Context: an optimization exercise on an open-source flow, tuned for small area, a short achievable clock period and few clock cycles. The choices shown serve that exercise and are no tape-out recipe.
At most, simulation tests tie the RTL to the original design; equivalence was not proved.
Some runs may be left out. An edit can pass the tests and still lose a function that they never use.
No functional check of the RTL was part of runs 6 to 8.

==> flow/design.v, too long to show whole: its modules and the start of the top module <==
// module MyDesign: 1585 lines
// module fa: 4 lines
module MyDesign (
    input  wire        dut_run,
    output reg         dut_busy,
    input  wire        reset_b,
    input  wire        clk,
    output wire        input_sram_write_enable,
    output wire [11:0] input_sram_write_addresss,
    output wire [15:0] input_sram_write_data,
    output wire [11:0] input_sram_read_address,
    input  wire [15:0] input_sram_read_data,
    output reg         output_sram_write_enable,
    output wire [11:0] output_sram_write_addresss,
    output wire [15:0] output_sram_write_data,
    output wire [11:0] output_sram_read_address,
    input  wire [15:0] output_sram_read_data,
    output wire        scratchpad_sram_write_enable,
    output wire [11:0] scratchpad_sram_write_addresss,
    output wire [15:0] scratchpad_sram_write_data,
    output wire [11:0] scratchpad_sram_read_address,
    input  wire [15:0] scratchpad_sram_read_data,
    output wire        weights_sram_write_enable,
    output wire [11:0] weights_sram_write_addresss,
    output wire [15:0] weights_sram_write_data,
    output wire [11:0] weights_sram_read_address,
    input  wire [15:0] weights_sram_read_data
);
  // ...
==> flow/flow/run.sh <==
#!/bin/bash
# Layout: the standard ORFS flow (standard.sh, unchanged synthesis),
# with repair_timing asked to keep a setup margin of 7.6 ns on the design's
# 11 ns clock, and the port buffers made as buf_2 cells.
# Each ORFS step writes its full log under orfs/logs; make's output goes to
# standard.log.
set -o pipefail
bash standard.sh SETUP_SLACK_MARGIN=7.6 "BUFFER_PORTS_ARGS=-buffer_cell sky130_fd_sc_hd__buf_2" finish > standard.log 2>&1
==> flow/standard.sh <==
#!/bin/bash
# synth_recipe.tcl (not shown) runs the flow's synth.tcl, then flattens the netlist and writes it again
# the make line also repeats each setting of config.mk as NAME=value (left out here)
make -C /OpenROAD-flow-scripts/flow DESIGN_CONFIG=/design/flow/config.mk WORK_HOME=/design/flow/orfs CLKGATE_MAP_FILE= SYNTH_SCRIPT=/design/flow/synth_recipe.tcl "${@:-finish}"
==> flow/config.mk <==
export PLATFORM = sky130hd
export DESIGN_NAME = MyDesign
export DESIGN_NICKNAME = MyDesign
export VERILOG_FILES = /design/flow/design.v
export SDC_FILE = /design/flow/constraint.sdc
export NUM_CORES = 4
export LEC_CHECK = 0
export ABC_AREA = 1
export CAP_MARGIN = 20
export CORE_MARGIN = 2
export CORE_UTILIZATION = 65
export CTS_BUF_LIST = sky130_fd_sc_hd__clkbuf_8 sky130_fd_sc_hd__clkbuf_16
export CTS_CLUSTER_DIAMETER = 80
export CTS_CLUSTER_SIZE = 30
export SLEW_MARGIN = 20
export SYNTH_HIERARCHICAL = 1
export SYNTH_MINIMUM_KEEP_SIZE = 0
==> flow/constraint.sdc <==
create_clock -name core_clock -period 11.0 [get_ports {clk}]
set_input_delay 2.2000 -clock core_clock [delete_from_list [all_inputs] [get_ports {clk}]]
set_output_delay 2.2000 -clock core_clock [all_outputs]
set_load 0.01 [all_outputs]
==> run_1/wires.png <==
The bar under the picture is 50 um long. Two of the layers only.
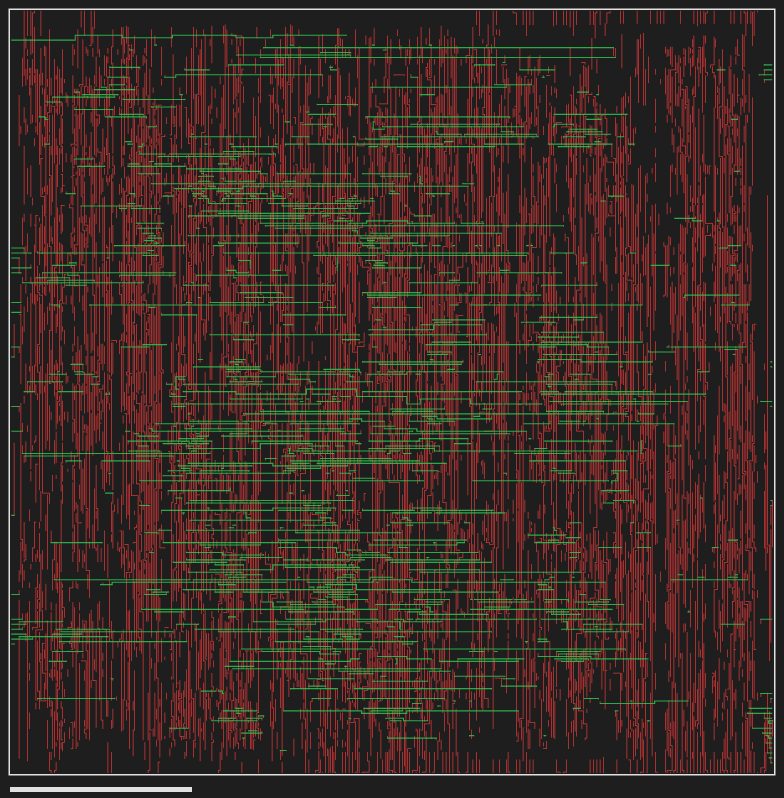
layer	color	wire length
metal 3	green	8670 um
metal 2	red	40.8 mm
Wirelength per Cell: 25.8 um
Total GRT Usage: 40.9%
drt total wl: 89700 um
Vias: 20887

==> run_1/congestion.png <==
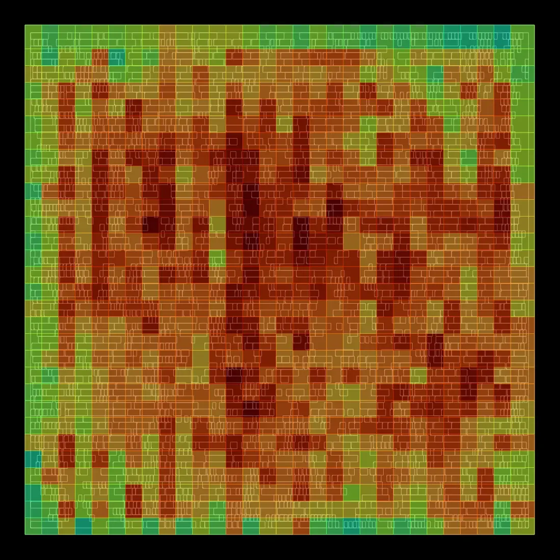
grt peak-use layer: met2
met1 Usage GRT: 52.4%

==> run_1/metal_density.png <==
The bar under the picture is 50 um long. The die is cut into 21 by 21 equal tiles; black is low, pale yellow is high, scaled to the fullest tile. Values are wire area over tile area, all layers added.
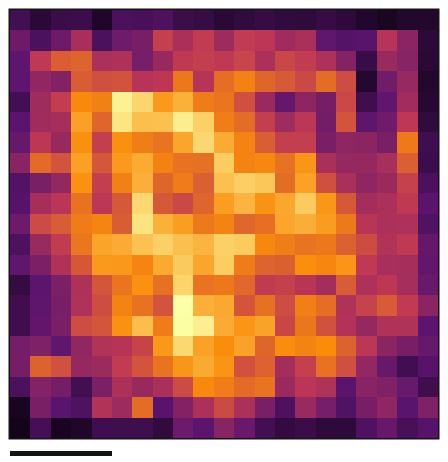
emptiest ninth of the die	upper right
densest ninth of the die	center
mean over tiles	0.36
tiles over half the peak	50%

==> run_1/layer_met1.png <==
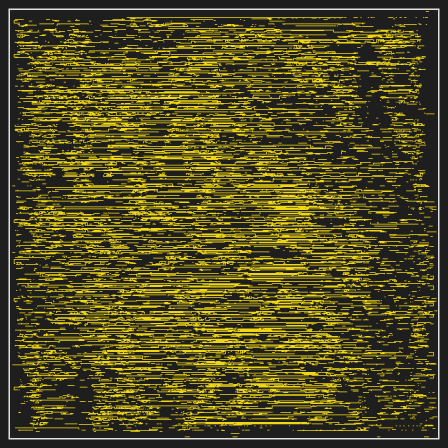
wire length on this layer	32.1 mm
share of all routed wire	36%
longest straight run	119 um

==> qor.csv, run 1 <==
metric;value;unit
status;no timing/DRC/antenna violations;
CTS Hold Buffers Added;0;
Filler cells;3124;
met2 Usage GRT;65.0;%
Via density;6.02;
R2R cell count;6;
cts bufs inserted;24;
Hold Vio Cnt, Final;0;
Initial Util;65.8;%
Final Max Tran Viols;0;
vias in the first global route;20454;
Sinks on Clock Net;428;
Final Setup Violations;0;
RePlAce Congestion;1.02;
CP Max Fanout;17;
DR WL met3;8670;um
number of I/O port buffers;67;
FF-to-FF setup slack;7.55;ns
top_reg_cell synth;dfxtp_1;
min-delay worst type;reg -> reg;
Ys Warns;7;
CP arrival;3.92;ns
CP endpoint kind;flop;
post-DP HPWL;72600;um
Avg Inst Size Synth;9.84;um2
top cell type's share of synthesized area;25.4;%
Mapped Area;27600;um2
crit start category;flop;
Critical Path RT;11.47;ns
Seq cells post-synth;428;
# IOs;232;
Slew HR;28.7;%
clock buffer depth;3;
Post-Synthesis Cells;2800;
row cnt;75;
Core ar.;41900;um2
met3 global-route usage;5.85;%
H-Tree Depth;1;
Fin Clk Skew;0.0326;ns
first-pass GRT wire length;129000;um
Max Clock Freq;0.290;GHz
Antenna Nets Post-Route;0;
setup TNS;0;ns
DRT iter0 DRCs;2688;
Top Metal Used;met4;
WL met1;32100;um
share of post-route cells with drive strength above 1;10.8;%
met2 WL;40800;um
Max-Cap Viols;0;
CP most frequent cell;fa_1;
pin count of the biggest net entering global routing;86;
synth unique cells;48;
Critical Path, Cell by Cell;o21ai_1 > o22ai_1 > xor2_1 > fa_1 > fa_1 > fa_1;
Seq/Total Area, Yosys;34.0;%
clock latency on the worst-skew pair;0.60;ns
CTS tree;yes;
Die Y;210;um
number of synthesized flops with an enable pin;79;
top cell type by total area after synthesis;dfxtp_1;
FFs w/ async S/R, synth;0;%
crit path max-delay cell type;o21ai_1;
min Tclk post-route;3.45;ns
max reg flops;72;
DRT Pass-1 Iters;8;
# DRC;0;
final net count;3367;
crit path kind;reg -> reg;
Worst Max-Slew Pin Slew;1.07;ns
Clock Tree Root;clkbuf_16;
Layout area overhead;8.09;%
Die Footprint;44100;um2
crit share post-route;31.4;%
unrepaired setup endpoints after global routing;true;
Worst-path clk slew;0.11;ns
total gr overflow;0;
top cells by area in the synthesized netlist;dfxtp_1 (25%), fa_1 (24%), xor2_1 (10%), edfxtp_1 (8.6%), nand2_1 (5.5%);
CP max stage delay;0.77;ns
initial antenna violation count;1;
Hold Path Depth;0;
Die Wd;210;um
Testbench counts for the RTL of run 1, summed over its fixed seeds: cycles 13,944.
[run 1: cell families (layout without fill, tap and decap cells)]
| family | count (synthesis) | after routing | synth area share [%] |
|---|---|---|---|
| adder cells (fa/ha/maj) | 385 | 385 | 26.3 |
| flip-flops | 428 | 428 | 34.0 |
| AO/OA/AOI/OAI | 515 | 515 | 10.5 |
| XOR/XNOR | 325 | 325 | 10.3 |
| other | 1 | 133 | 0.0136 |
| AND/OR/NAND/NOR | 610 | 610 | 8.94 |
| multiplexers | 23 | 23 | 0.835 |
| buffers and inverters | 513 | 512 | 9.04 |
[run 1: area by class of cell]
type	count	area (um2)	share of cell area, %
repair inverters	1	7.51	0.0252
inverters	306	1160	3.88
well taps	539	674	2.26
clock buffers	26	651	2.18
repair buffers	164	1130	3.78
multi-input cells	1990	16500	55.5
diodes	1	2.50	0.00840
flip-flops and latches	428	9380	31.5
clock inverters	15	260	0.874
[run 1: synthesized netlist by cell type, types with 51 or more instances]
cell type,n
buf_2,51
xor2_1,318
inv_1,295
dfxtp_1,349
o21ai_0,190
ha_1,60
o22ai_1,222
fa_1,325
edfxtp_1,79
nand2_1,405
buf_4,133
nor2_1,125
[run 1: what timing repair did]
item,CTS,global route
pin swaps,0,1
gates cloned,0,1
setup buffers,69,16
resized for setup,56,37
hold endpoints to repair,0,0
endpoints found under the setup margin,90,40
[run 1: cell usage in the layout, fill, tap and decap left out, types with 79 or more instances in the layout]
master / netlist / final
nand2_1: 405 / 405
dfxtp_1: 349 / 339
buf_4: 133 / 92
inv_1: 295 / 288
o21ai_0: 190 / 187
edfxtp_1: 79 / 79
nor2_1: 125 / 122
fa_1: 325 / 323
o22ai_1: 222 / 221
conb_1: 1 / 132
xor2_1: 318 / 318
[run 1: metrics by stage]
stage / cell area [um2] / setup slack (ns) / instances / hold WS [ns] / util, %
2_1_floorplan: 28000 / 7.91 / 2931 / 0.330 / -
3_3_place_gp: 27800 / 7.01 / 3342 / 0.335 / 66.5
3_5_place_dp: 27800 / 6.99 / 3342 / 0.336 / 66.5
4_1_cts: 29500 / 7.58 / 3452 / 0.359 / 70.5
5_1_grt: 29800 / 7.54 / 3469 / 0.365 / 71.2
6_report: 29800 / 7.55 / 3470 / 0.356 / 71.2
[run 1: worst max-delay path: cells and delay by family (launching register included)]
family          cells  cell delay, ns
xor+xnor            1            0.25
compound gates      2            1.01
fa+ha+maj           3            1.61
flops               1            0.46
==> run_1/clk_routes.png <==
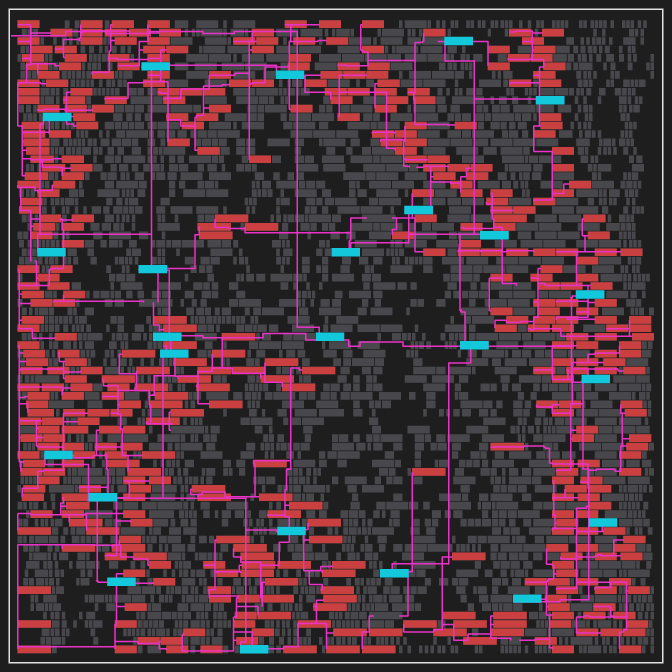

==> run 2: changes to the inputs <==
--- a/flow/config.mk
+++ b/flow/config.mk
@@ -9,5 +9,5 @@
 export CAP_MARGIN = 20
 export CORE_MARGIN = 2
-export CORE_UTILIZATION = 65
+export CORE_UTILIZATION = 55
 export CTS_BUF_LIST = sky130_fd_sc_hd__clkbuf_8 sky130_fd_sc_hd__clkbuf_16
 export CTS_CLUSTER_DIAMETER = 80
==> run_2/clk_routes.png <==
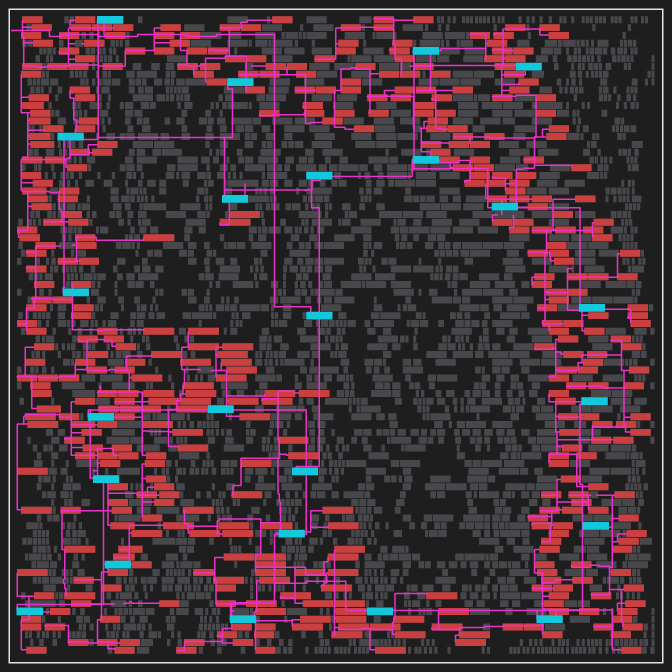
[clock drivers] cyan | count: 24
[clock wires] magenta | length: 4600 um
[flip-flops] red | count: 428
routed clock nets	25
flops lie	spread over the die

==> run_2/wires.png <==
The bar under the picture is 50 um long. Two of the layers only.
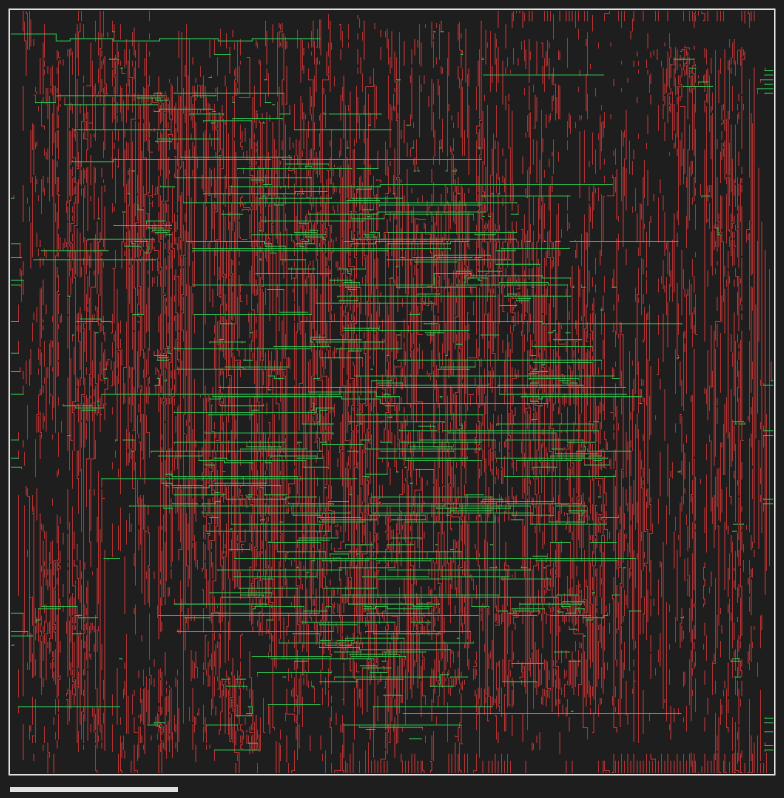
layer	color	wire length
metal 2	red	40.6 mm
metal 3	green	7360 um
drt total wl: 88500 um
Vias: 20312
Total GRT Usage: 34.0%
Wirelength per Cell: 24.6 um

==> run 2 against run 1 <==
First-iteration DRC count down 23%. Synthesized cell count did not move. Count of clock-buffer cells in the layout down 1. Routed wire length fell by 1.3%. Worst setup slack better by 0.0098 ns. Final cell count is 3.8% higher. Largest cell class unchanged. Still clean on timing, DRC and antenna. Area after synthesis stayed put. Fmax is 0.28% higher.
==> qor.csv, run 2 <==
metric;value;unit
status;no timing/DRC/antenna violations;
Clock Tree Root;clkbuf_16;
FF-to-FF setup slack;7.60;ns
Worst-path clk slew;0.11;ns
Hold Vio Cnt, Final;0;
max reg flops;72;
RePlAce Congestion;1.04;
crit start category;flop;
CTS tree;yes;
Final Max Tran Viols;0;
Avg Inst Size Synth;9.84;um2
Mapped Area;27600;um2
crit share post-route;31.3;%
Critical Path, Cell by Cell;buf_2;
# DRC;0;
Slew HR;28.8;%
crit path kind;reg -> out;
pin count of the biggest net entering global routing;81;
Largest delay share family, worst path;flip-flops;
hold slack;0.354;ns
# IOs;232;
min Tclk post-route;3.44;ns
Seq cells post-synth;428;
leading cell types in the layout, fill and taps excluded;nand2_1 (405), dfxtp_1 (339), fa_1 (321);
min-delay worst type;reg -> reg;
share of post-route cells with drive strength above 1;11.5;%
top_reg_cell synth;dfxtp_1;
number of synthesized flops with an enable pin;79;
setup TNS;0;ns
Crit. path cell count;1;
CP Max Fanout;2;
final net count;3362;
Synth top cells by count;nand2_1 (405), dfxtp_1 (349), fa_1 (325);
Seq/Total Area, Yosys;34.0;%
crit path max-delay cell type;edfxtp_1;
Initial Util;55.4;%
vias in the first global route;20052;
Max Clock Freq;0.290;GHz
Worst Max-Slew Pin Slew;1.06;ns
CP arrival;1.24;ns
DRT iter0 DRCs;2068;
Max-Cap Viols;0;
Via density;5.64;
most common cell after layout, fill and taps aside;nand2_1;
Ys Warns;7;
H-Tree Depth;1;
top cell type by total area after synthesis;dfxtp_1;
clock latency on the worst-skew pair;0.60;ns
Die Wd;228;um
FFs w/ async S/R, synth;0;%
CTS Hold Buffers Added;0;
DRT Pass-1 Iters;6;
number of I/O port buffers;67;
Die Footprint;51900;um2
total gr overflow;0;
Post-Synthesis Cells;2800;
top-count cell post-synth;nand2_1;
Final Setup Violations;0;
first-pass GRT wire length;128000;um
CP max stage delay;0.47;ns
initial antenna violation count;2;
Hold Path Depth;0;
synth unique cells;48;
post-DP HPWL;72500;um
Die Y;228;um
unrepaired setup endpoints after global routing;true;
R2R cell count;7;
Fin Clk Skew;0.0341;ns
Critical Path RT;8.80;ns
Layout area overhead;8.94;%
CP endpoint kind;output pin;
Buf/Inv on CP;1;
top cells by area in the synthesized netlist;dfxtp_1 (25%), fa_1 (24%), xor2_1 (10%), edfxtp_1 (8.6%), nand2_1 (5.5%);
cts bufs inserted;24;
row cnt;82;
==> run_2/congestion.png <==
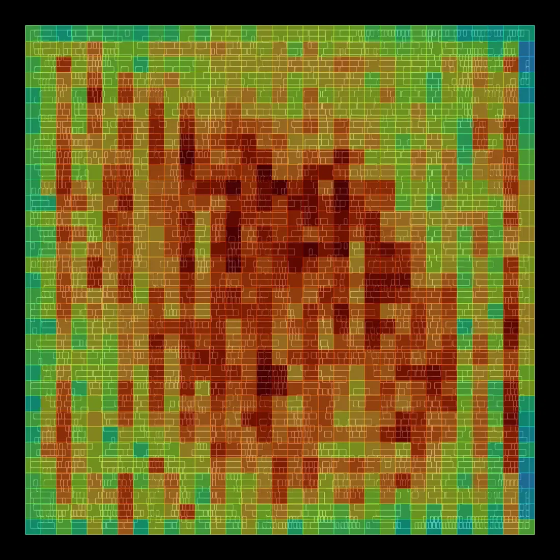
met1 Usage GRT: 43.1%
met3 global-route usage: 5.41%
met2 Usage GRT: 54.2%
Final Util: 60.3%

==> run_2/layer_met1.png <==
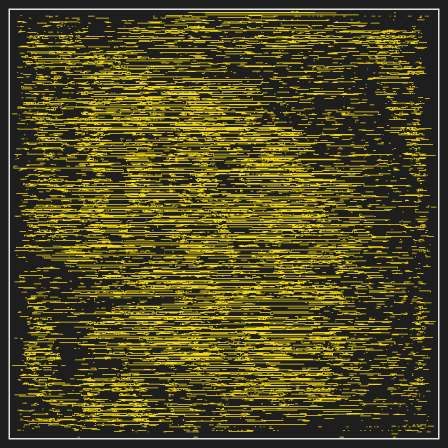
wire length on this layer	33.6 mm
longest straight run	91.1 um
main direction	horizontal
share of all routed wire	38%
nets with wire on the layer	3034

==> run 2: cell counts after synthesis <==
No cell type changed its count.
==> run 2: cells by family after synthesis <==
logic type      share of synthesized area, %
compound gates                          10.5
simple gates                            8.94
xor+xnor                                10.3
buf+inv                                 9.04
flops                                   34.0
fa+ha+maj                               26.3
mux                                    0.835
other cells                           0.0136
==> run 2: layer usage <==
| layer | global-route usage (%) | part of all wire (%) | wire, um |
|---|---|---|---|
| met5 | 0 | 0 | 0 |
| met4 | 22.2 | 7.8 | 6880 |
| met3 | 5.41 | 8.3 | 7360 |
| met2 | 54.2 | 46 | 40600 |
| met1 | 43.1 | 38 | 33600 |
==> run 2: cell type report <==
type	instances	area, um2
clock inverter	19	280
timing repair buffer	159	1090
sequential	428	9390
antenna	1	2.50
fill	4267	19700
multi-input combinational	1990	16600
clock buffer	25	626
inverter	306	1150
timing repair inverter	1	5.00
tap	672	841
==> run 2: worst reg2reg max path, stage by stage (launching register included) <==
cell and delay (ns):
dfxtp_4 0.52, mux2i_2 0.61, o22ai_1 0.18, xor2_1 0.22
fa_1 0.62, inv_1 0.09, fa_1 0.51, fa_1 0.50
==> run 2: per-stage QoR <==
stage	setup WS (ns)	instances	area [um2]	utilization, %
floorplan	7.91	2931	28000	-
global placement	7.06	3473	28000	56.2
detailed placement	7.05	3473	28000	56.2
CTS	7.52	3586	29700	59.6
global route	7.51	3600	30000	60.3
finish	7.56	3601	30000	60.3
==> run 2: timing repair <==
| item | CTS | global route |
|---|---|---|
| gates resized for setup | 56 | 71 |
| cloned | 0 | 1 |
| buffers inserted | 69 | 13 |
| hold endpoints to repair | 0 | 0 |
| pin swaps | 0 | 5 |
| setup endpoints to repair | 91 | 56 |
==> run_2/metal_density.png <==
The bar under the picture is 50 um long. The die is cut into 23 by 23 equal tiles; black is low, pale yellow is high, scaled to the fullest tile. Values are wire area over tile area, all layers added.
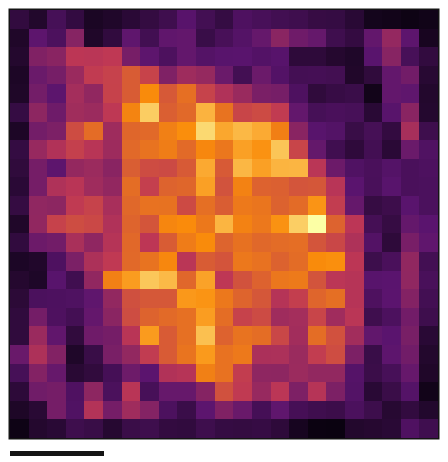

==> run 3: changes to the inputs <==
--- a/flow/config.mk
+++ b/flow/config.mk
@@ -10,7 +10,7 @@
 export CORE_MARGIN = 2
 export CORE_UTILIZATION = 55
-export CTS_BUF_LIST = sky130_fd_sc_hd__clkbuf_8 sky130_fd_sc_hd__clkbuf_16
-export CTS_CLUSTER_DIAMETER = 80
-export CTS_CLUSTER_SIZE = 30
+export CTS_BUF_LIST = sky130_fd_sc_hd__clkbuf_8
+export CTS_CLUSTER_DIAMETER = 60
+export CTS_CLUSTER_SIZE = 20
 export SLEW_MARGIN = 20
 export SYNTH_HIERARCHICAL = 1
==> run_3/metal_density.png <==
The bar under the picture is 50 um long. The die is cut into 23 by 23 equal tiles; black is low, pale yellow is high, scaled to the fullest tile. Values are wire area over tile area, all layers added.
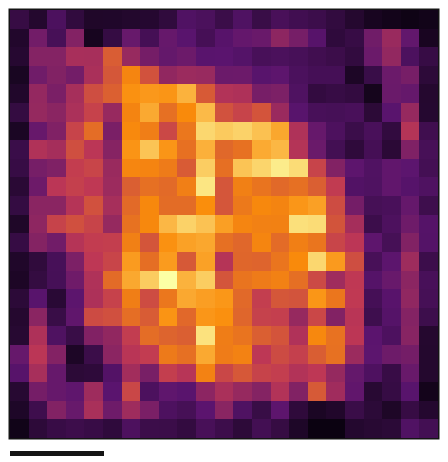
emptiest ninth of the die	upper right
fullest tile	0.72
densest ninth of the die	center
tiles over half the peak	37%
mean over tiles	0.30
drt total wl: 89200 um
Wirelength per Cell: 24.6 um
Total GRT Usage: 34.4%
Vias: 20471

==> run_3/layer_met1.png <==
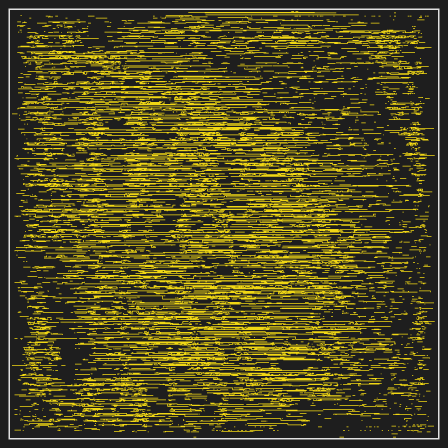
nets with wire on the layer	3070
wire length on this layer	34.0 mm

==> run_3/wires.png <==
The bar under the picture is 50 um long. Two of the layers only.
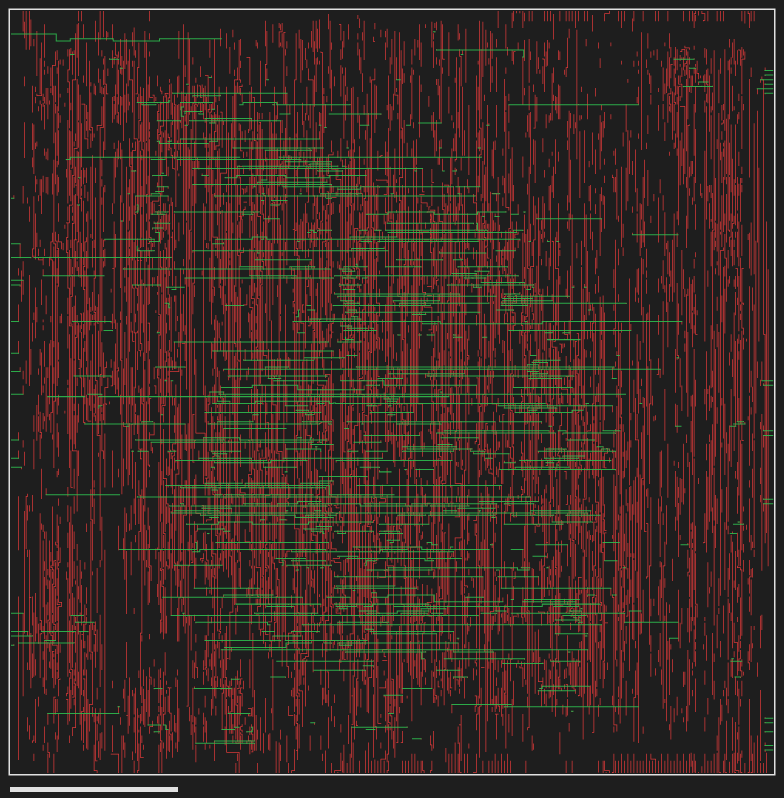
layer	color	wire length
metal 3	green	7480 um
metal 2	red	40.7 mm

==> run_3/congestion.png <==
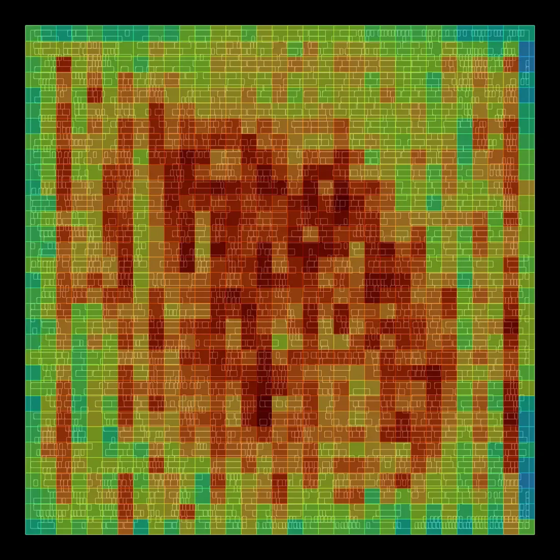
met2 Usage GRT: 54.6%
met3 global-route usage: 6.11%

==> run 3 against run 2 <==
Cell area grew 0.25%. First-iteration DRC count grew 3.8%. Fmax shrank 2.0%. Final cell count grew 0.89%. Register-to-register slack is essentially flat. Via count grew 0.78%. Core utilization grew 0.15 points. Critical endpoint unchanged. Largest cell class unchanged.
==> qor.csv, run 3 <==
metric;value;unit
Die Wd;228;um
CP arrival;1.31;ns
vias in the first global route;20191;
max reg flops;72;
Crit. path cell count;1;
total gr overflow;0;
Reg area;9390;um2
top_reg_cell synth;dfxtp_1;
Filler cells;4284;
Buf/Inv on CP;1;
setup TNS;0;ns
Final Setup Violations;0;
Core ar.;49800;um2
Layout area overhead;9.21;%
crit share post-route;31.9;%
share of post-route cells with drive strength above 1;12.5;%
leading cell types in the layout, fill and taps excluded;nand2_1 (405), dfxtp_1 (336), fa_1 (320);
FF-to-FF setup slack;7.59;ns
met1 Usage GRT;43.6;%
Synth top cells by count;nand2_1 (405), dfxtp_1 (349), fa_1 (325);
Critical Path, Cell by Cell;buf_2;
FFs w/ async S/R, synth;0;%
row cnt;82;
top cell type's share of synthesized area;25.4;%
DRT Pass-1 Iters;7;
R2R cell count;7;
CTS tree;yes;
min-delay worst type;reg -> reg;
Sinks on Clock Net;428;
clock buffer depth;3;
grt peak-use layer;met2;
Hold Path Depth;0;
Final Max Tran Viols;0;
first-pass GRT wire length;130000;um
synth unique cells;48;
Hold Vio Cnt, Final;0;
Clock Tree Root;clkbuf_8;
Fin Clk Skew;0.0777;ns
Seq/Total Area, Yosys;34.0;%
cts bufs inserted;37;
DRT iter0 DRCs;2146;
Ys Warns;7;
CP max stage delay;0.46;ns
Antenna Nets Post-Route;0;
H-Tree Depth;2;
Via density;5.63;
Slew HR;27.3;%
Avg Inst Size Synth;9.84;um2
post-DP HPWL;72500;um
top cells by area in the synthesized netlist;dfxtp_1 (25%), fa_1 (24%), xor2_1 (10%), edfxtp_1 (8.6%), nand2_1 (5.5%);
Die Y;228;um
clock latency on the worst-skew pair;0.70;ns
min Tclk post-route;3.51;ns
pin count of the biggest net entering global routing;81;
Largest delay share family, worst path;flip-flops;
RePlAce Congestion;1.04;
CP Max Fanout;2;
Initial Util;55.4;%
Max Clock Freq;0.285;GHz
top-count cell post-synth;nand2_1;
initial antenna violation count;2;
final net count;3387;
Worst-path clk slew;0.11;ns
footprint of the multi-input gates;16700;um2
# IOs;232;
CP endpoint kind;output pin;
most common cell after layout, fill and taps aside;nand2_1;
Mapped Area;27600;um2
top cell type by total area after synthesis;dfxtp_1;
crit path max-delay cell type;edfxtp_1;
Post-Synthesis Cells;2800;
Final Util;60.5;%
Critical Path RT;8.80;ns
number of I/O port buffers;67;
# DRC;0;
crit path kind;reg -> out;
number of synthesized flops with an enable pin;79;
crit start category;flop;
Max-Cap Viols;0;
unrepaired setup endpoints after global routing;true;
Final Non-Filler Cells;3633;
Die Footprint;51900;um2
Placed Instances;3473;
Seq cells post-synth;428;
Worst Max-Slew Pin Slew;1.09;ns
status;no timing/DRC/antenna violations;
==> run 3: cell types whose count changed in the layout (fill, tap and decap cells not counted), sizes merged <==
cell and delta:
clkinv +2, inv +7, clkinvlp -1, bufinv -1, buf +12, clkbuf +13
==> run 3: cells by family (layout without fill, tap and decap cells) <==
group | count (synthesis) | after routing | share of synthesized area, %
xor+xnor | 325 | 325 | 10.3
other cells | 1 | 133 | 0.0136
compound gates | 515 | 515 | 10.5
simple gates | 610 | 610 | 8.94
mux | 23 | 23 | 0.835
buf+inv | 513 | 542 | 9.04
fa+ha+maj | 385 | 385 | 26.3
flops | 428 | 428 | 34.0
==> run 3: cell type report <==
type / instances / area share (%)
multi-input combinational: 1990 / 55.5
sequential: 428 / 31.2
timing repair buffer: 172 / 3.97
inverter: 306 / 3.82
tap: 672 / 2.79
clock buffer: 37 / 1.69
clock inverter: 27 / 1.02
antenna: 1 / 0.00831
==> run 3: timing repair <==
item                       CTS  global route
pin swaps                    0             4
hold buffers                 0             0
buffers inserted            71            24
setup endpoints to repair   94            54
gates resized for setup     76            61
cloned                       0             0
==> run 3: routing by layer <==
layer / part of all wire, % / up-vias
li1: - / 9106
met1: 38 / 10121
met2: 46 / 1003
met3: 8.4 / 241
met4: 7.9 / 0
met5: 0 / -
==> run 3: through the flow <==
stage	hold slack, ns	area [um2]	worst slack [ns]
3_3_place_gp	0.333	28000	7.06
2_1_floorplan	0.330	28000	7.91
6_report	0.350	30100	7.49
3_5_place_dp	0.334	28000	7.05
4_1_cts	0.347	29700	7.42
5_1_grt	0.361	30100	7.42
==> run_3/clk_routes.png <==
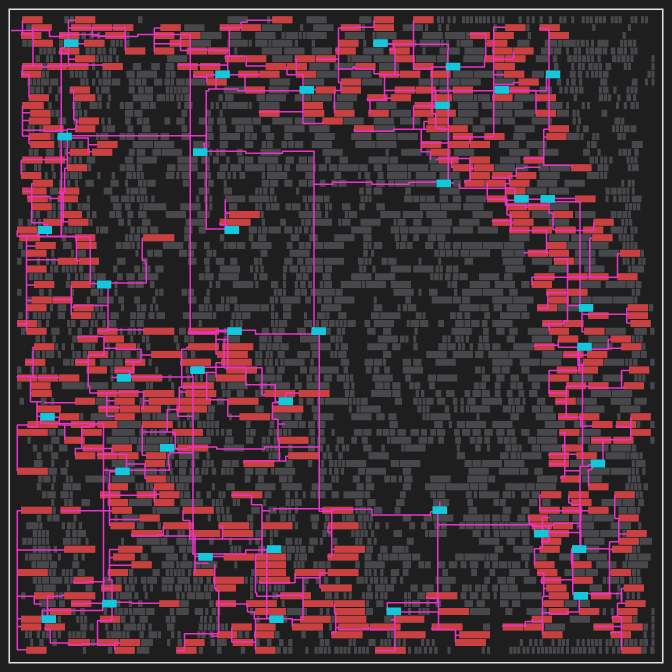

==> run 4: changes to the inputs <==
==> flow/flow/run.sh (replaced) <==
#!/bin/bash
# Layout: the standard ORFS flow (standard.sh, unchanged synthesis),
# with repair_timing asked to keep a setup margin of 7.4 ns on the design's
# 11 ns clock, and the port buffers made as buf_2 cells.
# Each ORFS step writes its full log under orfs/logs; make's output goes to
# standard.log.
set -o pipefail
bash standard.sh SETUP_SLACK_MARGIN=7.4 "BUFFER_PORTS_ARGS=-buffer_cell sky130_fd_sc_hd__buf_2" finish > standard.log 2>&1
--- a/flow/config.mk
+++ b/flow/config.mk
@@ -10,7 +10,7 @@
 export CORE_MARGIN = 2
 export CORE_UTILIZATION = 55
-export CTS_BUF_LIST = sky130_fd_sc_hd__clkbuf_8
-export CTS_CLUSTER_DIAMETER = 60
-export CTS_CLUSTER_SIZE = 20
+export CTS_BUF_LIST = sky130_fd_sc_hd__clkbuf_8 sky130_fd_sc_hd__clkbuf_16
+export CTS_CLUSTER_DIAMETER = 80
+export CTS_CLUSTER_SIZE = 30
 export SLEW_MARGIN = 20
 export SYNTH_HIERARCHICAL = 1
==> run_4/clk_routes.png <==
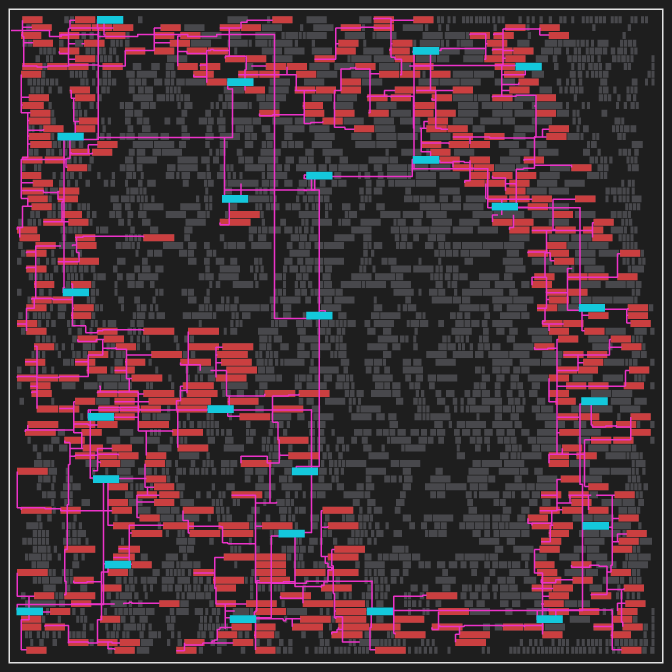
[clock wires] magenta | length: 4610 um
[flip-flops] red | count: 428
[clock drivers] cyan | count: 24
flops lie	spread over the die
routed clock nets	25
clock latency on the worst-skew pair: 0.60 ns
Fin Clk Skew: 0.0337 ns

==> run_4/congestion.png <==
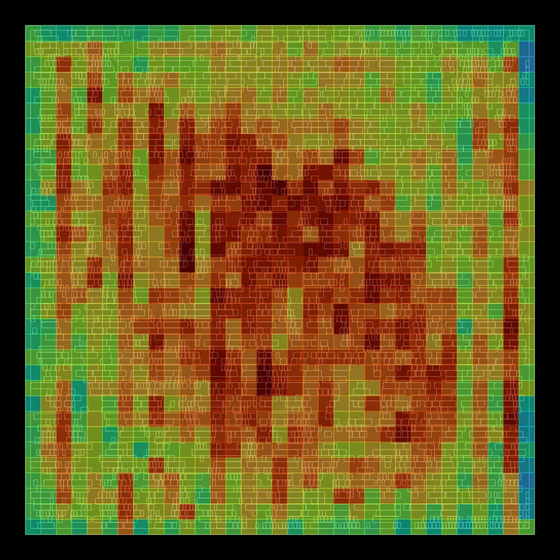
Final Util: 59.6%
met2 Usage GRT: 54.0%

==> run_4/layer_met1.png <==
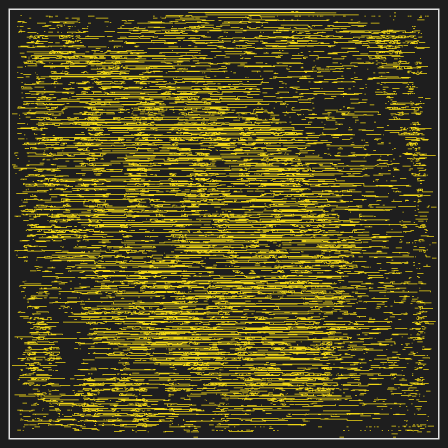
nets with wire on the layer	3049
main direction	horizontal
longest straight run	91.1 um
wire length on this layer	33.5 mm
share of all routed wire	38%
met1 Usage GRT: 43.1%
drt total wl: 87300 um

==> run_4/metal_density.png <==
The bar under the picture is 50 um long. The die is cut into 23 by 23 equal tiles; black is low, pale yellow is high, scaled to the fullest tile. Values are wire area over tile area, all layers added.
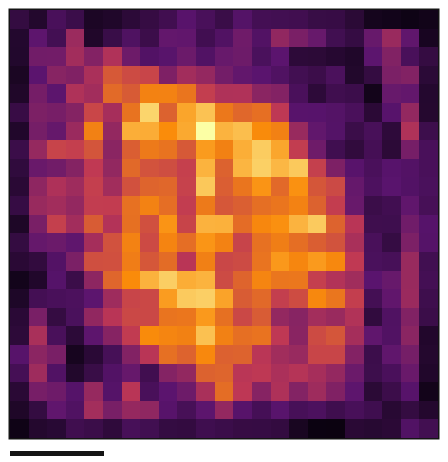
tiles over half the peak	34%
fullest tile	0.73
densest ninth of the die	center
Total GRT Usage: 33.6%
Vias: 20127
Wirelength per Cell: 24.3 um

==> run 4 against run 3 <==
Still clean. Cell area shrank 1.5%. Flip-flop and latch count stayed put. Critical path depth grew 9. Core utilization shrank 0.88 points. Worst setup slack worse by 0.055 ns. Critical endpoint is now r544$_DFF_P_. Global-route usage fell by 0.81 points. Clock skew is 0.044 ns lower. Non-clock buffer count fell by 21.
==> qor.csv, run 4 <==
metric;value;unit
crit path kind;reg -> reg;
final net count;3353;
Final Max Tran Viols;0;
synth unique cells;48;
Placed Area;28000;um2
min Tclk post-route;3.57;ns
setup TNS;0;ns
number of synthesized flops with an enable pin;79;
Seq cells post-synth;428;
Seq/Total Area, Yosys;34.0;%
Max Clock Freq;0.280;GHz
DRT Pass-1 Iters;6;
Core ar.;49800;um2
RePlAce Congestion;1.04;
Via density;5.60;
Placed Instances;3473;
Post-Synthesis Cells;2800;
Mapped Area;27600;um2
Hold Path Depth;0;
number of I/O port buffers;67;
crit start category;flop;
Layout area overhead;7.61;%
top_reg_cell synth;dfxtp_1;
initial antenna violation count;3;
Synth top cells by count;nand2_1 (405), dfxtp_1 (349), fa_1 (325);
first-pass GRT wire length;127000;um
Clock Tree Root;clkbuf_16;
# DRC;0;
unrepaired setup endpoints after global routing;true;
leading cell types in the layout, fill and taps excluded;nand2_1 (405), dfxtp_1 (339), fa_1 (325);
R2R cell count;10;
post-DP HPWL;72500;um
max reg flops;72;
CP arrival;4.03;ns
clock buffer depth;3;
DRT iter0 DRCs;2046;
status;no timing/DRC/antenna violations;
top cell type's share of synthesized area;25.4;%
Max-Cap Viols;0;
cts bufs inserted;24;
CP endpoint kind;flop;
Worst Max-Slew Pin Slew;1.13;ns
row cnt;82;
# IOs;232;
Antenna Nets Post-Route;0;
pin count of the biggest net entering global routing;81;
CTS Hold Buffers Added;0;
fin area;29700;um2
top-count cell post-synth;nand2_1;
top cells by area in the synthesized netlist;dfxtp_1 (25%), fa_1 (24%), xor2_1 (10%), edfxtp_1 (8.6%), nand2_1 (5.5%);
top cell type by total area after synthesis;dfxtp_1;
Ys Warns;7;
vias in the first global route;19893;
Avg Inst Size Synth;9.84;um2
Initial Util;55.4;%
Die Wd;228;um
total gr overflow;0;
FFs w/ async S/R, synth;0;%
Final Non-Filler Cells;3592;
Die Footprint;51900;um2
share of post-route cells with drive strength above 1;9.39;%
Worst-path clk slew;0.10;ns
crit share post-route;32.4;%
most common cell after layout, fill and taps aside;nand2_1;
Die Y;228;um
Critical Path RT;11.47;ns
Hold Vio Cnt, Final;0;
min-delay worst type;reg -> reg;
FF-to-FF setup slack;7.43;ns
CP Max Fanout;9;
Slew HR;24.4;%
H-Tree Depth;1;
CTS tree;yes;
Sinks on Clock Net;428;
Final Setup Violations;0;
run 4: through the flow:
step | hold slack, ns | setup WS, ns
floorplan | 0.330 | 7.91
global placement | 0.333 | 7.06
detailed placement | 0.334 | 7.05
CTS | 0.354 | 7.40
global route | 0.358 | 7.40
finish | 0.354 | 7.43
run 4: final cells by class:
cell class,count,area (um2)
Sequential cell,428,9370
Clock buffer,25,626
Multi-Input combinational cell,1990,16400
Timing Repair Buffer,151,1030
Antenna cell,1,2.50
Inverter,306,1150
Clock inverter,19,280
Tap cell,672,841
Fill cell,4305,20100
run 4: cells by family (layout without fill, tap and decap cells):
kind of cell / Yosys count / count (layout) / synth area share, %
adder cells (fa/ha/maj): 385 / 385 / 26.3
flip-flops: 428 / 428 / 34.0
XOR/XNOR: 325 / 325 / 10.3
multiplexers: 23 / 23 / 0.835
AND/OR/NAND/NOR: 610 / 610 / 8.94
buffers and inverters: 513 / 501 / 9.04
other: 1 / 133 / 0.0136
AO/OA/AOI/OAI: 515 / 515 / 10.5
run 4: critical path, stage by stage, from the launching register on:
cell and delay, ns:
edfxtp_1 0.49, buf_4 0.26, nor2_1 0.20, nand2_1 0.07, o21ai_0 0.10, inv_1 0.18
o22ai_1 0.20, xor2_1 0.24, fa_1 0.52, fa_1 0.70, fa_1 0.49
run 4: timing repair:
action / in CTS / in global routing
setup buffers: 36 / 38
endpoints found under the hold margin: 0 / 0
setup endpoints to repair: 78 / 56
gates resized for setup: 34 / 14
run 4: metal layers:
layer,global-route usage [%],vias to the layer above,share of wire (%),wire length [um]
met5,0,-,0,0
li1,-,9014,-,-
met1,43.1,9949,38,33500
met2,54.0,944,46,40100
met4,20.8,0,7.5,6560
met3,4.86,220,8.2,7190
==> run_4/wires.png <==
The bar under the picture is 50 um long. Two of the layers only.
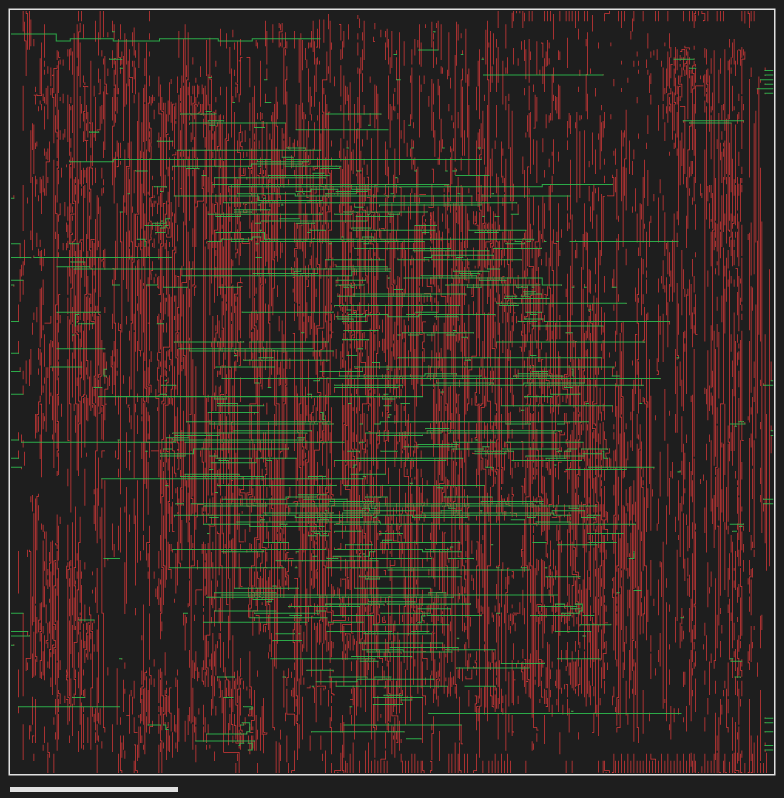

==> run 5: changes to the inputs <==
==> flow/run.sh (new file) <==
#!/bin/bash
# synth_recipe.tcl (not shown) runs the flow's synth.tcl, then flattens the netlist and writes it again
# the make line also repeats each setting of config.mk as NAME=value (left out here)
make -C /OpenROAD-flow-scripts/flow DESIGN_CONFIG=/design/flow/config.mk WORK_HOME=/design/flow/orfs CLKGATE_MAP_FILE= SYNTH_SCRIPT=/design/flow/synth_recipe.tcl finish
--- a/flow/config.mk
+++ b/flow/config.mk
@@ -13,5 +13,6 @@
 export CTS_CLUSTER_DIAMETER = 80
 export CTS_CLUSTER_SIZE = 30
-export SLEW_MARGIN = 20
+export SETUP_SLACK_MARGIN = 5
+export SLEW_MARGIN = 65
 export SYNTH_HIERARCHICAL = 1
 export SYNTH_MINIMUM_KEEP_SIZE = 0
removed: flow/flow/run.sh
removed: flow/standard.sh
==> run_5/wires.png <==
The bar under the picture is 50 um long. Two of the layers only.
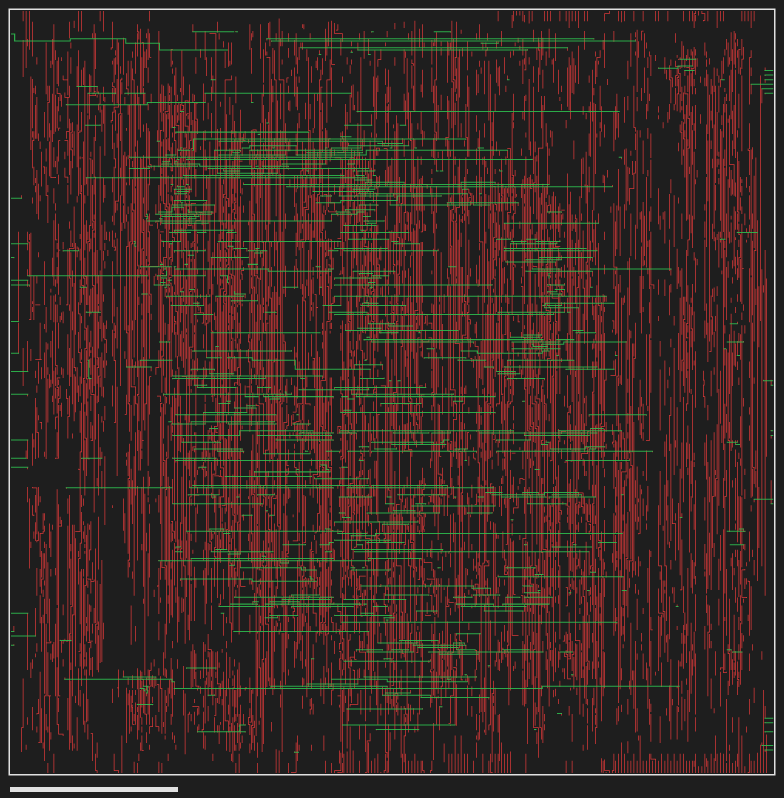
layer	color	wire length
metal 2	red	40.6 mm
metal 3	green	6940 um
Total GRT Usage: 33.8%
drt total wl: 87800 um

==> run_5/congestion.png <==
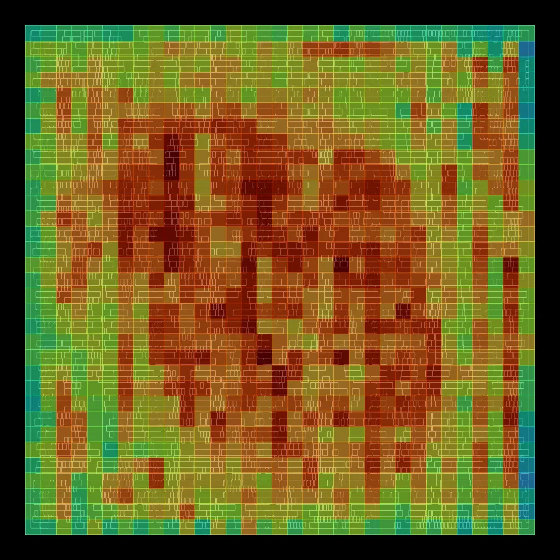
Wirelength per Cell: 24.5 um
met2 Usage GRT: 54.5%
met3 global-route usage: 4.55%
Final Util: 61.3%

==> run_5/metal_density.png <==
The bar under the picture is 50 um long. The die is cut into 23 by 23 equal tiles; black is low, pale yellow is high, scaled to the fullest tile. Values are wire area over tile area, all layers added.
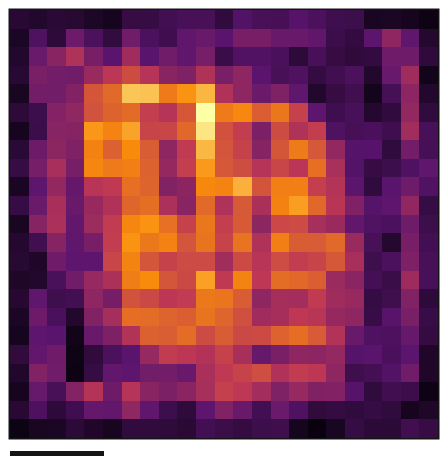
densest ninth of the die	center
tiles over half the peak	27%
mean over tiles	0.29
emptiest ninth of the die	upper right
fullest tile	0.80

==> run_5/layer_met1.png <==
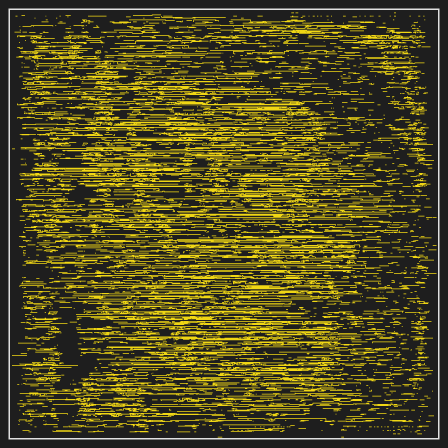
wire length on this layer	34.1 mm
nets with wire on the layer	3040
longest straight run	77.3 um

==> run 5 against run 4 <==
Worst setup slack lost 0.44 ns. Count of clock-buffer cells in the layout grew 2. Fmax shrank 11%. Synthesized cell count is the same. Highest routed layer unchanged.
==> qor.csv, run 5 <==
metric;value;unit
top cell type's share of synthesized area;25.4;%
top-count cell post-synth;nand2_1;
unrepaired setup endpoints after global routing;false;
CP arrival;1.81;ns
Final Setup Violations;0;
Critical Path, Cell by Cell;clkdlybuf4s50_1;
Synth top cells by count;nand2_1 (405), dfxtp_1 (349), fa_1 (325);
grt peak-use layer;met2;
top cell type by total area after synthesis;dfxtp_1;
clock buffer depth;3;
crit path max-delay cell type;clkdlybuf4s50_1;
top_reg_cell synth;dfxtp_1;
top cells by area in the synthesized netlist;dfxtp_1 (25%), fa_1 (24%), xor2_1 (10%), edfxtp_1 (8.6%), nand2_1 (5.5%);
Hold Path Depth;0;
total gr overflow;0;
DRT iter0 DRCs;2033;
number of I/O port buffers;67;
Max Clock Freq;0.250;GHz
vias in the first global route;19918;
Critical Path RT;8.80;ns
Initial Util;55.4;%
met1 Usage GRT;43.9;%
Seq/Total Area, Yosys;34.0;%
Post-Synthesis Cells;2800;
Buf/Inv on CP;1;
Antenna Nets Post-Route;0;
CP Max Fanout;8;
Ys Warns;7;
# DRC;0;
CTS Hold Buffers Added;0;
Largest delay share family, worst path;buffers and inverters;
Crit. path cell count;1;
Worst Max-Slew Pin Slew;0.568;ns
Worst-path clk slew;0.10;ns
crit start category;flop;
H-Tree Depth;1;
Seq cells post-synth;428;
Final Max Tran Viols;0;
final net count;3341;
crit share post-route;36.4;%
R2R cell count;11;
setup TNS;0;ns
Vias;20160;
Sinks on Clock Net;428;
Core ar.;49800;um2
Clock Tree Root;clkbuf_16;
RePlAce Congestion;1.03;
CP endpoint kind;output pin;
CTS resizes;0;
min Tclk post-route;4.01;ns
most common cell after layout, fill and taps aside;nand2_1;
Slew HR;62.1;%
leading cell types in the layout, fill and taps excluded;nand2_1 (405), dfxtp_1 (339), fa_1 (325);
Die Wd;228;um
FF-to-FF setup slack;7.24;ns
initial antenna violation count;4;
row cnt;82;
post-DP HPWL;74300;um
FFs w/ async S/R, synth;0;%
CP max stage delay;0.62;ns
Placed Instances;3531;
pin count of the biggest net entering global routing;86;
post-CTS setup buffers;0;
status;no timing/DRC/antenna violations;
Die Footprint;51900;um2
Layout area overhead;10.7;%
DRT Pass-1 Iters;6;
number of synthesized flops with an enable pin;79;
min-delay worst type;reg -> reg;
crit path kind;reg -> out;
cts bufs inserted;26;
clock latency on the worst-skew pair;0.60;ns
Final Non-Filler Cells;3581;
max reg flops;72;
Mapped Area;27600;um2
Avg Inst Size Synth;9.84;um2
first-pass GRT wire length;128000;um
CTS tree;yes;
Max-Cap Viols;0;
share of post-route cells with drive strength above 1;8.25;%
synth unique cells;48;
# IOs;232;
Via density;5.63;
Fin Clk Skew;0.0376;ns
Hold Vio Cnt, Final;0;
Die Y;228;um
[run 5: cell count changes in the layout (fill, tap and decap cells not counted), moves of 4 or more]
cell / previous run / this run
o21ai_1: 41 / 7
o21ai_4: 0 / 24
mux2i_4: 2 / 23
nor2_1: 124 / 120
o22ai_1: 222 / 218
buf_4: 79 / 61
o21ai_2: 12 / 22
buf_2: 67 / 1
o22ai_2: 0 / 4
dfxtp_4: 0 / 4
mux2i_2: 21 / 0
clkdlybuf4s50_1: 0 / 67
buf_12: 5 / 1
dfxtp_2: 10 / 6
[run 5: cell type report]
class / count / area (um2)
fill: 4251 / 19200
timing repair buffer: 137 / 1220
antenna: 1 / 2.50
inverter: 306 / 1150
sequential: 428 / 9380
tap: 672 / 841
multi-input combinational: 1990 / 16900
clock buffer: 27 / 676
clock inverter: 20 / 342
[run 5: metal layers]
layer  up-vias  share of wire [%]  routed length [um]
met1      9998                 39               34100
met3       213                7.9                6940
met2       947                 46               40600
li1       9002                  -                   -
met4         0                7.1                6220
met5         -                  0                   0
[run 5: cell families after synthesis]
| group | share of synthesized area, % |
|---|---|
| muxes | 0.835 |
| and+or+nand+nor | 8.94 |
| adders and majority gates | 26.3 |
| xor gates and xnor gates | 10.3 |
| AOI/OAI and AO/OA | 10.5 |
| other | 0.0136 |
| buffers and inverters | 9.04 |
| DFF | 34.0 |
[run 5: per-stage QoR]
stage	setup WS, ns	cell area, um2	hold WS (ns)	utilization [%]
floorplan	7.91	28000	0.330	-
global placement	6.84	28300	0.337	56.9
detailed placement	7.22	29400	0.338	59.1
CTS	6.97	30400	0.357	61.2
global route	6.93	30500	0.369	61.3
finish	6.99	30500	0.355	61.3
==> run_5/clk_routes.png <==
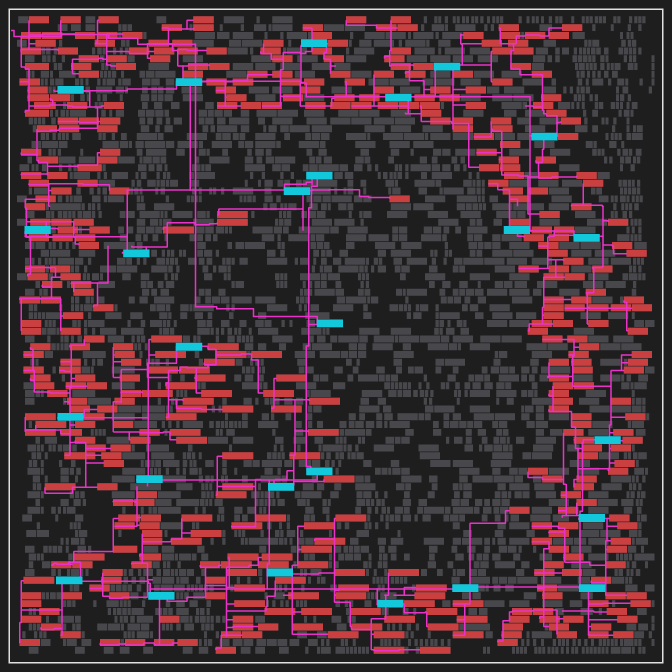

==> run 6: changes to the inputs <==
--- a/flow/design.v
+++ b/flow/design.v
@@ -37,6 +37,8 @@
   assign weights_sram_write_data = 16'b0;
   reg busy;
-  wire start = ~busy & dut_run;
-  wire runi = dut_run;
+  reg run_q;
+  always @(posedge clk) run_q <= dut_run;
+  wire start = ~busy & run_q;
+  wire runi = run_q;
   reg       rd;
   reg [2:0] st;
@@ -95,6 +97,5 @@
   end
   reg [15:0] x0, x1, x2, x3, x4, x5;
-  reg [7:0]  x6;
-  reg [8:0] ph;    
+  reg [2:0] ph;    
   always @(posedge clk) begin
     x0 <= input_sram_read_data;
@@ -105,16 +106,26 @@
     end
     x4 <= x3; x5 <= x4;
-    x6 <= x5[7:0];
-    ph <= {9{start}} | ~ph;
+    ph <= {3{start}} | ~ph;
+  end
+  reg [7:0] px0;
+  reg [7:0] px1;
+  reg [7:0] px2;
+  reg [7:0] px3;
+  reg [7:0] px4;
+  reg [7:0] px5;
+  reg [7:0] px6;
+  reg [7:0] px7;
+  reg [7:0] px8;
+  always @(posedge clk) begin
+    px0 <= ph[0] ? x5[7:0] : x4[15:8];
+    px1 <= ph[1] ? x4[15:8] : x4[7:0];
+    px2 <= ph[2] ? x4[7:0] : x3[15:8];
+    px3 <= ph[0] ? x3[7:0] : x2[15:8];
+    px4 <= ph[1] ? x2[15:8] : x2[7:0];
+    px5 <= ph[2] ? x2[7:0] : x1[15:8];
+    px6 <= ph[0] ? x1[7:0] : x0[15:8];
+    px7 <= ph[1] ? x0[15:8] : x0[7:0];
+    px8 <= ph[2] ? x0[7:0] : input_sram_read_data[15:8];
   end
-  wire [7:0] px0 = ph[0] ? x5[15:8] : x6[7:0];
-  wire [7:0] px1 = ph[1] ? x5[7:0] : x5[15:8];
-  wire [7:0] px2 = ph[2] ? x4[15:8] : x5[7:0];
-  wire [7:0] px3 = ph[3] ? x3[15:8] : x4[7:0];
-  wire [7:0] px4 = ph[4] ? x3[7:0] : x3[15:8];
-  wire [7:0] px5 = ph[5] ? x2[15:8] : x3[7:0];
-  wire [7:0] px6 = ph[6] ? x1[15:8] : x2[7:0];
-  wire [7:0] px7 = ph[7] ? x1[7:0] : x1[15:8];
-  wire [7:0] px8 = ph[8] ? x0[15:8] : x1[7:0];
   wire [11:0] kd0 = booth(kr[7:0]);
   wire [11:0] kd1 = booth(kr[15:8]);
==> flow/flow/run.sh (new file) <==
#!/bin/bash
# Layout: the standard ORFS flow (standard.sh, unchanged synthesis),
# with repair_timing asked to keep a setup margin of 7.75 ns on the design's
# 11 ns clock, and the port buffers made as buf_2 cells.
# Each ORFS step writes its full log under orfs/logs; make's output goes to
# standard.log.
set -o pipefail
bash standard.sh SETUP_SLACK_MARGIN=7.75 "BUFFER_PORTS_ARGS=-buffer_cell sky130_fd_sc_hd__buf_2" finish > standard.log 2>&1
==> flow/standard.sh (new file) <==
#!/bin/bash
# synth_recipe.tcl (not shown) runs the flow's synth.tcl, then flattens the netlist and writes it again
# the make line also repeats each setting of config.mk as NAME=value (left out here)
make -C /OpenROAD-flow-scripts/flow DESIGN_CONFIG=/design/flow/config.mk WORK_HOME=/design/flow/orfs CLKGATE_MAP_FILE= SYNTH_SCRIPT=/design/flow/synth_recipe.tcl "${@:-finish}"
--- a/flow/config.mk
+++ b/flow/config.mk
@@ -13,6 +13,5 @@
 export CTS_CLUSTER_DIAMETER = 80
 export CTS_CLUSTER_SIZE = 30
-export SETUP_SLACK_MARGIN = 5
-export SLEW_MARGIN = 65
+export SLEW_MARGIN = 20
 export SYNTH_HIERARCHICAL = 1
 export SYNTH_MINIMUM_KEEP_SIZE = 0
removed: flow/run.sh
==> run_6/clk_routes.png <==
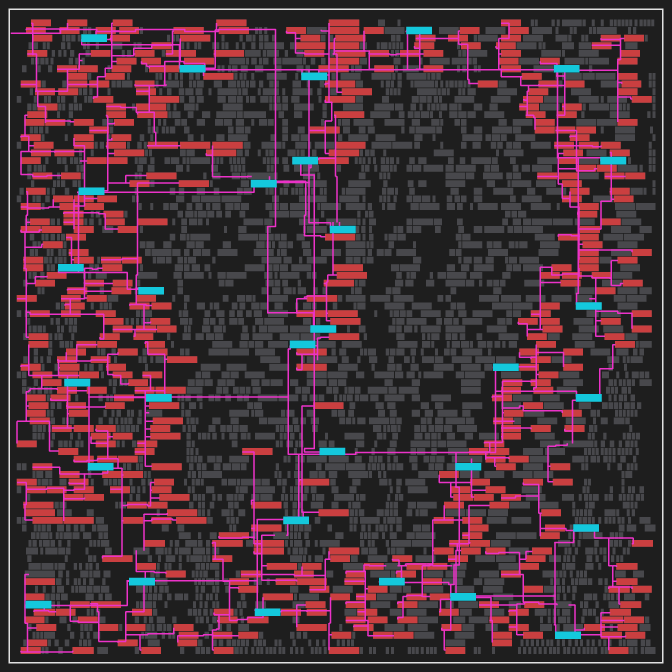
[clock drivers] cyan | count: 30
[clock wires] magenta | length: 5320 um
[flip-flops] red | count: 479
flops lie	spread over the die

==> run_6/wires.png <==
The bar under the picture is 50 um long. Two of the layers only.
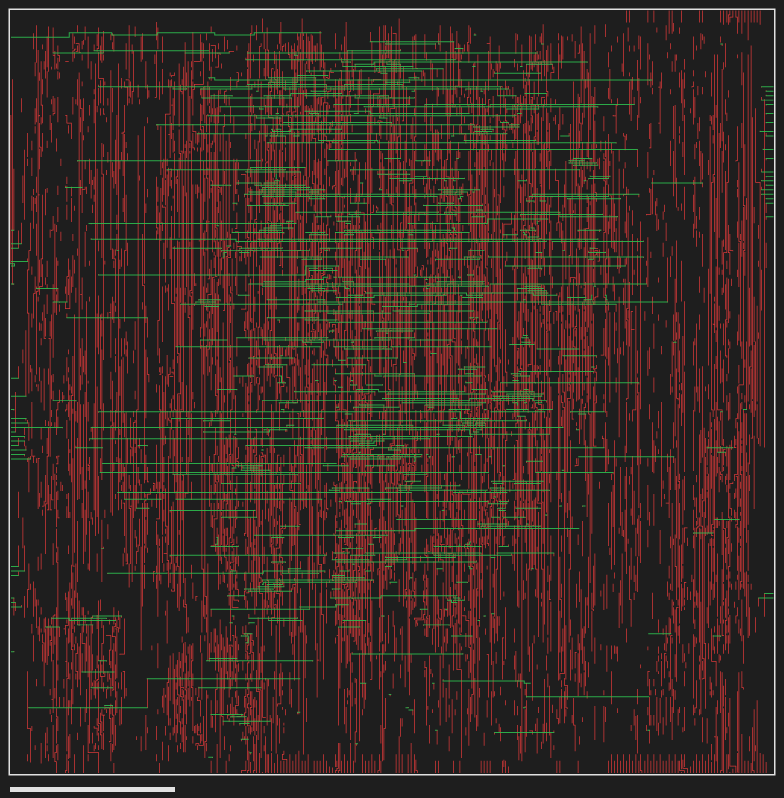
layer	color	wire length
metal 3	green	8440 um
metal 2	red	40.3 mm
Total GRT Usage: 33.2%
drt total wl: 89200 um
Vias: 20842
Wirelength per Cell: 24.0 um

==> run_6/metal_density.png <==
The bar under the picture is 50 um long. The die is cut into 23 by 23 equal tiles; black is low, pale yellow is high, scaled to the fullest tile. Values are wire area over tile area, all layers added.
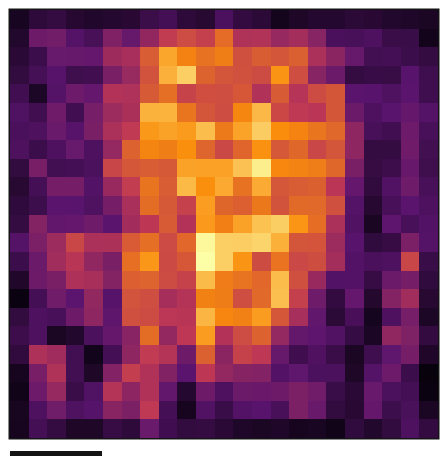
nearly empty tiles	0.20%
mean over tiles	0.28
fullest tile	0.75

==> run_6/layer_met1.png <==
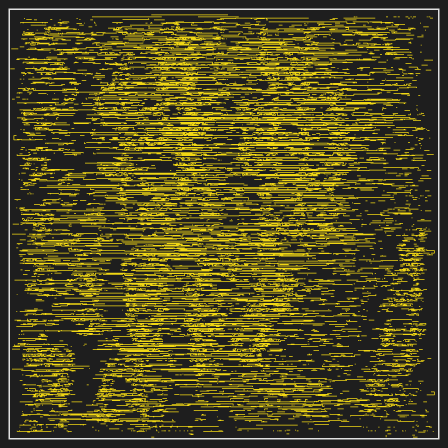
main direction	horizontal
share of all routed wire	39%

==> run 6 against run 5 <==
First-iteration DRC count shrank 2.1%. Worst setup slack gained 0.55 ns. Routed wire length grew 1.6%. Cell area grew 1.5%. Register-to-register slack gained 0.55 ns. Worst hold slack gained 0.0039 ns. Via count grew 3.4%. Critical path type unchanged. Largest cell class unchanged.
==> qor.csv, run 6 <==
metric;value;unit
status;no timing/DRC/antenna violations;
cts bufs inserted;30;
CP max stage delay;0.44;ns
Critical Path RT;8.80;ns
Seq cells post-synth;479;
Fin Clk Skew;0.0433;ns
Final Non-Filler Cells;3721;
setup TNS;0;ns
CP endpoint kind;output pin;
Avg Inst Size Synth;9.80;um2
pin count of the biggest net entering global routing;100;
R2R cell count;9;
Clock Tree Root;clkbuf_16;
Via density;5.60;
footprint of the multi-input gates;16200;um2
Crit. path cell count;1;
Seq/Total Area, Yosys;36.4;%
top-count cell post-synth;nand2_1;
hold slack;0.359;ns
initial antenna violation count;1;
DRT iter0 DRCs;1990;
Largest delay share family, worst path;flip-flops;
DRT Pass-1 Iters;6;
Die Footprint;53700;um2
CP Max Fanout;2;
Max-Cap Viols;0;
Worst-path clk slew;0.11;ns
min-delay worst type;reg -> reg;
# diodes;0;
Synth top cells by count;nand2_1 (439), dfxtp_1 (400), fa_1 (325);
post-DP HPWL;72700;um
top cell type by total area after synthesis;dfxtp_1;
crit share post-route;31.4;%
max reg flops;72;
Hold Vio Cnt, Final;0;
FFs w/ async S/R, synth;0;%
Core ar.;51300;um2
Die Wd;232;um
top cells by area in the synthesized netlist;dfxtp_1 (28%), fa_1 (23%), xor2_1 (8.5%), edfxtp_1 (8.3%), nand2_1 (5.8%);
CP arrival;1.25;ns
Hold Path Depth;0;
Final Max Tran Viols;0;
CTS tree;yes;
leading cell types in the layout, fill and taps excluded;nand2_1 (425), dfxtp_1 (387), fa_1 (323);
clock buffer depth;3;
fin area;31000;um2
# DRC;0;
Slew HR;21.6;%
top cell type's share of synthesized area;28.1;%
Worst Max-Slew Pin Slew;1.17;ns
Ys Warns;7;
row cnt;83;
H-Tree Depth;1;
crit path max-delay cell type;edfxtp_1;
unrepaired setup endpoints after global routing;true;
# IOs;232;
Max Clock Freq;0.290;GHz
number of synthesized flops with an enable pin;79;
CTS Hold Buffers Added;0;
Antenna Nets Post-Route;0;
Reg area;10400;um2
first-pass GRT wire length;129000;um
clock latency on the worst-skew pair;0.65;ns
RePlAce Congestion;1.02;
Filler cells;4410;
Layout area overhead;8.64;%
Final Setup Violations;0;
Critical Path, Cell by Cell;buf_2;
total gr overflow;0;
final net count;3470;
Post-Synthesis Cells;2908;
Placed Instances;3590;
Die Y;232;um
share of post-route cells with drive strength above 1;9.70;%
Placed Area;29000;um2
Sinks on Clock Net;479;
Mapped Area;28500;um2
synth unique cells;41;
vias in the first global route;20131;
min Tclk post-route;3.45;ns
Buf/Inv on CP;1;
FF-to-FF setup slack;7.79;ns
crit start category;flop;
Initial Util;55.6;%
number of I/O port buffers;67;
top_reg_cell synth;dfxtp_1;
crit path kind;reg -> out;
most common cell after layout, fill and taps aside;nand2_1;
-- run 6: cell types whose count changed after synthesis, sizes merged, moves of 6 or more --
cell    delta
a21oi     +36
nand3     +30
mux2       +8
nand2     +30
o21ai      -6
xor2      -42
a21boi     +9
dfxtp     +51
mux2i     -23
buf       -22
clkbuf    +22
inv       +27
-- run 6: final cells by class --
class	count	area share, %
sequential	479	33.6
tap	680	2.75
clock buffer	30	2.42
multi-input combinational	2022	52.4
timing repair buffer	154	3.43
clock inverter	25	1.41
inverter	331	4.01
-- run 6: kinds of logic (layout without fill, tap and decap cells) --
kind of cell	Yosys count	count (layout)	share of synthesized area [%]
adders and majority gates	385	385	25.5
DFF	479	479	36.4
and+or+nand+nor	661	661	9.26
AOI/OAI and AO/OA	556	556	11.0
xor gates and xnor gates	280	280	8.60
muxes	8	8	0.316
other	1	132	0.0132
buffers and inverters	538	540	8.97
-- run 6: metal layers --
layer,up-vias,GRT usage [%],part of all wire [%]
met5,-,0,0
met4,0,17.8,6.4
met3,223,7.05,9.5
met2,1027,52.3,45
met1,10212,43.0,39
li1,9380,-,-
-- run 6: what timing repair did --
action                     in CTS  in global routing
resized for setup              29                 44
buffers inserted               65                 11
pin swaps                       0                  2
setup endpoints to repair     121                 74
-- run 6: per-stage QoR --
| step | util [%] | worst slack (ns) |
|---|---|---|
| floorplan | - | 8.04 |
| global placement | 56.5 | 7.14 |
| detailed placement | 56.5 | 7.09 |
| CTS | 59.9 | 7.50 |
| global route | 60.4 | 7.48 |
| finish | 60.4 | 7.55 |
==> run_6/congestion.png <==
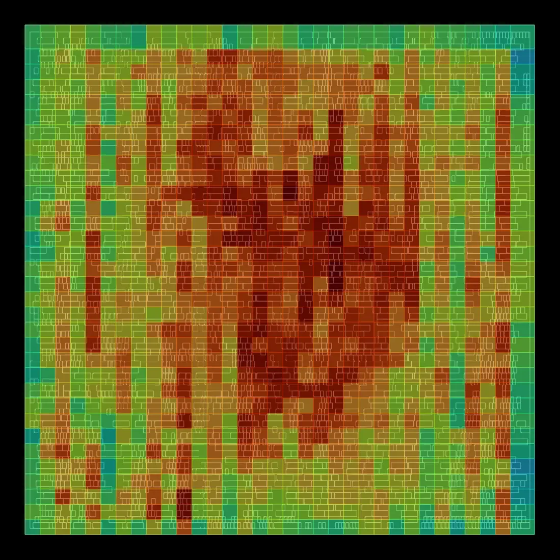

==> run 7: changes to the inputs <==
--- a/flow/design.v
+++ b/flow/design.v
@@ -37,8 +37,6 @@
   assign weights_sram_write_data = 16'b0;
   reg busy;
-  reg run_q;
-  always @(posedge clk) run_q <= dut_run;
-  wire start = ~busy & run_q;
-  wire runi = run_q;
+  wire start = ~busy & dut_run;
+  wire runi = dut_run;
   reg       rd;
   reg [2:0] st;
@@ -97,5 +95,6 @@
   end
   reg [15:0] x0, x1, x2, x3, x4, x5;
-  reg [2:0] ph;    
+  reg [7:0]  x6;
+  reg [17:0] ph;    
   always @(posedge clk) begin
     x0 <= input_sram_read_data;
@@ -106,26 +105,34 @@
     end
     x4 <= x3; x5 <= x4;
-    ph <= {3{start}} | ~ph;
-  end
-  reg [7:0] px0;
-  reg [7:0] px1;
-  reg [7:0] px2;
-  reg [7:0] px3;
-  reg [7:0] px4;
-  reg [7:0] px5;
-  reg [7:0] px6;
-  reg [7:0] px7;
-  reg [7:0] px8;
-  always @(posedge clk) begin
-    px0 <= ph[0] ? x5[7:0] : x4[15:8];
-    px1 <= ph[1] ? x4[15:8] : x4[7:0];
-    px2 <= ph[2] ? x4[7:0] : x3[15:8];
-    px3 <= ph[0] ? x3[7:0] : x2[15:8];
-    px4 <= ph[1] ? x2[15:8] : x2[7:0];
-    px5 <= ph[2] ? x2[7:0] : x1[15:8];
-    px6 <= ph[0] ? x1[7:0] : x0[15:8];
-    px7 <= ph[1] ? x0[15:8] : x0[7:0];
-    px8 <= ph[2] ? x0[7:0] : input_sram_read_data[15:8];
+    x6 <= x5[7:0];
+    ph <= {18{start}} | ~ph;
   end
+  wire [7:0] pa0 = x5[15:8];
+  wire [7:0] pb0 = x6[7:0];
+  wire [7:0] px0 = {ph[1] ? pa0[7:4] : pb0[7:4], ph[0] ? pa0[3:0] : pb0[3:0]};
+  wire [7:0] pa1 = x5[7:0];
+  wire [7:0] pb1 = x5[15:8];
+  wire [7:0] px1 = {ph[3] ? pa1[7:4] : pb1[7:4], ph[2] ? pa1[3:0] : pb1[3:0]};
+  wire [7:0] pa2 = x4[15:8];
+  wire [7:0] pb2 = x5[7:0];
+  wire [7:0] px2 = {ph[5] ? pa2[7:4] : pb2[7:4], ph[4] ? pa2[3:0] : pb2[3:0]};
+  wire [7:0] pa3 = x3[15:8];
+  wire [7:0] pb3 = x4[7:0];
+  wire [7:0] px3 = {ph[7] ? pa3[7:4] : pb3[7:4], ph[6] ? pa3[3:0] : pb3[3:0]};
+  wire [7:0] pa4 = x3[7:0];
+  wire [7:0] pb4 = x3[15:8];
+  wire [7:0] px4 = {ph[9] ? pa4[7:4] : pb4[7:4], ph[8] ? pa4[3:0] : pb4[3:0]};
+  wire [7:0] pa5 = x2[15:8];
+  wire [7:0] pb5 = x3[7:0];
+  wire [7:0] px5 = {ph[11] ? pa5[7:4] : pb5[7:4], ph[10] ? pa5[3:0] : pb5[3:0]};
+  wire [7:0] pa6 = x1[15:8];
+  wire [7:0] pb6 = x2[7:0];
+  wire [7:0] px6 = {ph[13] ? pa6[7:4] : pb6[7:4], ph[12] ? pa6[3:0] : pb6[3:0]};
+  wire [7:0] pa7 = x1[7:0];
+  wire [7:0] pb7 = x1[15:8];
+  wire [7:0] px7 = {ph[15] ? pa7[7:4] : pb7[7:4], ph[14] ? pa7[3:0] : pb7[3:0]};
+  wire [7:0] pa8 = x0[15:8];
+  wire [7:0] pb8 = x1[7:0];
+  wire [7:0] px8 = {ph[17] ? pa8[7:4] : pb8[7:4], ph[16] ? pa8[3:0] : pb8[3:0]};
   wire [11:0] kd0 = booth(kr[7:0]);
   wire [11:0] kd1 = booth(kr[15:8]);
==> flow/flow/run.sh (replaced) <==
#!/bin/bash
# Layout: the standard ORFS flow (standard.sh, unchanged synthesis),
# with repair_timing asked to keep a setup margin of 7.6 ns on the design's
# 11 ns clock, and the port buffers made as buf_2 cells.
# Each ORFS step writes its full log under orfs/logs; make's output goes to
# standard.log.
set -o pipefail
bash standard.sh SETUP_SLACK_MARGIN=7.6 "BUFFER_PORTS_ARGS=-buffer_cell sky130_fd_sc_hd__buf_2" finish > standard.log 2>&1
==> run_7/congestion.png <==
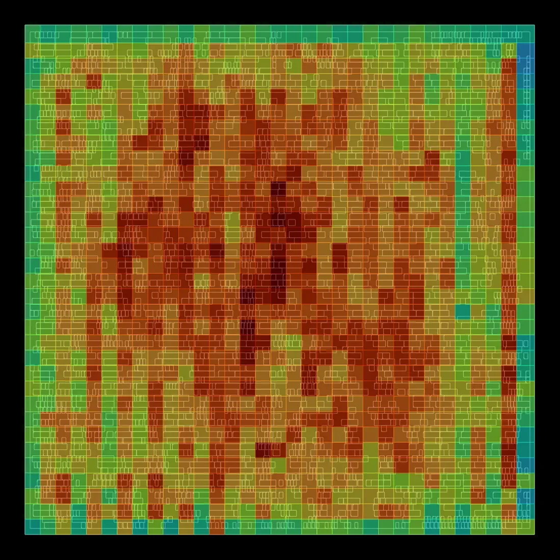
Wirelength per Cell: 25.2 um
Total GRT Usage: 34.8%
met1 Usage GRT: 45.9%
met2 Usage GRT: 56.5%
Final Util: 60.2%

==> run_7/clk_routes.png <==
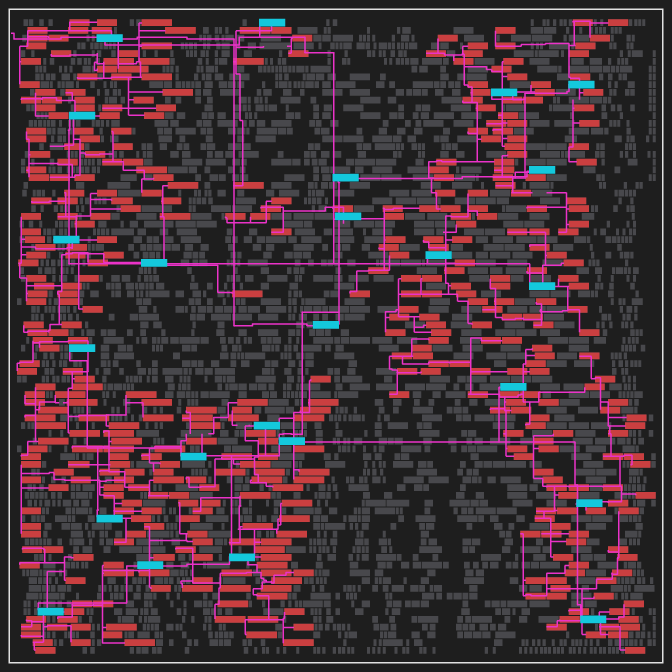
[clock drivers] cyan | count: 24
[flip-flops] red | count: 437
[clock wires] magenta | length: 4850 um
routed clock nets	25
flops lie	spread over the die
Fin Clk Skew: 0.0297 ns

==> run_7/metal_density.png <==
The bar under the picture is 50 um long. The die is cut into 23 by 23 equal tiles; black is low, pale yellow is high, scaled to the fullest tile. Values are wire area over tile area, all layers added.
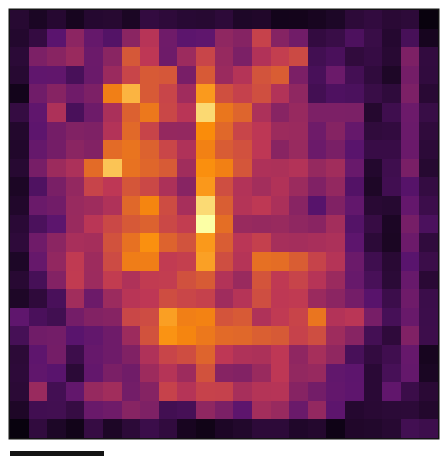
tiles over half the peak	25%
densest ninth of the die	center
emptiest ninth of the die	upper right
fullest tile	0.84
mean over tiles	0.30
Vias: 20475
drt total wl: 91500 um

==> run_7/layer_met1.png <==
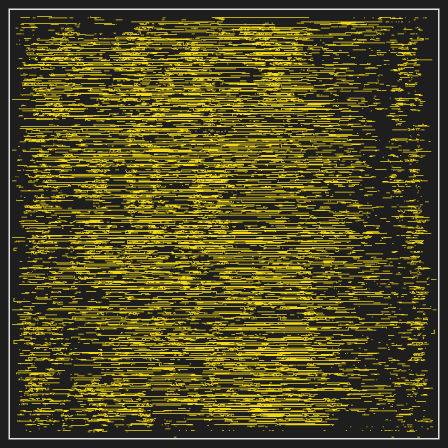
nets with wire on the layer	3100
share of all routed wire	39%

==> run 7 against run 6 <==
Still clean on timing, DRC and antenna. Clock skew fell by 0.014 ns. Worst hold slack got worse by 0.0055 ns. Worst setup slack improved by 0.057 ns. Sequential share of layout area fell by 1.9 points. Flip-flop and latch count fell by 42. Core utilization fell by 0.17 points.
==> qor.csv, run 7 <==
metric;value;unit
RePlAce Congestion;0.990;
number of I/O port buffers;67;
CTS tree;yes;
CP arrival;1.20;ns
most common cell after layout, fill and taps aside;nand2_1;
clock buffer depth;3;
DRT iter0 DRCs;2258;
Initial Util;55.5;%
CP Max Fanout;2;
Max Clock Freq;0.294;GHz
Critical Path RT;8.80;ns
H-Tree Depth;1;
Core ar.;50100;um2
CP max stage delay;0.43;ns
crit path max-delay cell type;edfxtp_1;
Sinks on Clock Net;437;
Synth top cells by count;nand2_1 (431), dfxtp_1 (358), fa_1 (325);
Die Wd;229;um
initial antenna violation count;7;
top cell type's share of synthesized area;25.8;%
synth unique cells;42;
CP endpoint kind;output pin;
share of post-route cells with drive strength above 1;9.53;%
Slew HR;35.6;%
Hold Path Depth;0;
top_reg_cell synth;dfxtp_1;
final net count;3396;
Largest delay share family, worst path;flip-flops;
Worst Max-Slew Pin Slew;0.959;ns
crit start category;flop;
Antenna Nets Post-Route;0;
Hold Vio Cnt, Final;0;
Final Setup Violations;0;
Final Max Tran Viols;0;
Ys Warns;7;
clock latency on the worst-skew pair;0.61;ns
grt peak-use layer;met2;
top cells by area in the synthesized netlist;dfxtp_1 (26%), fa_1 (23%), xor2_1 (10%), edfxtp_1 (8.5%), nand2_1 (5.8%);
Seq/Total Area, Yosys;34.3;%
Crit. path cell count;1;
pin count of the biggest net entering global routing;82;
Post-Synthesis Cells;2843;
Die Y;229;um
total gr overflow;0;
met3 global-route usage;4.83;%
Layout area overhead;8.41;%
first-pass GRT wire length;132000;um
row cnt;82;
FF-to-FF setup slack;7.62;ns
min-delay worst type;reg -> reg;
Critical Path, Cell by Cell;buf_2;
Clock Tree Root;clkbuf_16;
Buf/Inv on CP;1;
DRT Pass-1 Iters;6;
crit share post-route;30.9;%
number of synthesized flops with an enable pin;79;
Placed Instances;3515;
R2R cell count;7;
Mapped Area;27800;um2
crit path kind;reg -> out;
max reg flops;72;
FFs w/ async S/R, synth;0;%
# IOs;232;
Worst-path clk slew;0.11;ns
Via density;5.63;
status;no timing/DRC/antenna violations;
Die Footprint;52400;um2
Seq cells post-synth;437;
Final Non-Filler Cells;3635;
Max-Cap Viols;0;
min Tclk post-route;3.40;ns
cts bufs inserted;24;
setup TNS;0;ns
top-count cell post-synth;nand2_1;
top cell type by total area after synthesis;dfxtp_1;
vias in the first global route;20047;
# DRC;0;
unrepaired setup endpoints after global routing;true;
Avg Inst Size Synth;9.78;um2
leading cell types in the layout, fill and taps excluded;nand2_1 (431), dfxtp_1 (354), fa_1 (323);
hold slack;0.353;ns
post-DP HPWL;74900;um
[run 7: cell type report]
| cell class | instances | area [um2] |
|---|---|---|
| antenna | 3 | 7.51 |
| clock buffer | 26 | 639 |
| clock inverter | 16 | 246 |
| fill | 4314 | 19900 |
| inverter | 320 | 1200 |
| multi-input combinational | 2005 | 16600 |
| sequential | 437 | 9540 |
| tap | 672 | 841 |
| timing repair buffer | 156 | 1090 |
[run 7: cell families (layout without fill, tap and decap cells)]
| kind of cell | count (synthesis) | count (layout) | share of synthesized area (%) |
|---|---|---|---|
| multiplexers | 22 | 22 | 0.792 |
| adder cells (fa/ha/maj) | 385 | 385 | 26.1 |
| XOR/XNOR | 323 | 323 | 10.2 |
| buffers and inverters | 532 | 518 | 9.15 |
| AO/OA/AOI/OAI | 521 | 521 | 10.5 |
| other | 1 | 135 | 0.0135 |
| flip-flops | 437 | 437 | 34.3 |
| AND/OR/NAND/NOR | 622 | 622 | 8.96 |
[run 7: metrics by stage]
step	setup slack [ns]	cell area, um2
after detailed placement	6.92	28200
after global routing	7.56	30100
after CTS	7.58	29700
final	7.60	30100
after global placement	6.94	28200
after floorplan	7.91	28300
[run 7: what timing repair did]
action                                  4_1_cts  5_1_grt
pin swaps                                     0        2
endpoints found under the setup margin       87       55
hold buffers                                  0        0
resized for setup                            35       50
hold endpoints to repair                      0        0
buffers inserted                             52       22
[run 7: metal layers]
layer | vias up | wire length, um | share of wire, %
met1 | 10088 | 35600 | 39
met5 | - | 27 | 0.030
met4 | 4 | 5640 | 6.2
met2 | 1060 | 42200 | 46
met3 | 200 | 8020 | 8.8
li1 | 9123 | - | -
==> run_7/wires.png <==
The bar under the picture is 50 um long. Two of the layers only.
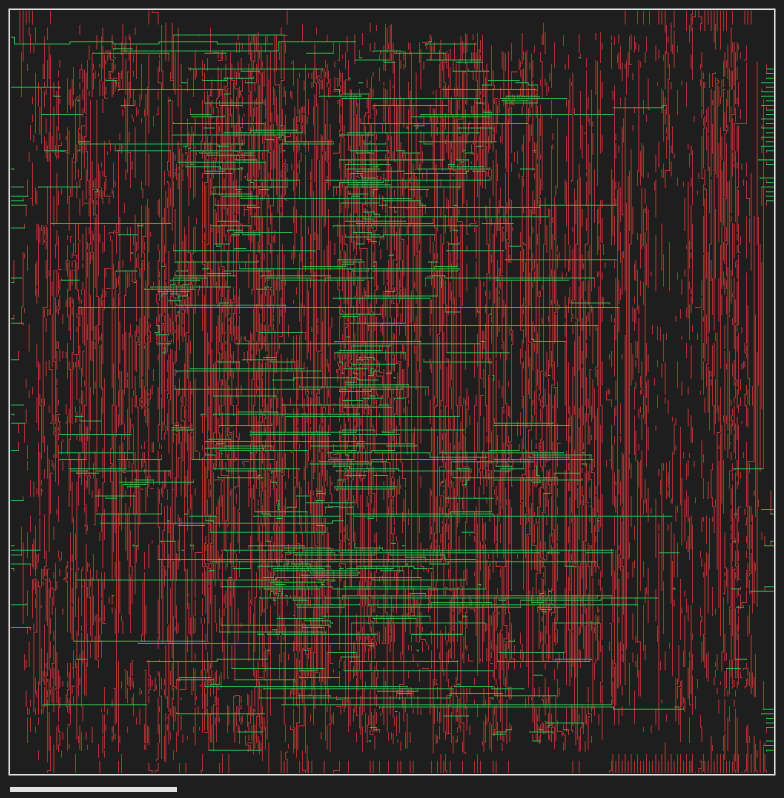

==> run 8: changes to the inputs <==
==> flow/flow/run.sh (replaced) <==
#!/bin/bash
# Layout: the standard ORFS flow (standard.sh, unchanged synthesis),
# with repair_timing asked to keep a setup margin of 7.7 ns on the design's
# 11 ns clock, and the port buffers made as buf_2 cells.
# Each ORFS step writes its full log under orfs/logs; make's output goes to
# standard.log.
set -o pipefail
bash standard.sh SETUP_SLACK_MARGIN=7.7 "BUFFER_PORTS_ARGS=-buffer_cell sky130_fd_sc_hd__buf_2" finish > standard.log 2>&1
==> run_8/wires.png <==
The bar under the picture is 50 um long. Two of the layers only.
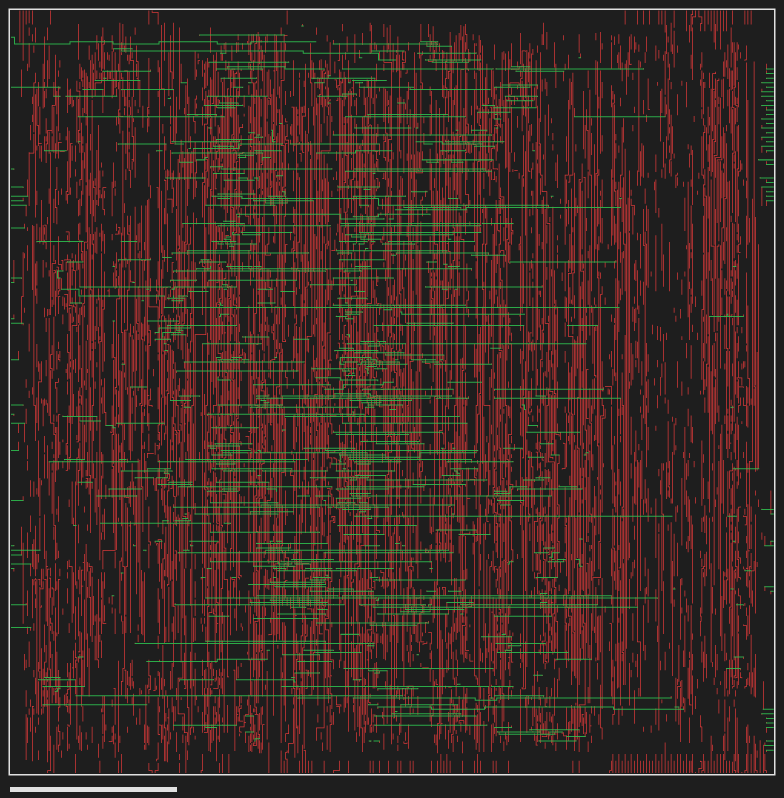
layer	color	wire length
metal 2	red	42.9 mm
metal 3	green	7850 um
Total GRT Usage: 35.0%
Wirelength per Cell: 25.3 um
Vias: 20749
drt total wl: 92300 um

==> run_8/clk_routes.png <==
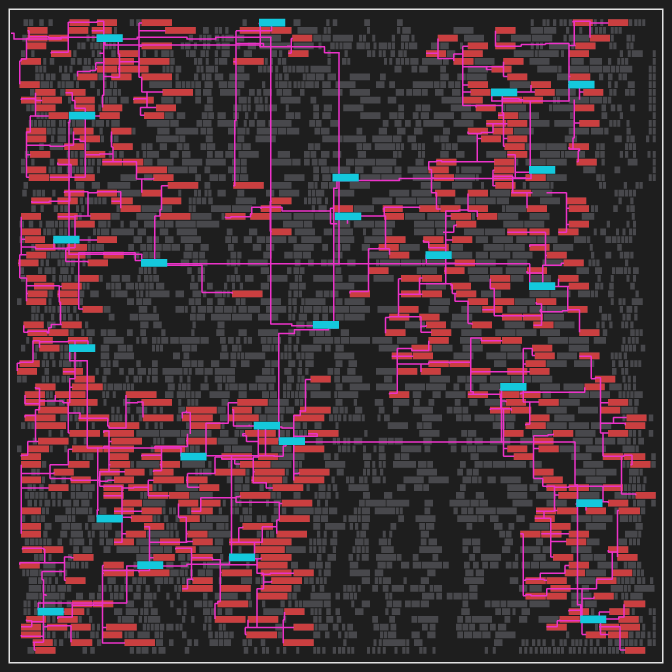
[clock wires] magenta | length: 4790 um
[clock drivers] cyan | count: 24
[flip-flops] red | count: 437
routed clock nets	25
flops lie	spread over the die

==> run_8/metal_density.png <==
The bar under the picture is 50 um long. The die is cut into 23 by 23 equal tiles; black is low, pale yellow is high, scaled to the fullest tile. Values are wire area over tile area, all layers added.
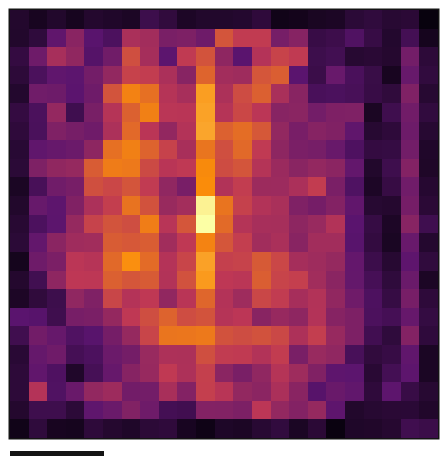
densest ninth of the die	center
fullest tile	0.87
mean over tiles	0.30
emptiest ninth of the die	upper right
tiles over half the peak	22%

==> run_8/congestion.png <==
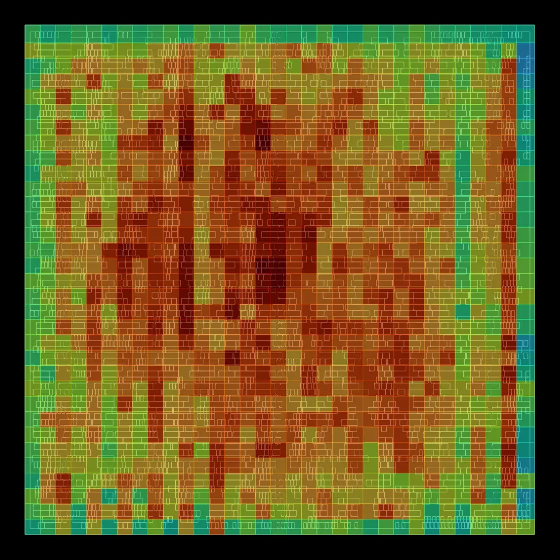
met2 Usage GRT: 57.5%
met1 Usage GRT: 46.1%
Final Util: 61.0%
met3 global-route usage: 4.54%

==> run 8 against run 7 <==
Still clean. First-iteration DRC count decreased by 4.9%. Non-clock buffer count increased by 19. Global-route usage increased by 0.20 points. Count of clock-buffer cells in the layout unchanged. Die area unchanged. Sequential share of layout area decreased by 0.38 points. Flip-flop and latch count unchanged. Area after synthesis unchanged. Final cell count increased by 0.50%. Clock skew increased by 0.0040 ns. Largest cell class unchanged. Highest routed layer unchanged.
==> qor.csv, run 8 <==
metric;value;unit
status;no timing/DRC/antenna violations;
first-pass GRT wire length;132000;um
clock buffer depth;3;
Ys Warns;7;
Worst Max-Slew Pin Slew;0.972;ns
Critical Path, Cell by Cell;buf_2;
crit start category;flop;
clock latency on the worst-skew pair;0.61;ns
Antenna Nets Post-Route;0;
crit path kind;reg -> out;
# IOs;232;
Final Max Tran Viols;0;
row cnt;82;
final net count;3416;
FF-to-FF setup slack;7.66;ns
cts bufs inserted;24;
unrepaired setup endpoints after global routing;true;
CTS tree;yes;
Layout area overhead;9.89;%
Core ar.;50100;um2
DRT Pass-1 Iters;6;
Die Wd;229;um
CP max stage delay;0.44;ns
top cell type's share of synthesized area;25.8;%
Seq/Total Area, Yosys;34.3;%
Sinks on Clock Net;437;
number of I/O port buffers;67;
share of post-route cells with drive strength above 1;13.0;%
Largest delay share family, worst path;flip-flops;
top cell type by total area after synthesis;dfxtp_1;
Buf/Inv on CP;1;
Synth top cells by count;nand2_1 (431), dfxtp_1 (358), fa_1 (325);
pin count of the biggest net entering global routing;82;
min Tclk post-route;3.40;ns
Via density;5.68;
FFs w/ async S/R, synth;0;%
Max Clock Freq;0.294;GHz
crit path max-delay cell type;edfxtp_1;
vias in the first global route;20119;
RePlAce Congestion;0.990;
Hold Vio Cnt, Final;0;
Hold Path Depth;0;
Die Y;229;um
min-delay worst type;reg -> reg;
R2R cell count;10;
DRT iter0 DRCs;2147;
Max-Cap Viols;0;
Worst-path clk slew;0.11;ns
# DRC;0;
synth unique cells;42;
top cells by area in the synthesized netlist;dfxtp_1 (26%), fa_1 (23%), xor2_1 (10%), edfxtp_1 (8.5%), nand2_1 (5.8%);
Filler cells;4289;
Mapped Area;27800;um2
total gr overflow;0;
CP Max Fanout;2;
H-Tree Depth;1;
Final Setup Violations;0;
top-count cell post-synth;nand2_1;
CP arrival;1.20;ns
Avg Inst Size Synth;9.78;um2
initial antenna violation count;6;
Critical Path RT;8.80;ns
Post-Synthesis Cells;2843;
Fin Clk Skew;0.0337;ns
max reg flops;72;
CP endpoint kind;output pin;
Seq cells post-synth;437;
Crit. path cell count;1;
setup TNS;0;ns
post-DP HPWL;74900;um
top_reg_cell synth;dfxtp_1;
CTS Hold Buffers Added;0;
crit share post-route;30.9;%
Die Footprint;52400;um2
Slew HR;34.9;%
number of synthesized flops with an enable pin;79;
hold slack;0.352;ns
most common cell after layout, fill and taps aside;nand2_1;
leading cell types in the layout, fill and taps excluded;nand2_1 (431), dfxtp_1 (345), xor2_1 (317), fa_1 (317), inv_1 (290);
Clock Tree Root;clkbuf_16;
Initial Util;55.5;%
run 8: cell counts after synthesis:
No cell type changed its count.
run 8: per-stage QoR:
| step | cell area (um2) | utilization, % | instances | setup slack (ns) |
|---|---|---|---|---|
| detailed placement | 28200 | 56.4 | 3515 | 6.92 |
| floorplan | 28300 | - | 2974 | 7.91 |
| CTS | 30000 | 59.8 | 3617 | 7.58 |
| finish | 30600 | 61.0 | 3653 | 7.60 |
| global route | 30500 | 61.0 | 3652 | 7.56 |
| global placement | 28200 | 56.4 | 3515 | 6.94 |
run 8: logic make-up after synthesis:
| kind of cell | after synthesis | synth area share [%] |
|---|---|---|
| and+or+nand+nor | 622 | 8.96 |
| buffers and inverters | 532 | 9.15 |
| AOI/OAI and AO/OA | 521 | 10.5 |
| DFF | 437 | 34.3 |
| adders and majority gates | 385 | 26.1 |
| xor gates and xnor gates | 323 | 10.2 |
| muxes | 22 | 0.792 |
| other | 1 | 0.0135 |
run 8: final cells by class:
| class | instances | area (um2) | area share, % |
|---|---|---|---|
| timing repair inverter | 1 | 7.51 | 0.0246 |
| inverter | 320 | 1210 | 3.95 |
| timing repair buffer | 175 | 1240 | 4.05 |
| clock buffer | 26 | 639 | 2.09 |
| sequential | 437 | 9560 | 31.3 |
| tap | 672 | 841 | 2.75 |
| antenna | 1 | 2.50 | 0.00819 |
| multi-input combinational | 2005 | 16800 | 55.0 |
| clock inverter | 16 | 246 | 0.807 |
run 8: layer usage:
layer,track usage [%],part of all wire [%],up-vias
met2,57.5,46,1077
li1,-,-,9180
met5,0,0.043,-
met1,46.1,39,10269
met3,4.54,8.5,217
met4,16.7,6.3,6
run 8: what timing repair did:
action,in CTS,in global routing
endpoints found under the hold margin,0,0
setup endpoints to repair,97,89
gates cloned,1,0
resized for setup,68,115
pin swaps,0,22
setup buffers,59,35
==> run_8/layer_met1.png <==
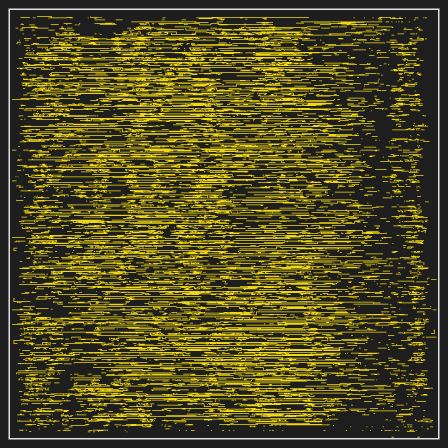

==> run 9: changes to the inputs <==
--- a/flow/design.v
+++ b/flow/design.v
@@ -81,15 +81,15 @@
     end
   endfunction
-  reg [71:0] kr;    
+  reg [107:0] kd;
   wire ld = rd & (st == 3'd0);
   always @(posedge clk) begin
-    if (ld && q == 5'd1) kr[15:0]  <= {weights_sram_read_data[7:0], weights_sram_read_data[15:8]};
-    if (ld && q == 5'd2) kr[31:16] <= {weights_sram_read_data[7:0], weights_sram_read_data[15:8]};
-    if (ld && q == 5'd3) kr[47:32] <= {weights_sram_read_data[7:0], weights_sram_read_data[15:8]};
-    if (ld && q == 5'd4) kr[63:48] <= {weights_sram_read_data[7:0], weights_sram_read_data[15:8]};
-    if (ld && q == 5'd5) kr[71:64] <= weights_sram_read_data[15:8];
+    if (ld && q == 5'd1) kd[23:0]  <= {booth(weights_sram_read_data[7:0]), booth(weights_sram_read_data[15:8])};
+    if (ld && q == 5'd2) kd[47:24] <= {booth(weights_sram_read_data[7:0]), booth(weights_sram_read_data[15:8])};
+    if (ld && q == 5'd3) kd[71:48] <= {booth(weights_sram_read_data[7:0]), booth(weights_sram_read_data[15:8])};
+    if (ld && q == 5'd4) kd[95:72] <= {booth(weights_sram_read_data[7:0]), booth(weights_sram_read_data[15:8])};
+    if (ld && q == 5'd5) kd[107:96] <= booth(weights_sram_read_data[15:8]);
     if (sw) begin
-      kr[23:0] <= kr[71:48];
-      kr[71:48] <= kr[23:0];
+      kd[35:0] <= kd[107:72];
+      kd[107:72] <= kd[35:0];
     end
   end
@@ -135,13 +135,13 @@
   wire [7:0] pb8 = x1[7:0];
   wire [7:0] px8 = {ph[17] ? pa8[7:4] : pb8[7:4], ph[16] ? pa8[3:0] : pb8[3:0]};
-  wire [11:0] kd0 = booth(kr[7:0]);
-  wire [11:0] kd1 = booth(kr[15:8]);
-  wire [11:0] kd2 = booth(kr[23:16]);
-  wire [11:0] kd3 = booth(kr[31:24]);
-  wire [11:0] kd4 = booth(kr[39:32]);
-  wire [11:0] kd5 = booth(kr[47:40]);
-  wire [11:0] kd6 = booth(kr[55:48]);
-  wire [11:0] kd7 = booth(kr[63:56]);
-  wire [11:0] kd8 = booth(kr[71:64]);
+  wire [11:0] kd0 = kd[11:0];
+  wire [11:0] kd1 = kd[23:12];
+  wire [11:0] kd2 = kd[35:24];
+  wire [11:0] kd3 = kd[47:36];
+  wire [11:0] kd4 = kd[59:48];
+  wire [11:0] kd5 = kd[71:60];
+  wire [11:0] kd6 = kd[83:72];
+  wire [11:0] kd7 = kd[95:84];
+  wire [11:0] kd8 = kd[107:96];
   wire y0_0_0 = (kd0[0] & px0[0]) ^ kd0[2];
   wire y0_0_1 = ((kd0[0] & px0[1]) | (kd0[1] & px0[0])) ^ kd0[2];
==> run_9/layer_met1.png <==
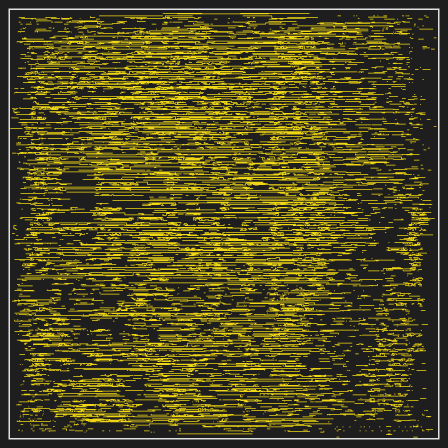
longest straight run	126 um
nets with wire on the layer	2913

==> run_9/wires.png <==
The bar under the picture is 50 um long. Two of the layers only.
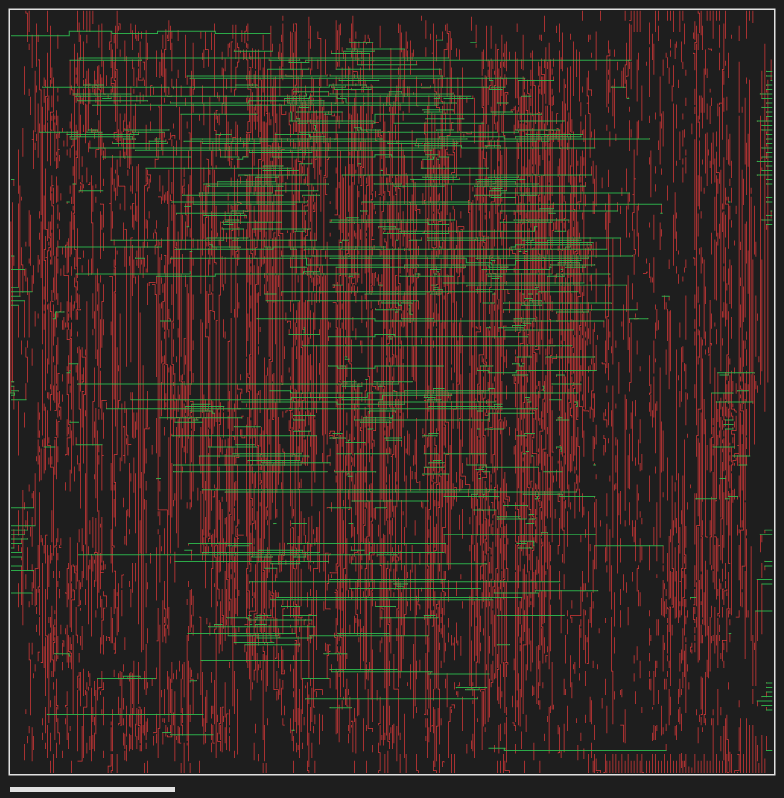
layer	color	wire length
metal 3	green	8500 um
metal 2	red	40.5 mm
drt total wl: 86500 um
Vias: 19615
Total GRT Usage: 32.5%

==> run_9/congestion.png <==
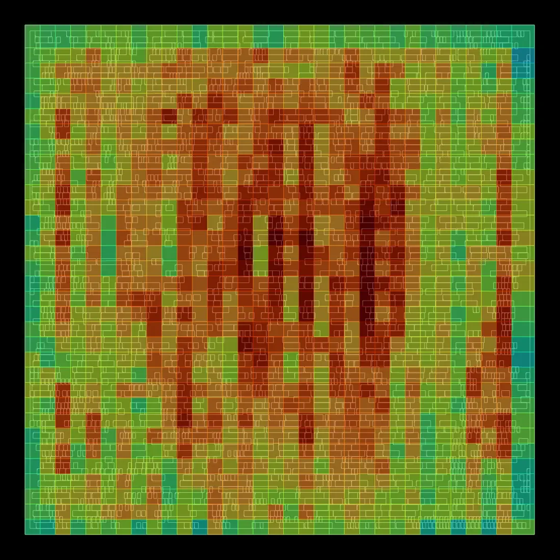
Final Util: 59.3%
Wirelength per Cell: 25.1 um
met3 global-route usage: 7.44%
met1 Usage GRT: 43.7%

==> run_9/clk_routes.png <==
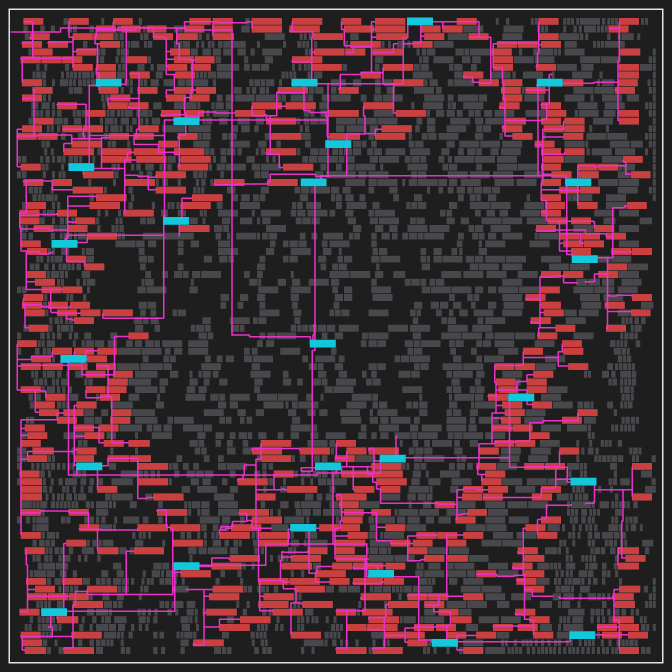
[flip-flops] red | count: 473
[clock drivers] cyan | count: 25
[clock wires] magenta | length: 5170 um
flops lie	spread over the die
routed clock nets	26

==> run 9 against run 8 <==
Highest routed layer unchanged. Worst setup slack improved by 0.0017 ns. First-iteration DRC count is 9.5% lower. Register-to-register slack gained 0.07 ns. Count of clock-buffer cells in the layout unchanged. Synthesized cell count shrank 4.7%. Routed wire length shrank 6.3%. Worst hold slack gained 0.00096 ns. Via count fell by 5.5%. Die area rose by 2.0%.
==> qor.csv, run 9 <==
metric;value;unit
total gr overflow;0;
CTS Hold Buffers Added;0;
Hold Path Depth;0;
Worst Max-Slew Pin Slew;1.11;ns
Hold Vio Cnt, Final;0;
Final Non-Filler Cells;3447;
max reg flops;108;
Crit. path cell count;1;
Post-Synthesis Cells;2708;
Seq/Total Area, Yosys;37.4;%
top-count cell post-synth;dfxtp_1;
Critical Path RT;8.80;ns
Mapped Area;28400;um2
Critical Path, Cell by Cell;buf_2;
DRT Pass-1 Iters;5;
crit share post-route;30.9;%
Max Clock Freq;0.294;GHz
# DRC;0;
cts bufs inserted;25;
CP arrival;1.20;ns
number of synthesized flops with an enable pin;115;
Ys Warns;7;
leading cell types in the layout, fill and taps excluded;dfxtp_1 (341), xor2_1 (336), fa_1 (325);
unrepaired setup endpoints after global routing;true;
hold slack;0.353;ns
Placed Instances;3388;
pin count of the biggest net entering global routing;88;
CP max stage delay;0.44;ns
DRT iter0 DRCs;1944;
crit path kind;reg -> out;
setup TNS;0;ns
crit path max-delay cell type;edfxtp_1;
CP endpoint kind;output pin;
final net count;3202;
Die Footprint;53400;um2
initial antenna violation count;2;
synth unique cells;40;
Avg Inst Size Synth;10.5;um2
Synth top cells by count;dfxtp_1 (358), xor2_1 (336), fa_1 (325);
top cell type's share of synthesized area;25.3;%
vias in the first global route;19569;
Buf/Inv on CP;1;
Seq cells post-synth;473;
CTS tree;yes;
FFs w/ async S/R, synth;0;%
crit start category;flop;
CP Max Fanout;2;
Sinks on Clock Net;473;
Via density;5.69;
most common cell after layout, fill and taps aside;dfxtp_1;
Final Setup Violations;0;
Initial Util;55.4;%
R2R cell count;6;
clock buffer depth;3;
Layout area overhead;7.09;%
clock latency on the worst-skew pair;0.61;ns
status;no timing/DRC/antenna violations;
Worst-path clk slew;0.10;ns
H-Tree Depth;1;
first-pass GRT wire length;126000;um
Die Wd;231;um
top cell type by total area after synthesis;dfxtp_1;
Clock Tree Root;clkbuf_16;
min-delay worst type;reg -> reg;
share of post-route cells with drive strength above 1;9.07;%
Final Max Tran Viols;0;
row cnt;83;
post-DP HPWL;70600;um
top_reg_cell synth;dfxtp_1;
RePlAce Congestion;1.07;
# IOs;232;
Core ar.;51200;um2
FF-to-FF setup slack;7.73;ns
top cells by area in the synthesized netlist;dfxtp_1 (25%), fa_1 (23%), edfxtp_1 (12%), xor2_1 (10%), o22ai_1 (5.6%);
Fin Clk Skew;0.0313;ns
number of I/O port buffers;67;
Largest delay share family, worst path;flip-flops;
# diodes;0;
min Tclk post-route;3.40;ns
Die Y;231;um
Slew HR;25.9;%
Max-Cap Viols;0;
Antenna Nets Post-Route;0;
Testbench counts for the RTL of run 9, summed over its fixed seeds: cycles 13,944.
-- run 9: changes by cell type after synthesis, sizes merged, moves of 32 or more --
cell,change
a21oi,+32
o21ai,-80
clkbuf,+37
nand2,-109
inv,-107
clkinv,+55
buf,-33
edfxtp,+36
-- run 9: cells by family (layout without fill, tap and decap cells) --
group           Yosys count  after routing  synth area share [%]
compound gates          505            505                  10.2
xor+xnor                345            345                  10.6
fa+ha+maj               385            385                  25.6
flops                   473            473                  37.4
mux                      24             24                 0.847
simple gates            491            491                  7.13
buf+inv                 484            412                  8.18
other cells               1            132                0.0132
-- run 9: layer usage --
layer | global-route usage [%] | up-vias | wire, um
met4 | 9.90 | 2 | 2410
met2 | 52.7 | 955 | 40500
li1 | - | 8702 | -
met5 | 0 | - | 13
met1 | 43.7 | 9799 | 35100
met3 | 7.44 | 157 | 8500
-- run 9: stage by stage --
stage / area [um2] / worst slack [ns]
after global routing: 30400 / 7.56
after floorplan: 28900 / 7.78
final: 30400 / 7.60
after global placement: 28900 / 7.07
after CTS: 30200 / 7.57
after detailed placement: 28900 / 7.03
-- run 9: cell type report --
class | count | area, um2
timing repair inverter | 1 | 7.51
clock buffer | 26 | 651
timing repair buffer | 99 | 617
clock inverter | 18 | 238
fill | 4372 | 20800
inverter | 268 | 1010
tap | 680 | 851
sequential | 473 | 10600
multi-input combinational | 1882 | 16400
-- run 9: what timing repair did --
item / 4_1_cts / 5_1_grt
cloned: 1 / 0
resized for setup: 65 / 31
endpoints found under the hold margin: 0 / 0
endpoints found under the setup margin: 96 / 80
setup buffers: 8 / 6
==> run_9/metal_density.png <==
The bar under the picture is 50 um long. The die is cut into 23 by 23 equal tiles; black is low, pale yellow is high, scaled to the fullest tile. Values are wire area over tile area, all layers added.
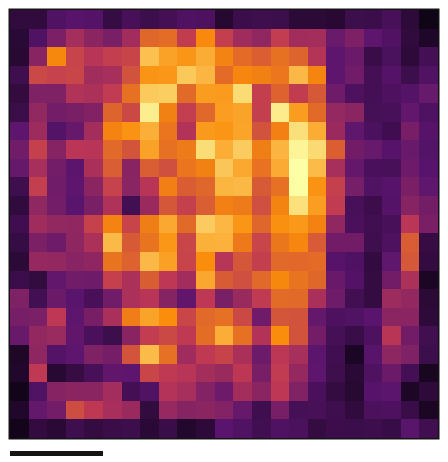

==> run 10: changes to the inputs <==
--- a/flow/design.v
+++ b/flow/design.v
@@ -1569,7 +1569,7 @@
   assign output_sram_write_data = {1'b0, wd_hi, 1'b0, wd_lo};
   reg [4:0] vf;
-  reg [6:0] waddr_o;   
+  reg [6:0] oa;        
   reg       odn;       
-  reg       ofirst;    
+  reg [6:0] waddr_o;   
   wire      last = output_sram_write_enable & (waddr_o == 7'd97);
   always @(posedge clk) begin
@@ -1585,16 +1585,15 @@
       dut_busy <= (~dut_busy & runi) | (dut_busy & ~last);
     end
+    waddr_o <= oa;
     if (start) begin
-      ofirst <= 1'b1;
+      oa <= 7'd0;
       odn <= 1'b0;
     end else if (vf[4]) begin
-      ofirst <= 1'b0;
-      if (ofirst) waddr_o <= 7'd0;
-      else if (~odn) begin
-        if (waddr_o >= 7'd91) begin waddr_o <= waddr_o + 7'd1; odn <= 1'b1; end
-        else waddr_o <= waddr_o + 7'd7;
+      if (~odn) begin
+        if (oa >= 7'd91) begin oa <= oa + 7'd1; odn <= 1'b1; end
+        else oa <= oa + 7'd7;
       end else begin
-        if (waddr_o <= 7'd6) begin waddr_o <= waddr_o + 7'd1; odn <= 1'b0; end
-        else waddr_o <= waddr_o - 7'd7;
+        if (oa <= 7'd6) begin oa <= oa + 7'd1; odn <= 1'b0; end
+        else oa <= oa - 7'd7;
       end
     end
==> run_10/metal_density.png <==
The bar under the picture is 50 um long. The die is cut into 23 by 23 equal tiles; black is low, pale yellow is high, scaled to the fullest tile. Values are wire area over tile area, all layers added.
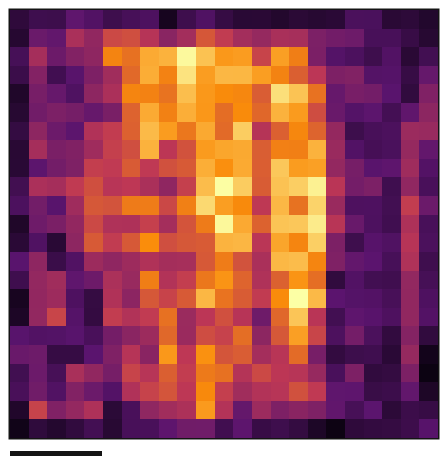
fullest tile	0.62
tiles over half the peak	35%
mean over tiles	0.27
Vias: 19689
drt total wl: 85600 um
Wirelength per Cell: 24.7 um
Total GRT Usage: 32.2%

==> run_10/congestion.png <==
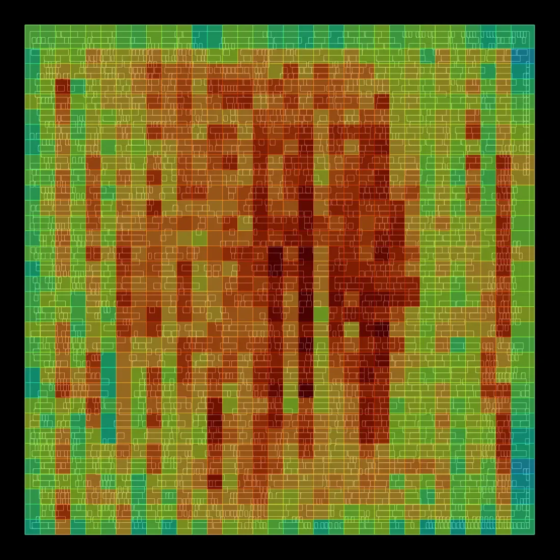
met3 global-route usage: 6.39%
met2 Usage GRT: 53.2%

==> run 10 against run 9 <==
Critical endpoint is now output_sram_write_addresss[6]. Non-clock buffer count decreased by 2. Highest routed layer is now met4. First-iteration DRC count decreased by 3.7%. Cell area increased by 0.63%. Synthesized cell count increased by 0.48%. Flip-flop and latch count increased by 6. Clock skew increased by 0.012 ns. Final cell count increased by 0.46%. Worst hold slack got worse by 0.0021 ns. Sequential share of layout area about the same.
==> qor.csv, run 10 <==
metric;value;unit
cts bufs inserted;27;
number of I/O port buffers;67;
FF-to-FF setup slack;7.77;ns
first-pass GRT wire length;125000;um
# DRC;0;
Crit. path cell count;1;
footprint of the multi-input gates;16400;um2
FFs w/ async S/R, synth;0;%
Clock Tree Root;clkbuf_16;
Hold Path Depth;0;
RePlAce Congestion;1.01;
total gr overflow;0;
Final Max Tran Viols;0;
top-count cell post-synth;dfxtp_1;
CTS Hold Buffers Added;0;
Worst-path clk slew;0.09;ns
hold slack;0.351;ns
crit start category;flop;
clock latency on the worst-skew pair;0.63;ns
CTS tree;yes;
DRT Pass-1 Iters;6;
Worst Max-Slew Pin Slew;1.12;ns
DRT iter0 DRCs;1872;
Sinks on Clock Net;479;
Antenna Nets Post-Route;0;
H-Tree Depth;1;
leading cell types in the layout, fill and taps excluded;dfxtp_1 (348), xor2_1 (331), fa_1 (325);
CP endpoint kind;output pin;
Slew HR;24.8;%
Final Util;59.7;%
share of post-route cells with drive strength above 1;9.16;%
Core ar.;51200;um2
R2R cell count;6;
max reg flops;108;
row cnt;83;
Mapped Area;28400;um2
top cells by area in the synthesized netlist;dfxtp_1 (26%), fa_1 (23%), edfxtp_1 (11%), xor2_1 (10%), o22ai_1 (5.5%);
vias in the first global route;19946;
Avg Inst Size Synth;10.5;um2
Fin Clk Skew;0.0433;ns
crit path max-delay cell type;dfxtp_2;
Seq/Total Area, Yosys;37.5;%
# IOs;232;
crit share post-route;29.8;%
Critical Path, Cell by Cell;buf_6;
Buf/Inv on CP;1;
Hold Vio Cnt, Final;0;
# diodes;0;
Layout area overhead;7.51;%
Die Y;231;um
CP Max Fanout;2;
Final WS setup;7.72;ns
Critical Path RT;8.80;ns
Final Setup Violations;0;
Largest delay share family, worst path;flip-flops;
Final Non-Filler Cells;3463;
number of synthesized flops with an enable pin;108;
setup TNS;0;ns
Via density;5.69;
status;no timing/DRC/antenna violations;
CP max stage delay;0.36;ns
Filler cells;4405;
Reg area;10700;um2
Placed Instances;3412;
min-delay worst type;reg -> reg;
Initial Util;55.6;%
top cell type by total area after synthesis;dfxtp_1;
DP Worst Slack;7.04;ns
clock buffer depth;3;
Ys Warns;7;
crit path kind;reg -> out;
Post-Synthesis Cells;2721;
Max-Cap Viols;0;
Die Wd;231;um
final net count;3214;
Seq cells post-synth;479;
synth unique cells;44;
Die Footprint;53500;um2
most common cell after layout, fill and taps aside;dfxtp_1;
initial antenna violation count;1;
top_reg_cell synth;dfxtp_1;
CP arrival;1.08;ns
post-DP HPWL;70100;um
Synth top cells by count;dfxtp_1 (371), xor2_1 (331), fa_1 (325);
Max Clock Freq;0.305;GHz
pin count of the biggest net entering global routing;71;
min Tclk post-route;3.28;ns
unrepaired setup endpoints after global routing;true;
top cell type's share of synthesized area;26.1;%
Testbench counts for the RTL of run 10, summed over its fixed seeds: cycles 13,944.
==> run_10/wires.png <==
The bar under the picture is 50 um long. Two of the layers only.
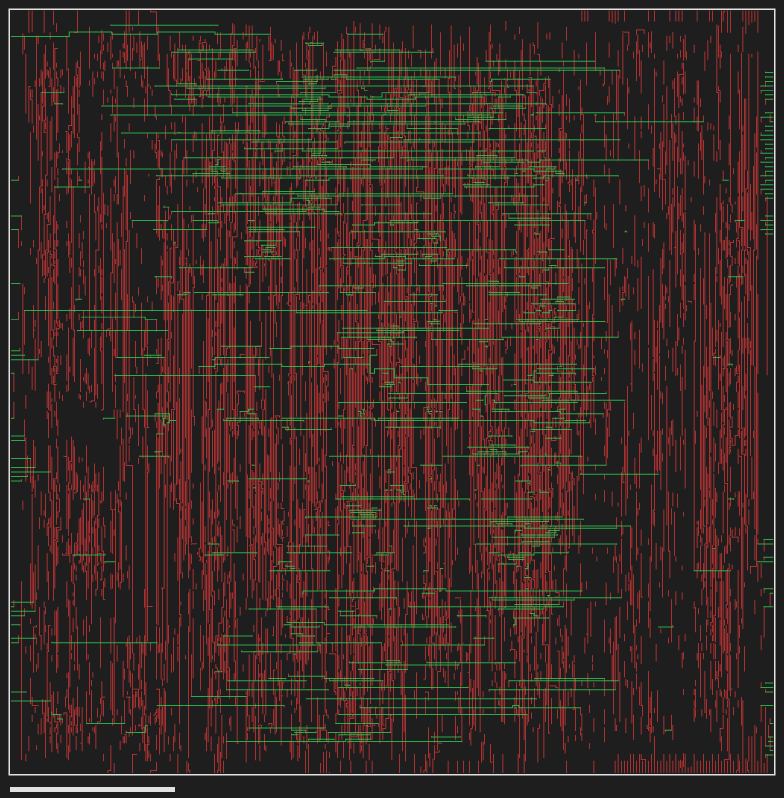
layer	color	wire length
metal 3	green	7850 um
metal 2	red	40.6 mm

==> run_10/layer_met1.png <==
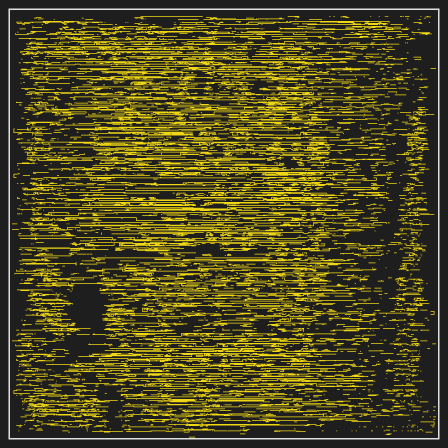
longest straight run	85.1 um
share of all routed wire	40%
main direction	horizontal
wire length on this layer	34.0 mm

[run 10: cell types whose count changed after synthesis, moves of 6 or more]
| cell | change |
|---|---|
| inv_1 | -6 |
| nand3_1 | -6 |
| dfxtp_1 | +13 |
| edfxtp_1 | -7 |
| o21ai_0 | +9 |
[run 10: per-stage QoR]
stage,area [um2]
3_3_place_gp,29100
4_1_cts,30500
2_1_floorplan,28900
6_report,30600
3_5_place_dp,29100
5_1_grt,30600
[run 10: routing by layer]
metal	vias to the layer above	track usage [%]	part of all wire (%)
met3	194	6.39	9.2
met2	943	53.2	47
li1	8766	-	-
met5	-	0	0
met4	0	11.5	3.6
met1	9786	42.5	40
[run 10: repair_timing]
action,in CTS,in global routing
endpoints found under the setup margin,93,59
resized for setup,89,17
buffers inserted,2,0
endpoints found under the hold margin,0,0
[run 10: layout make-up]
type	count	area share (%)
Clock buffer	27	2.21
Clock inverter	22	1.06
Inverter	265	3.25
Multi-Input combinational cell	1893	53.6
Sequential cell	479	35.0
Timing Repair Buffer	97	2.11
Tap cell	680	2.78
[run 10: logic make-up (layout without fill, tap and decap cells)]
kind of cell               after synthesis  count (layout)  share of synthesized area (%)
and+or+nand+nor                        494             494                           7.21
muxes                                   24              24                          0.845
other                                    1             132                         0.0132
buffers and inverters                  480             411                           8.09
adders and majority gates              384             384                           25.5
AOI/OAI and AO/OA                      520             520                           10.4
DFF                                    479             479                           37.5
xor gates and xnor gates               339             339                           10.4

[separate check: timing with driven ports]
In the flow no input, the clock included, has a driving cell. The finished layouts below were timed again as built, in two steps.
Step 1: set_driving_cell puts a clkbuf_16 on clk and a buf_2 on each other input, an assumption about the parent block.
Step 2 also shifts input and output timing later by t, the mid clock arrival at the registers, as if the neighbouring blocks saw the same clock.
a / b / c = no drivers / after step 1 / after step 2; a / b = the first two.
run	t (ns)	slack for setup (ns)	worst setup path after step 2
run 1	0.639	7.546 / 7.546 / 7.229	input to register
run 2	0.643	7.556 / 7.497 / 7.263	input to register
run 3	0.714	7.486 / 7.429 / 7.203	input to register
run 4	0.642	7.431 / 7.414 / 7.188	input to register
run 5	0.646	6.993 / 6.933 / 7.242	register to register
run 6	0.688	7.547 / 7.485 / 7.792	register to register
run 7	0.656	7.604 / 7.542 / 7.468	input to register
run 8	0.657	7.597 / 7.533 / 7.263	input to register
run 9	0.657	7.598 / 7.536 / 7.354	input to register
run 10	0.665	7.720 / 7.661 / 7.434	input to register
After both steps every run listed still meets setup and hold. For run 8, which loses most, drivers alone change the setup slack by -0.064 ns; drivers and shift together by -0.334 ns.
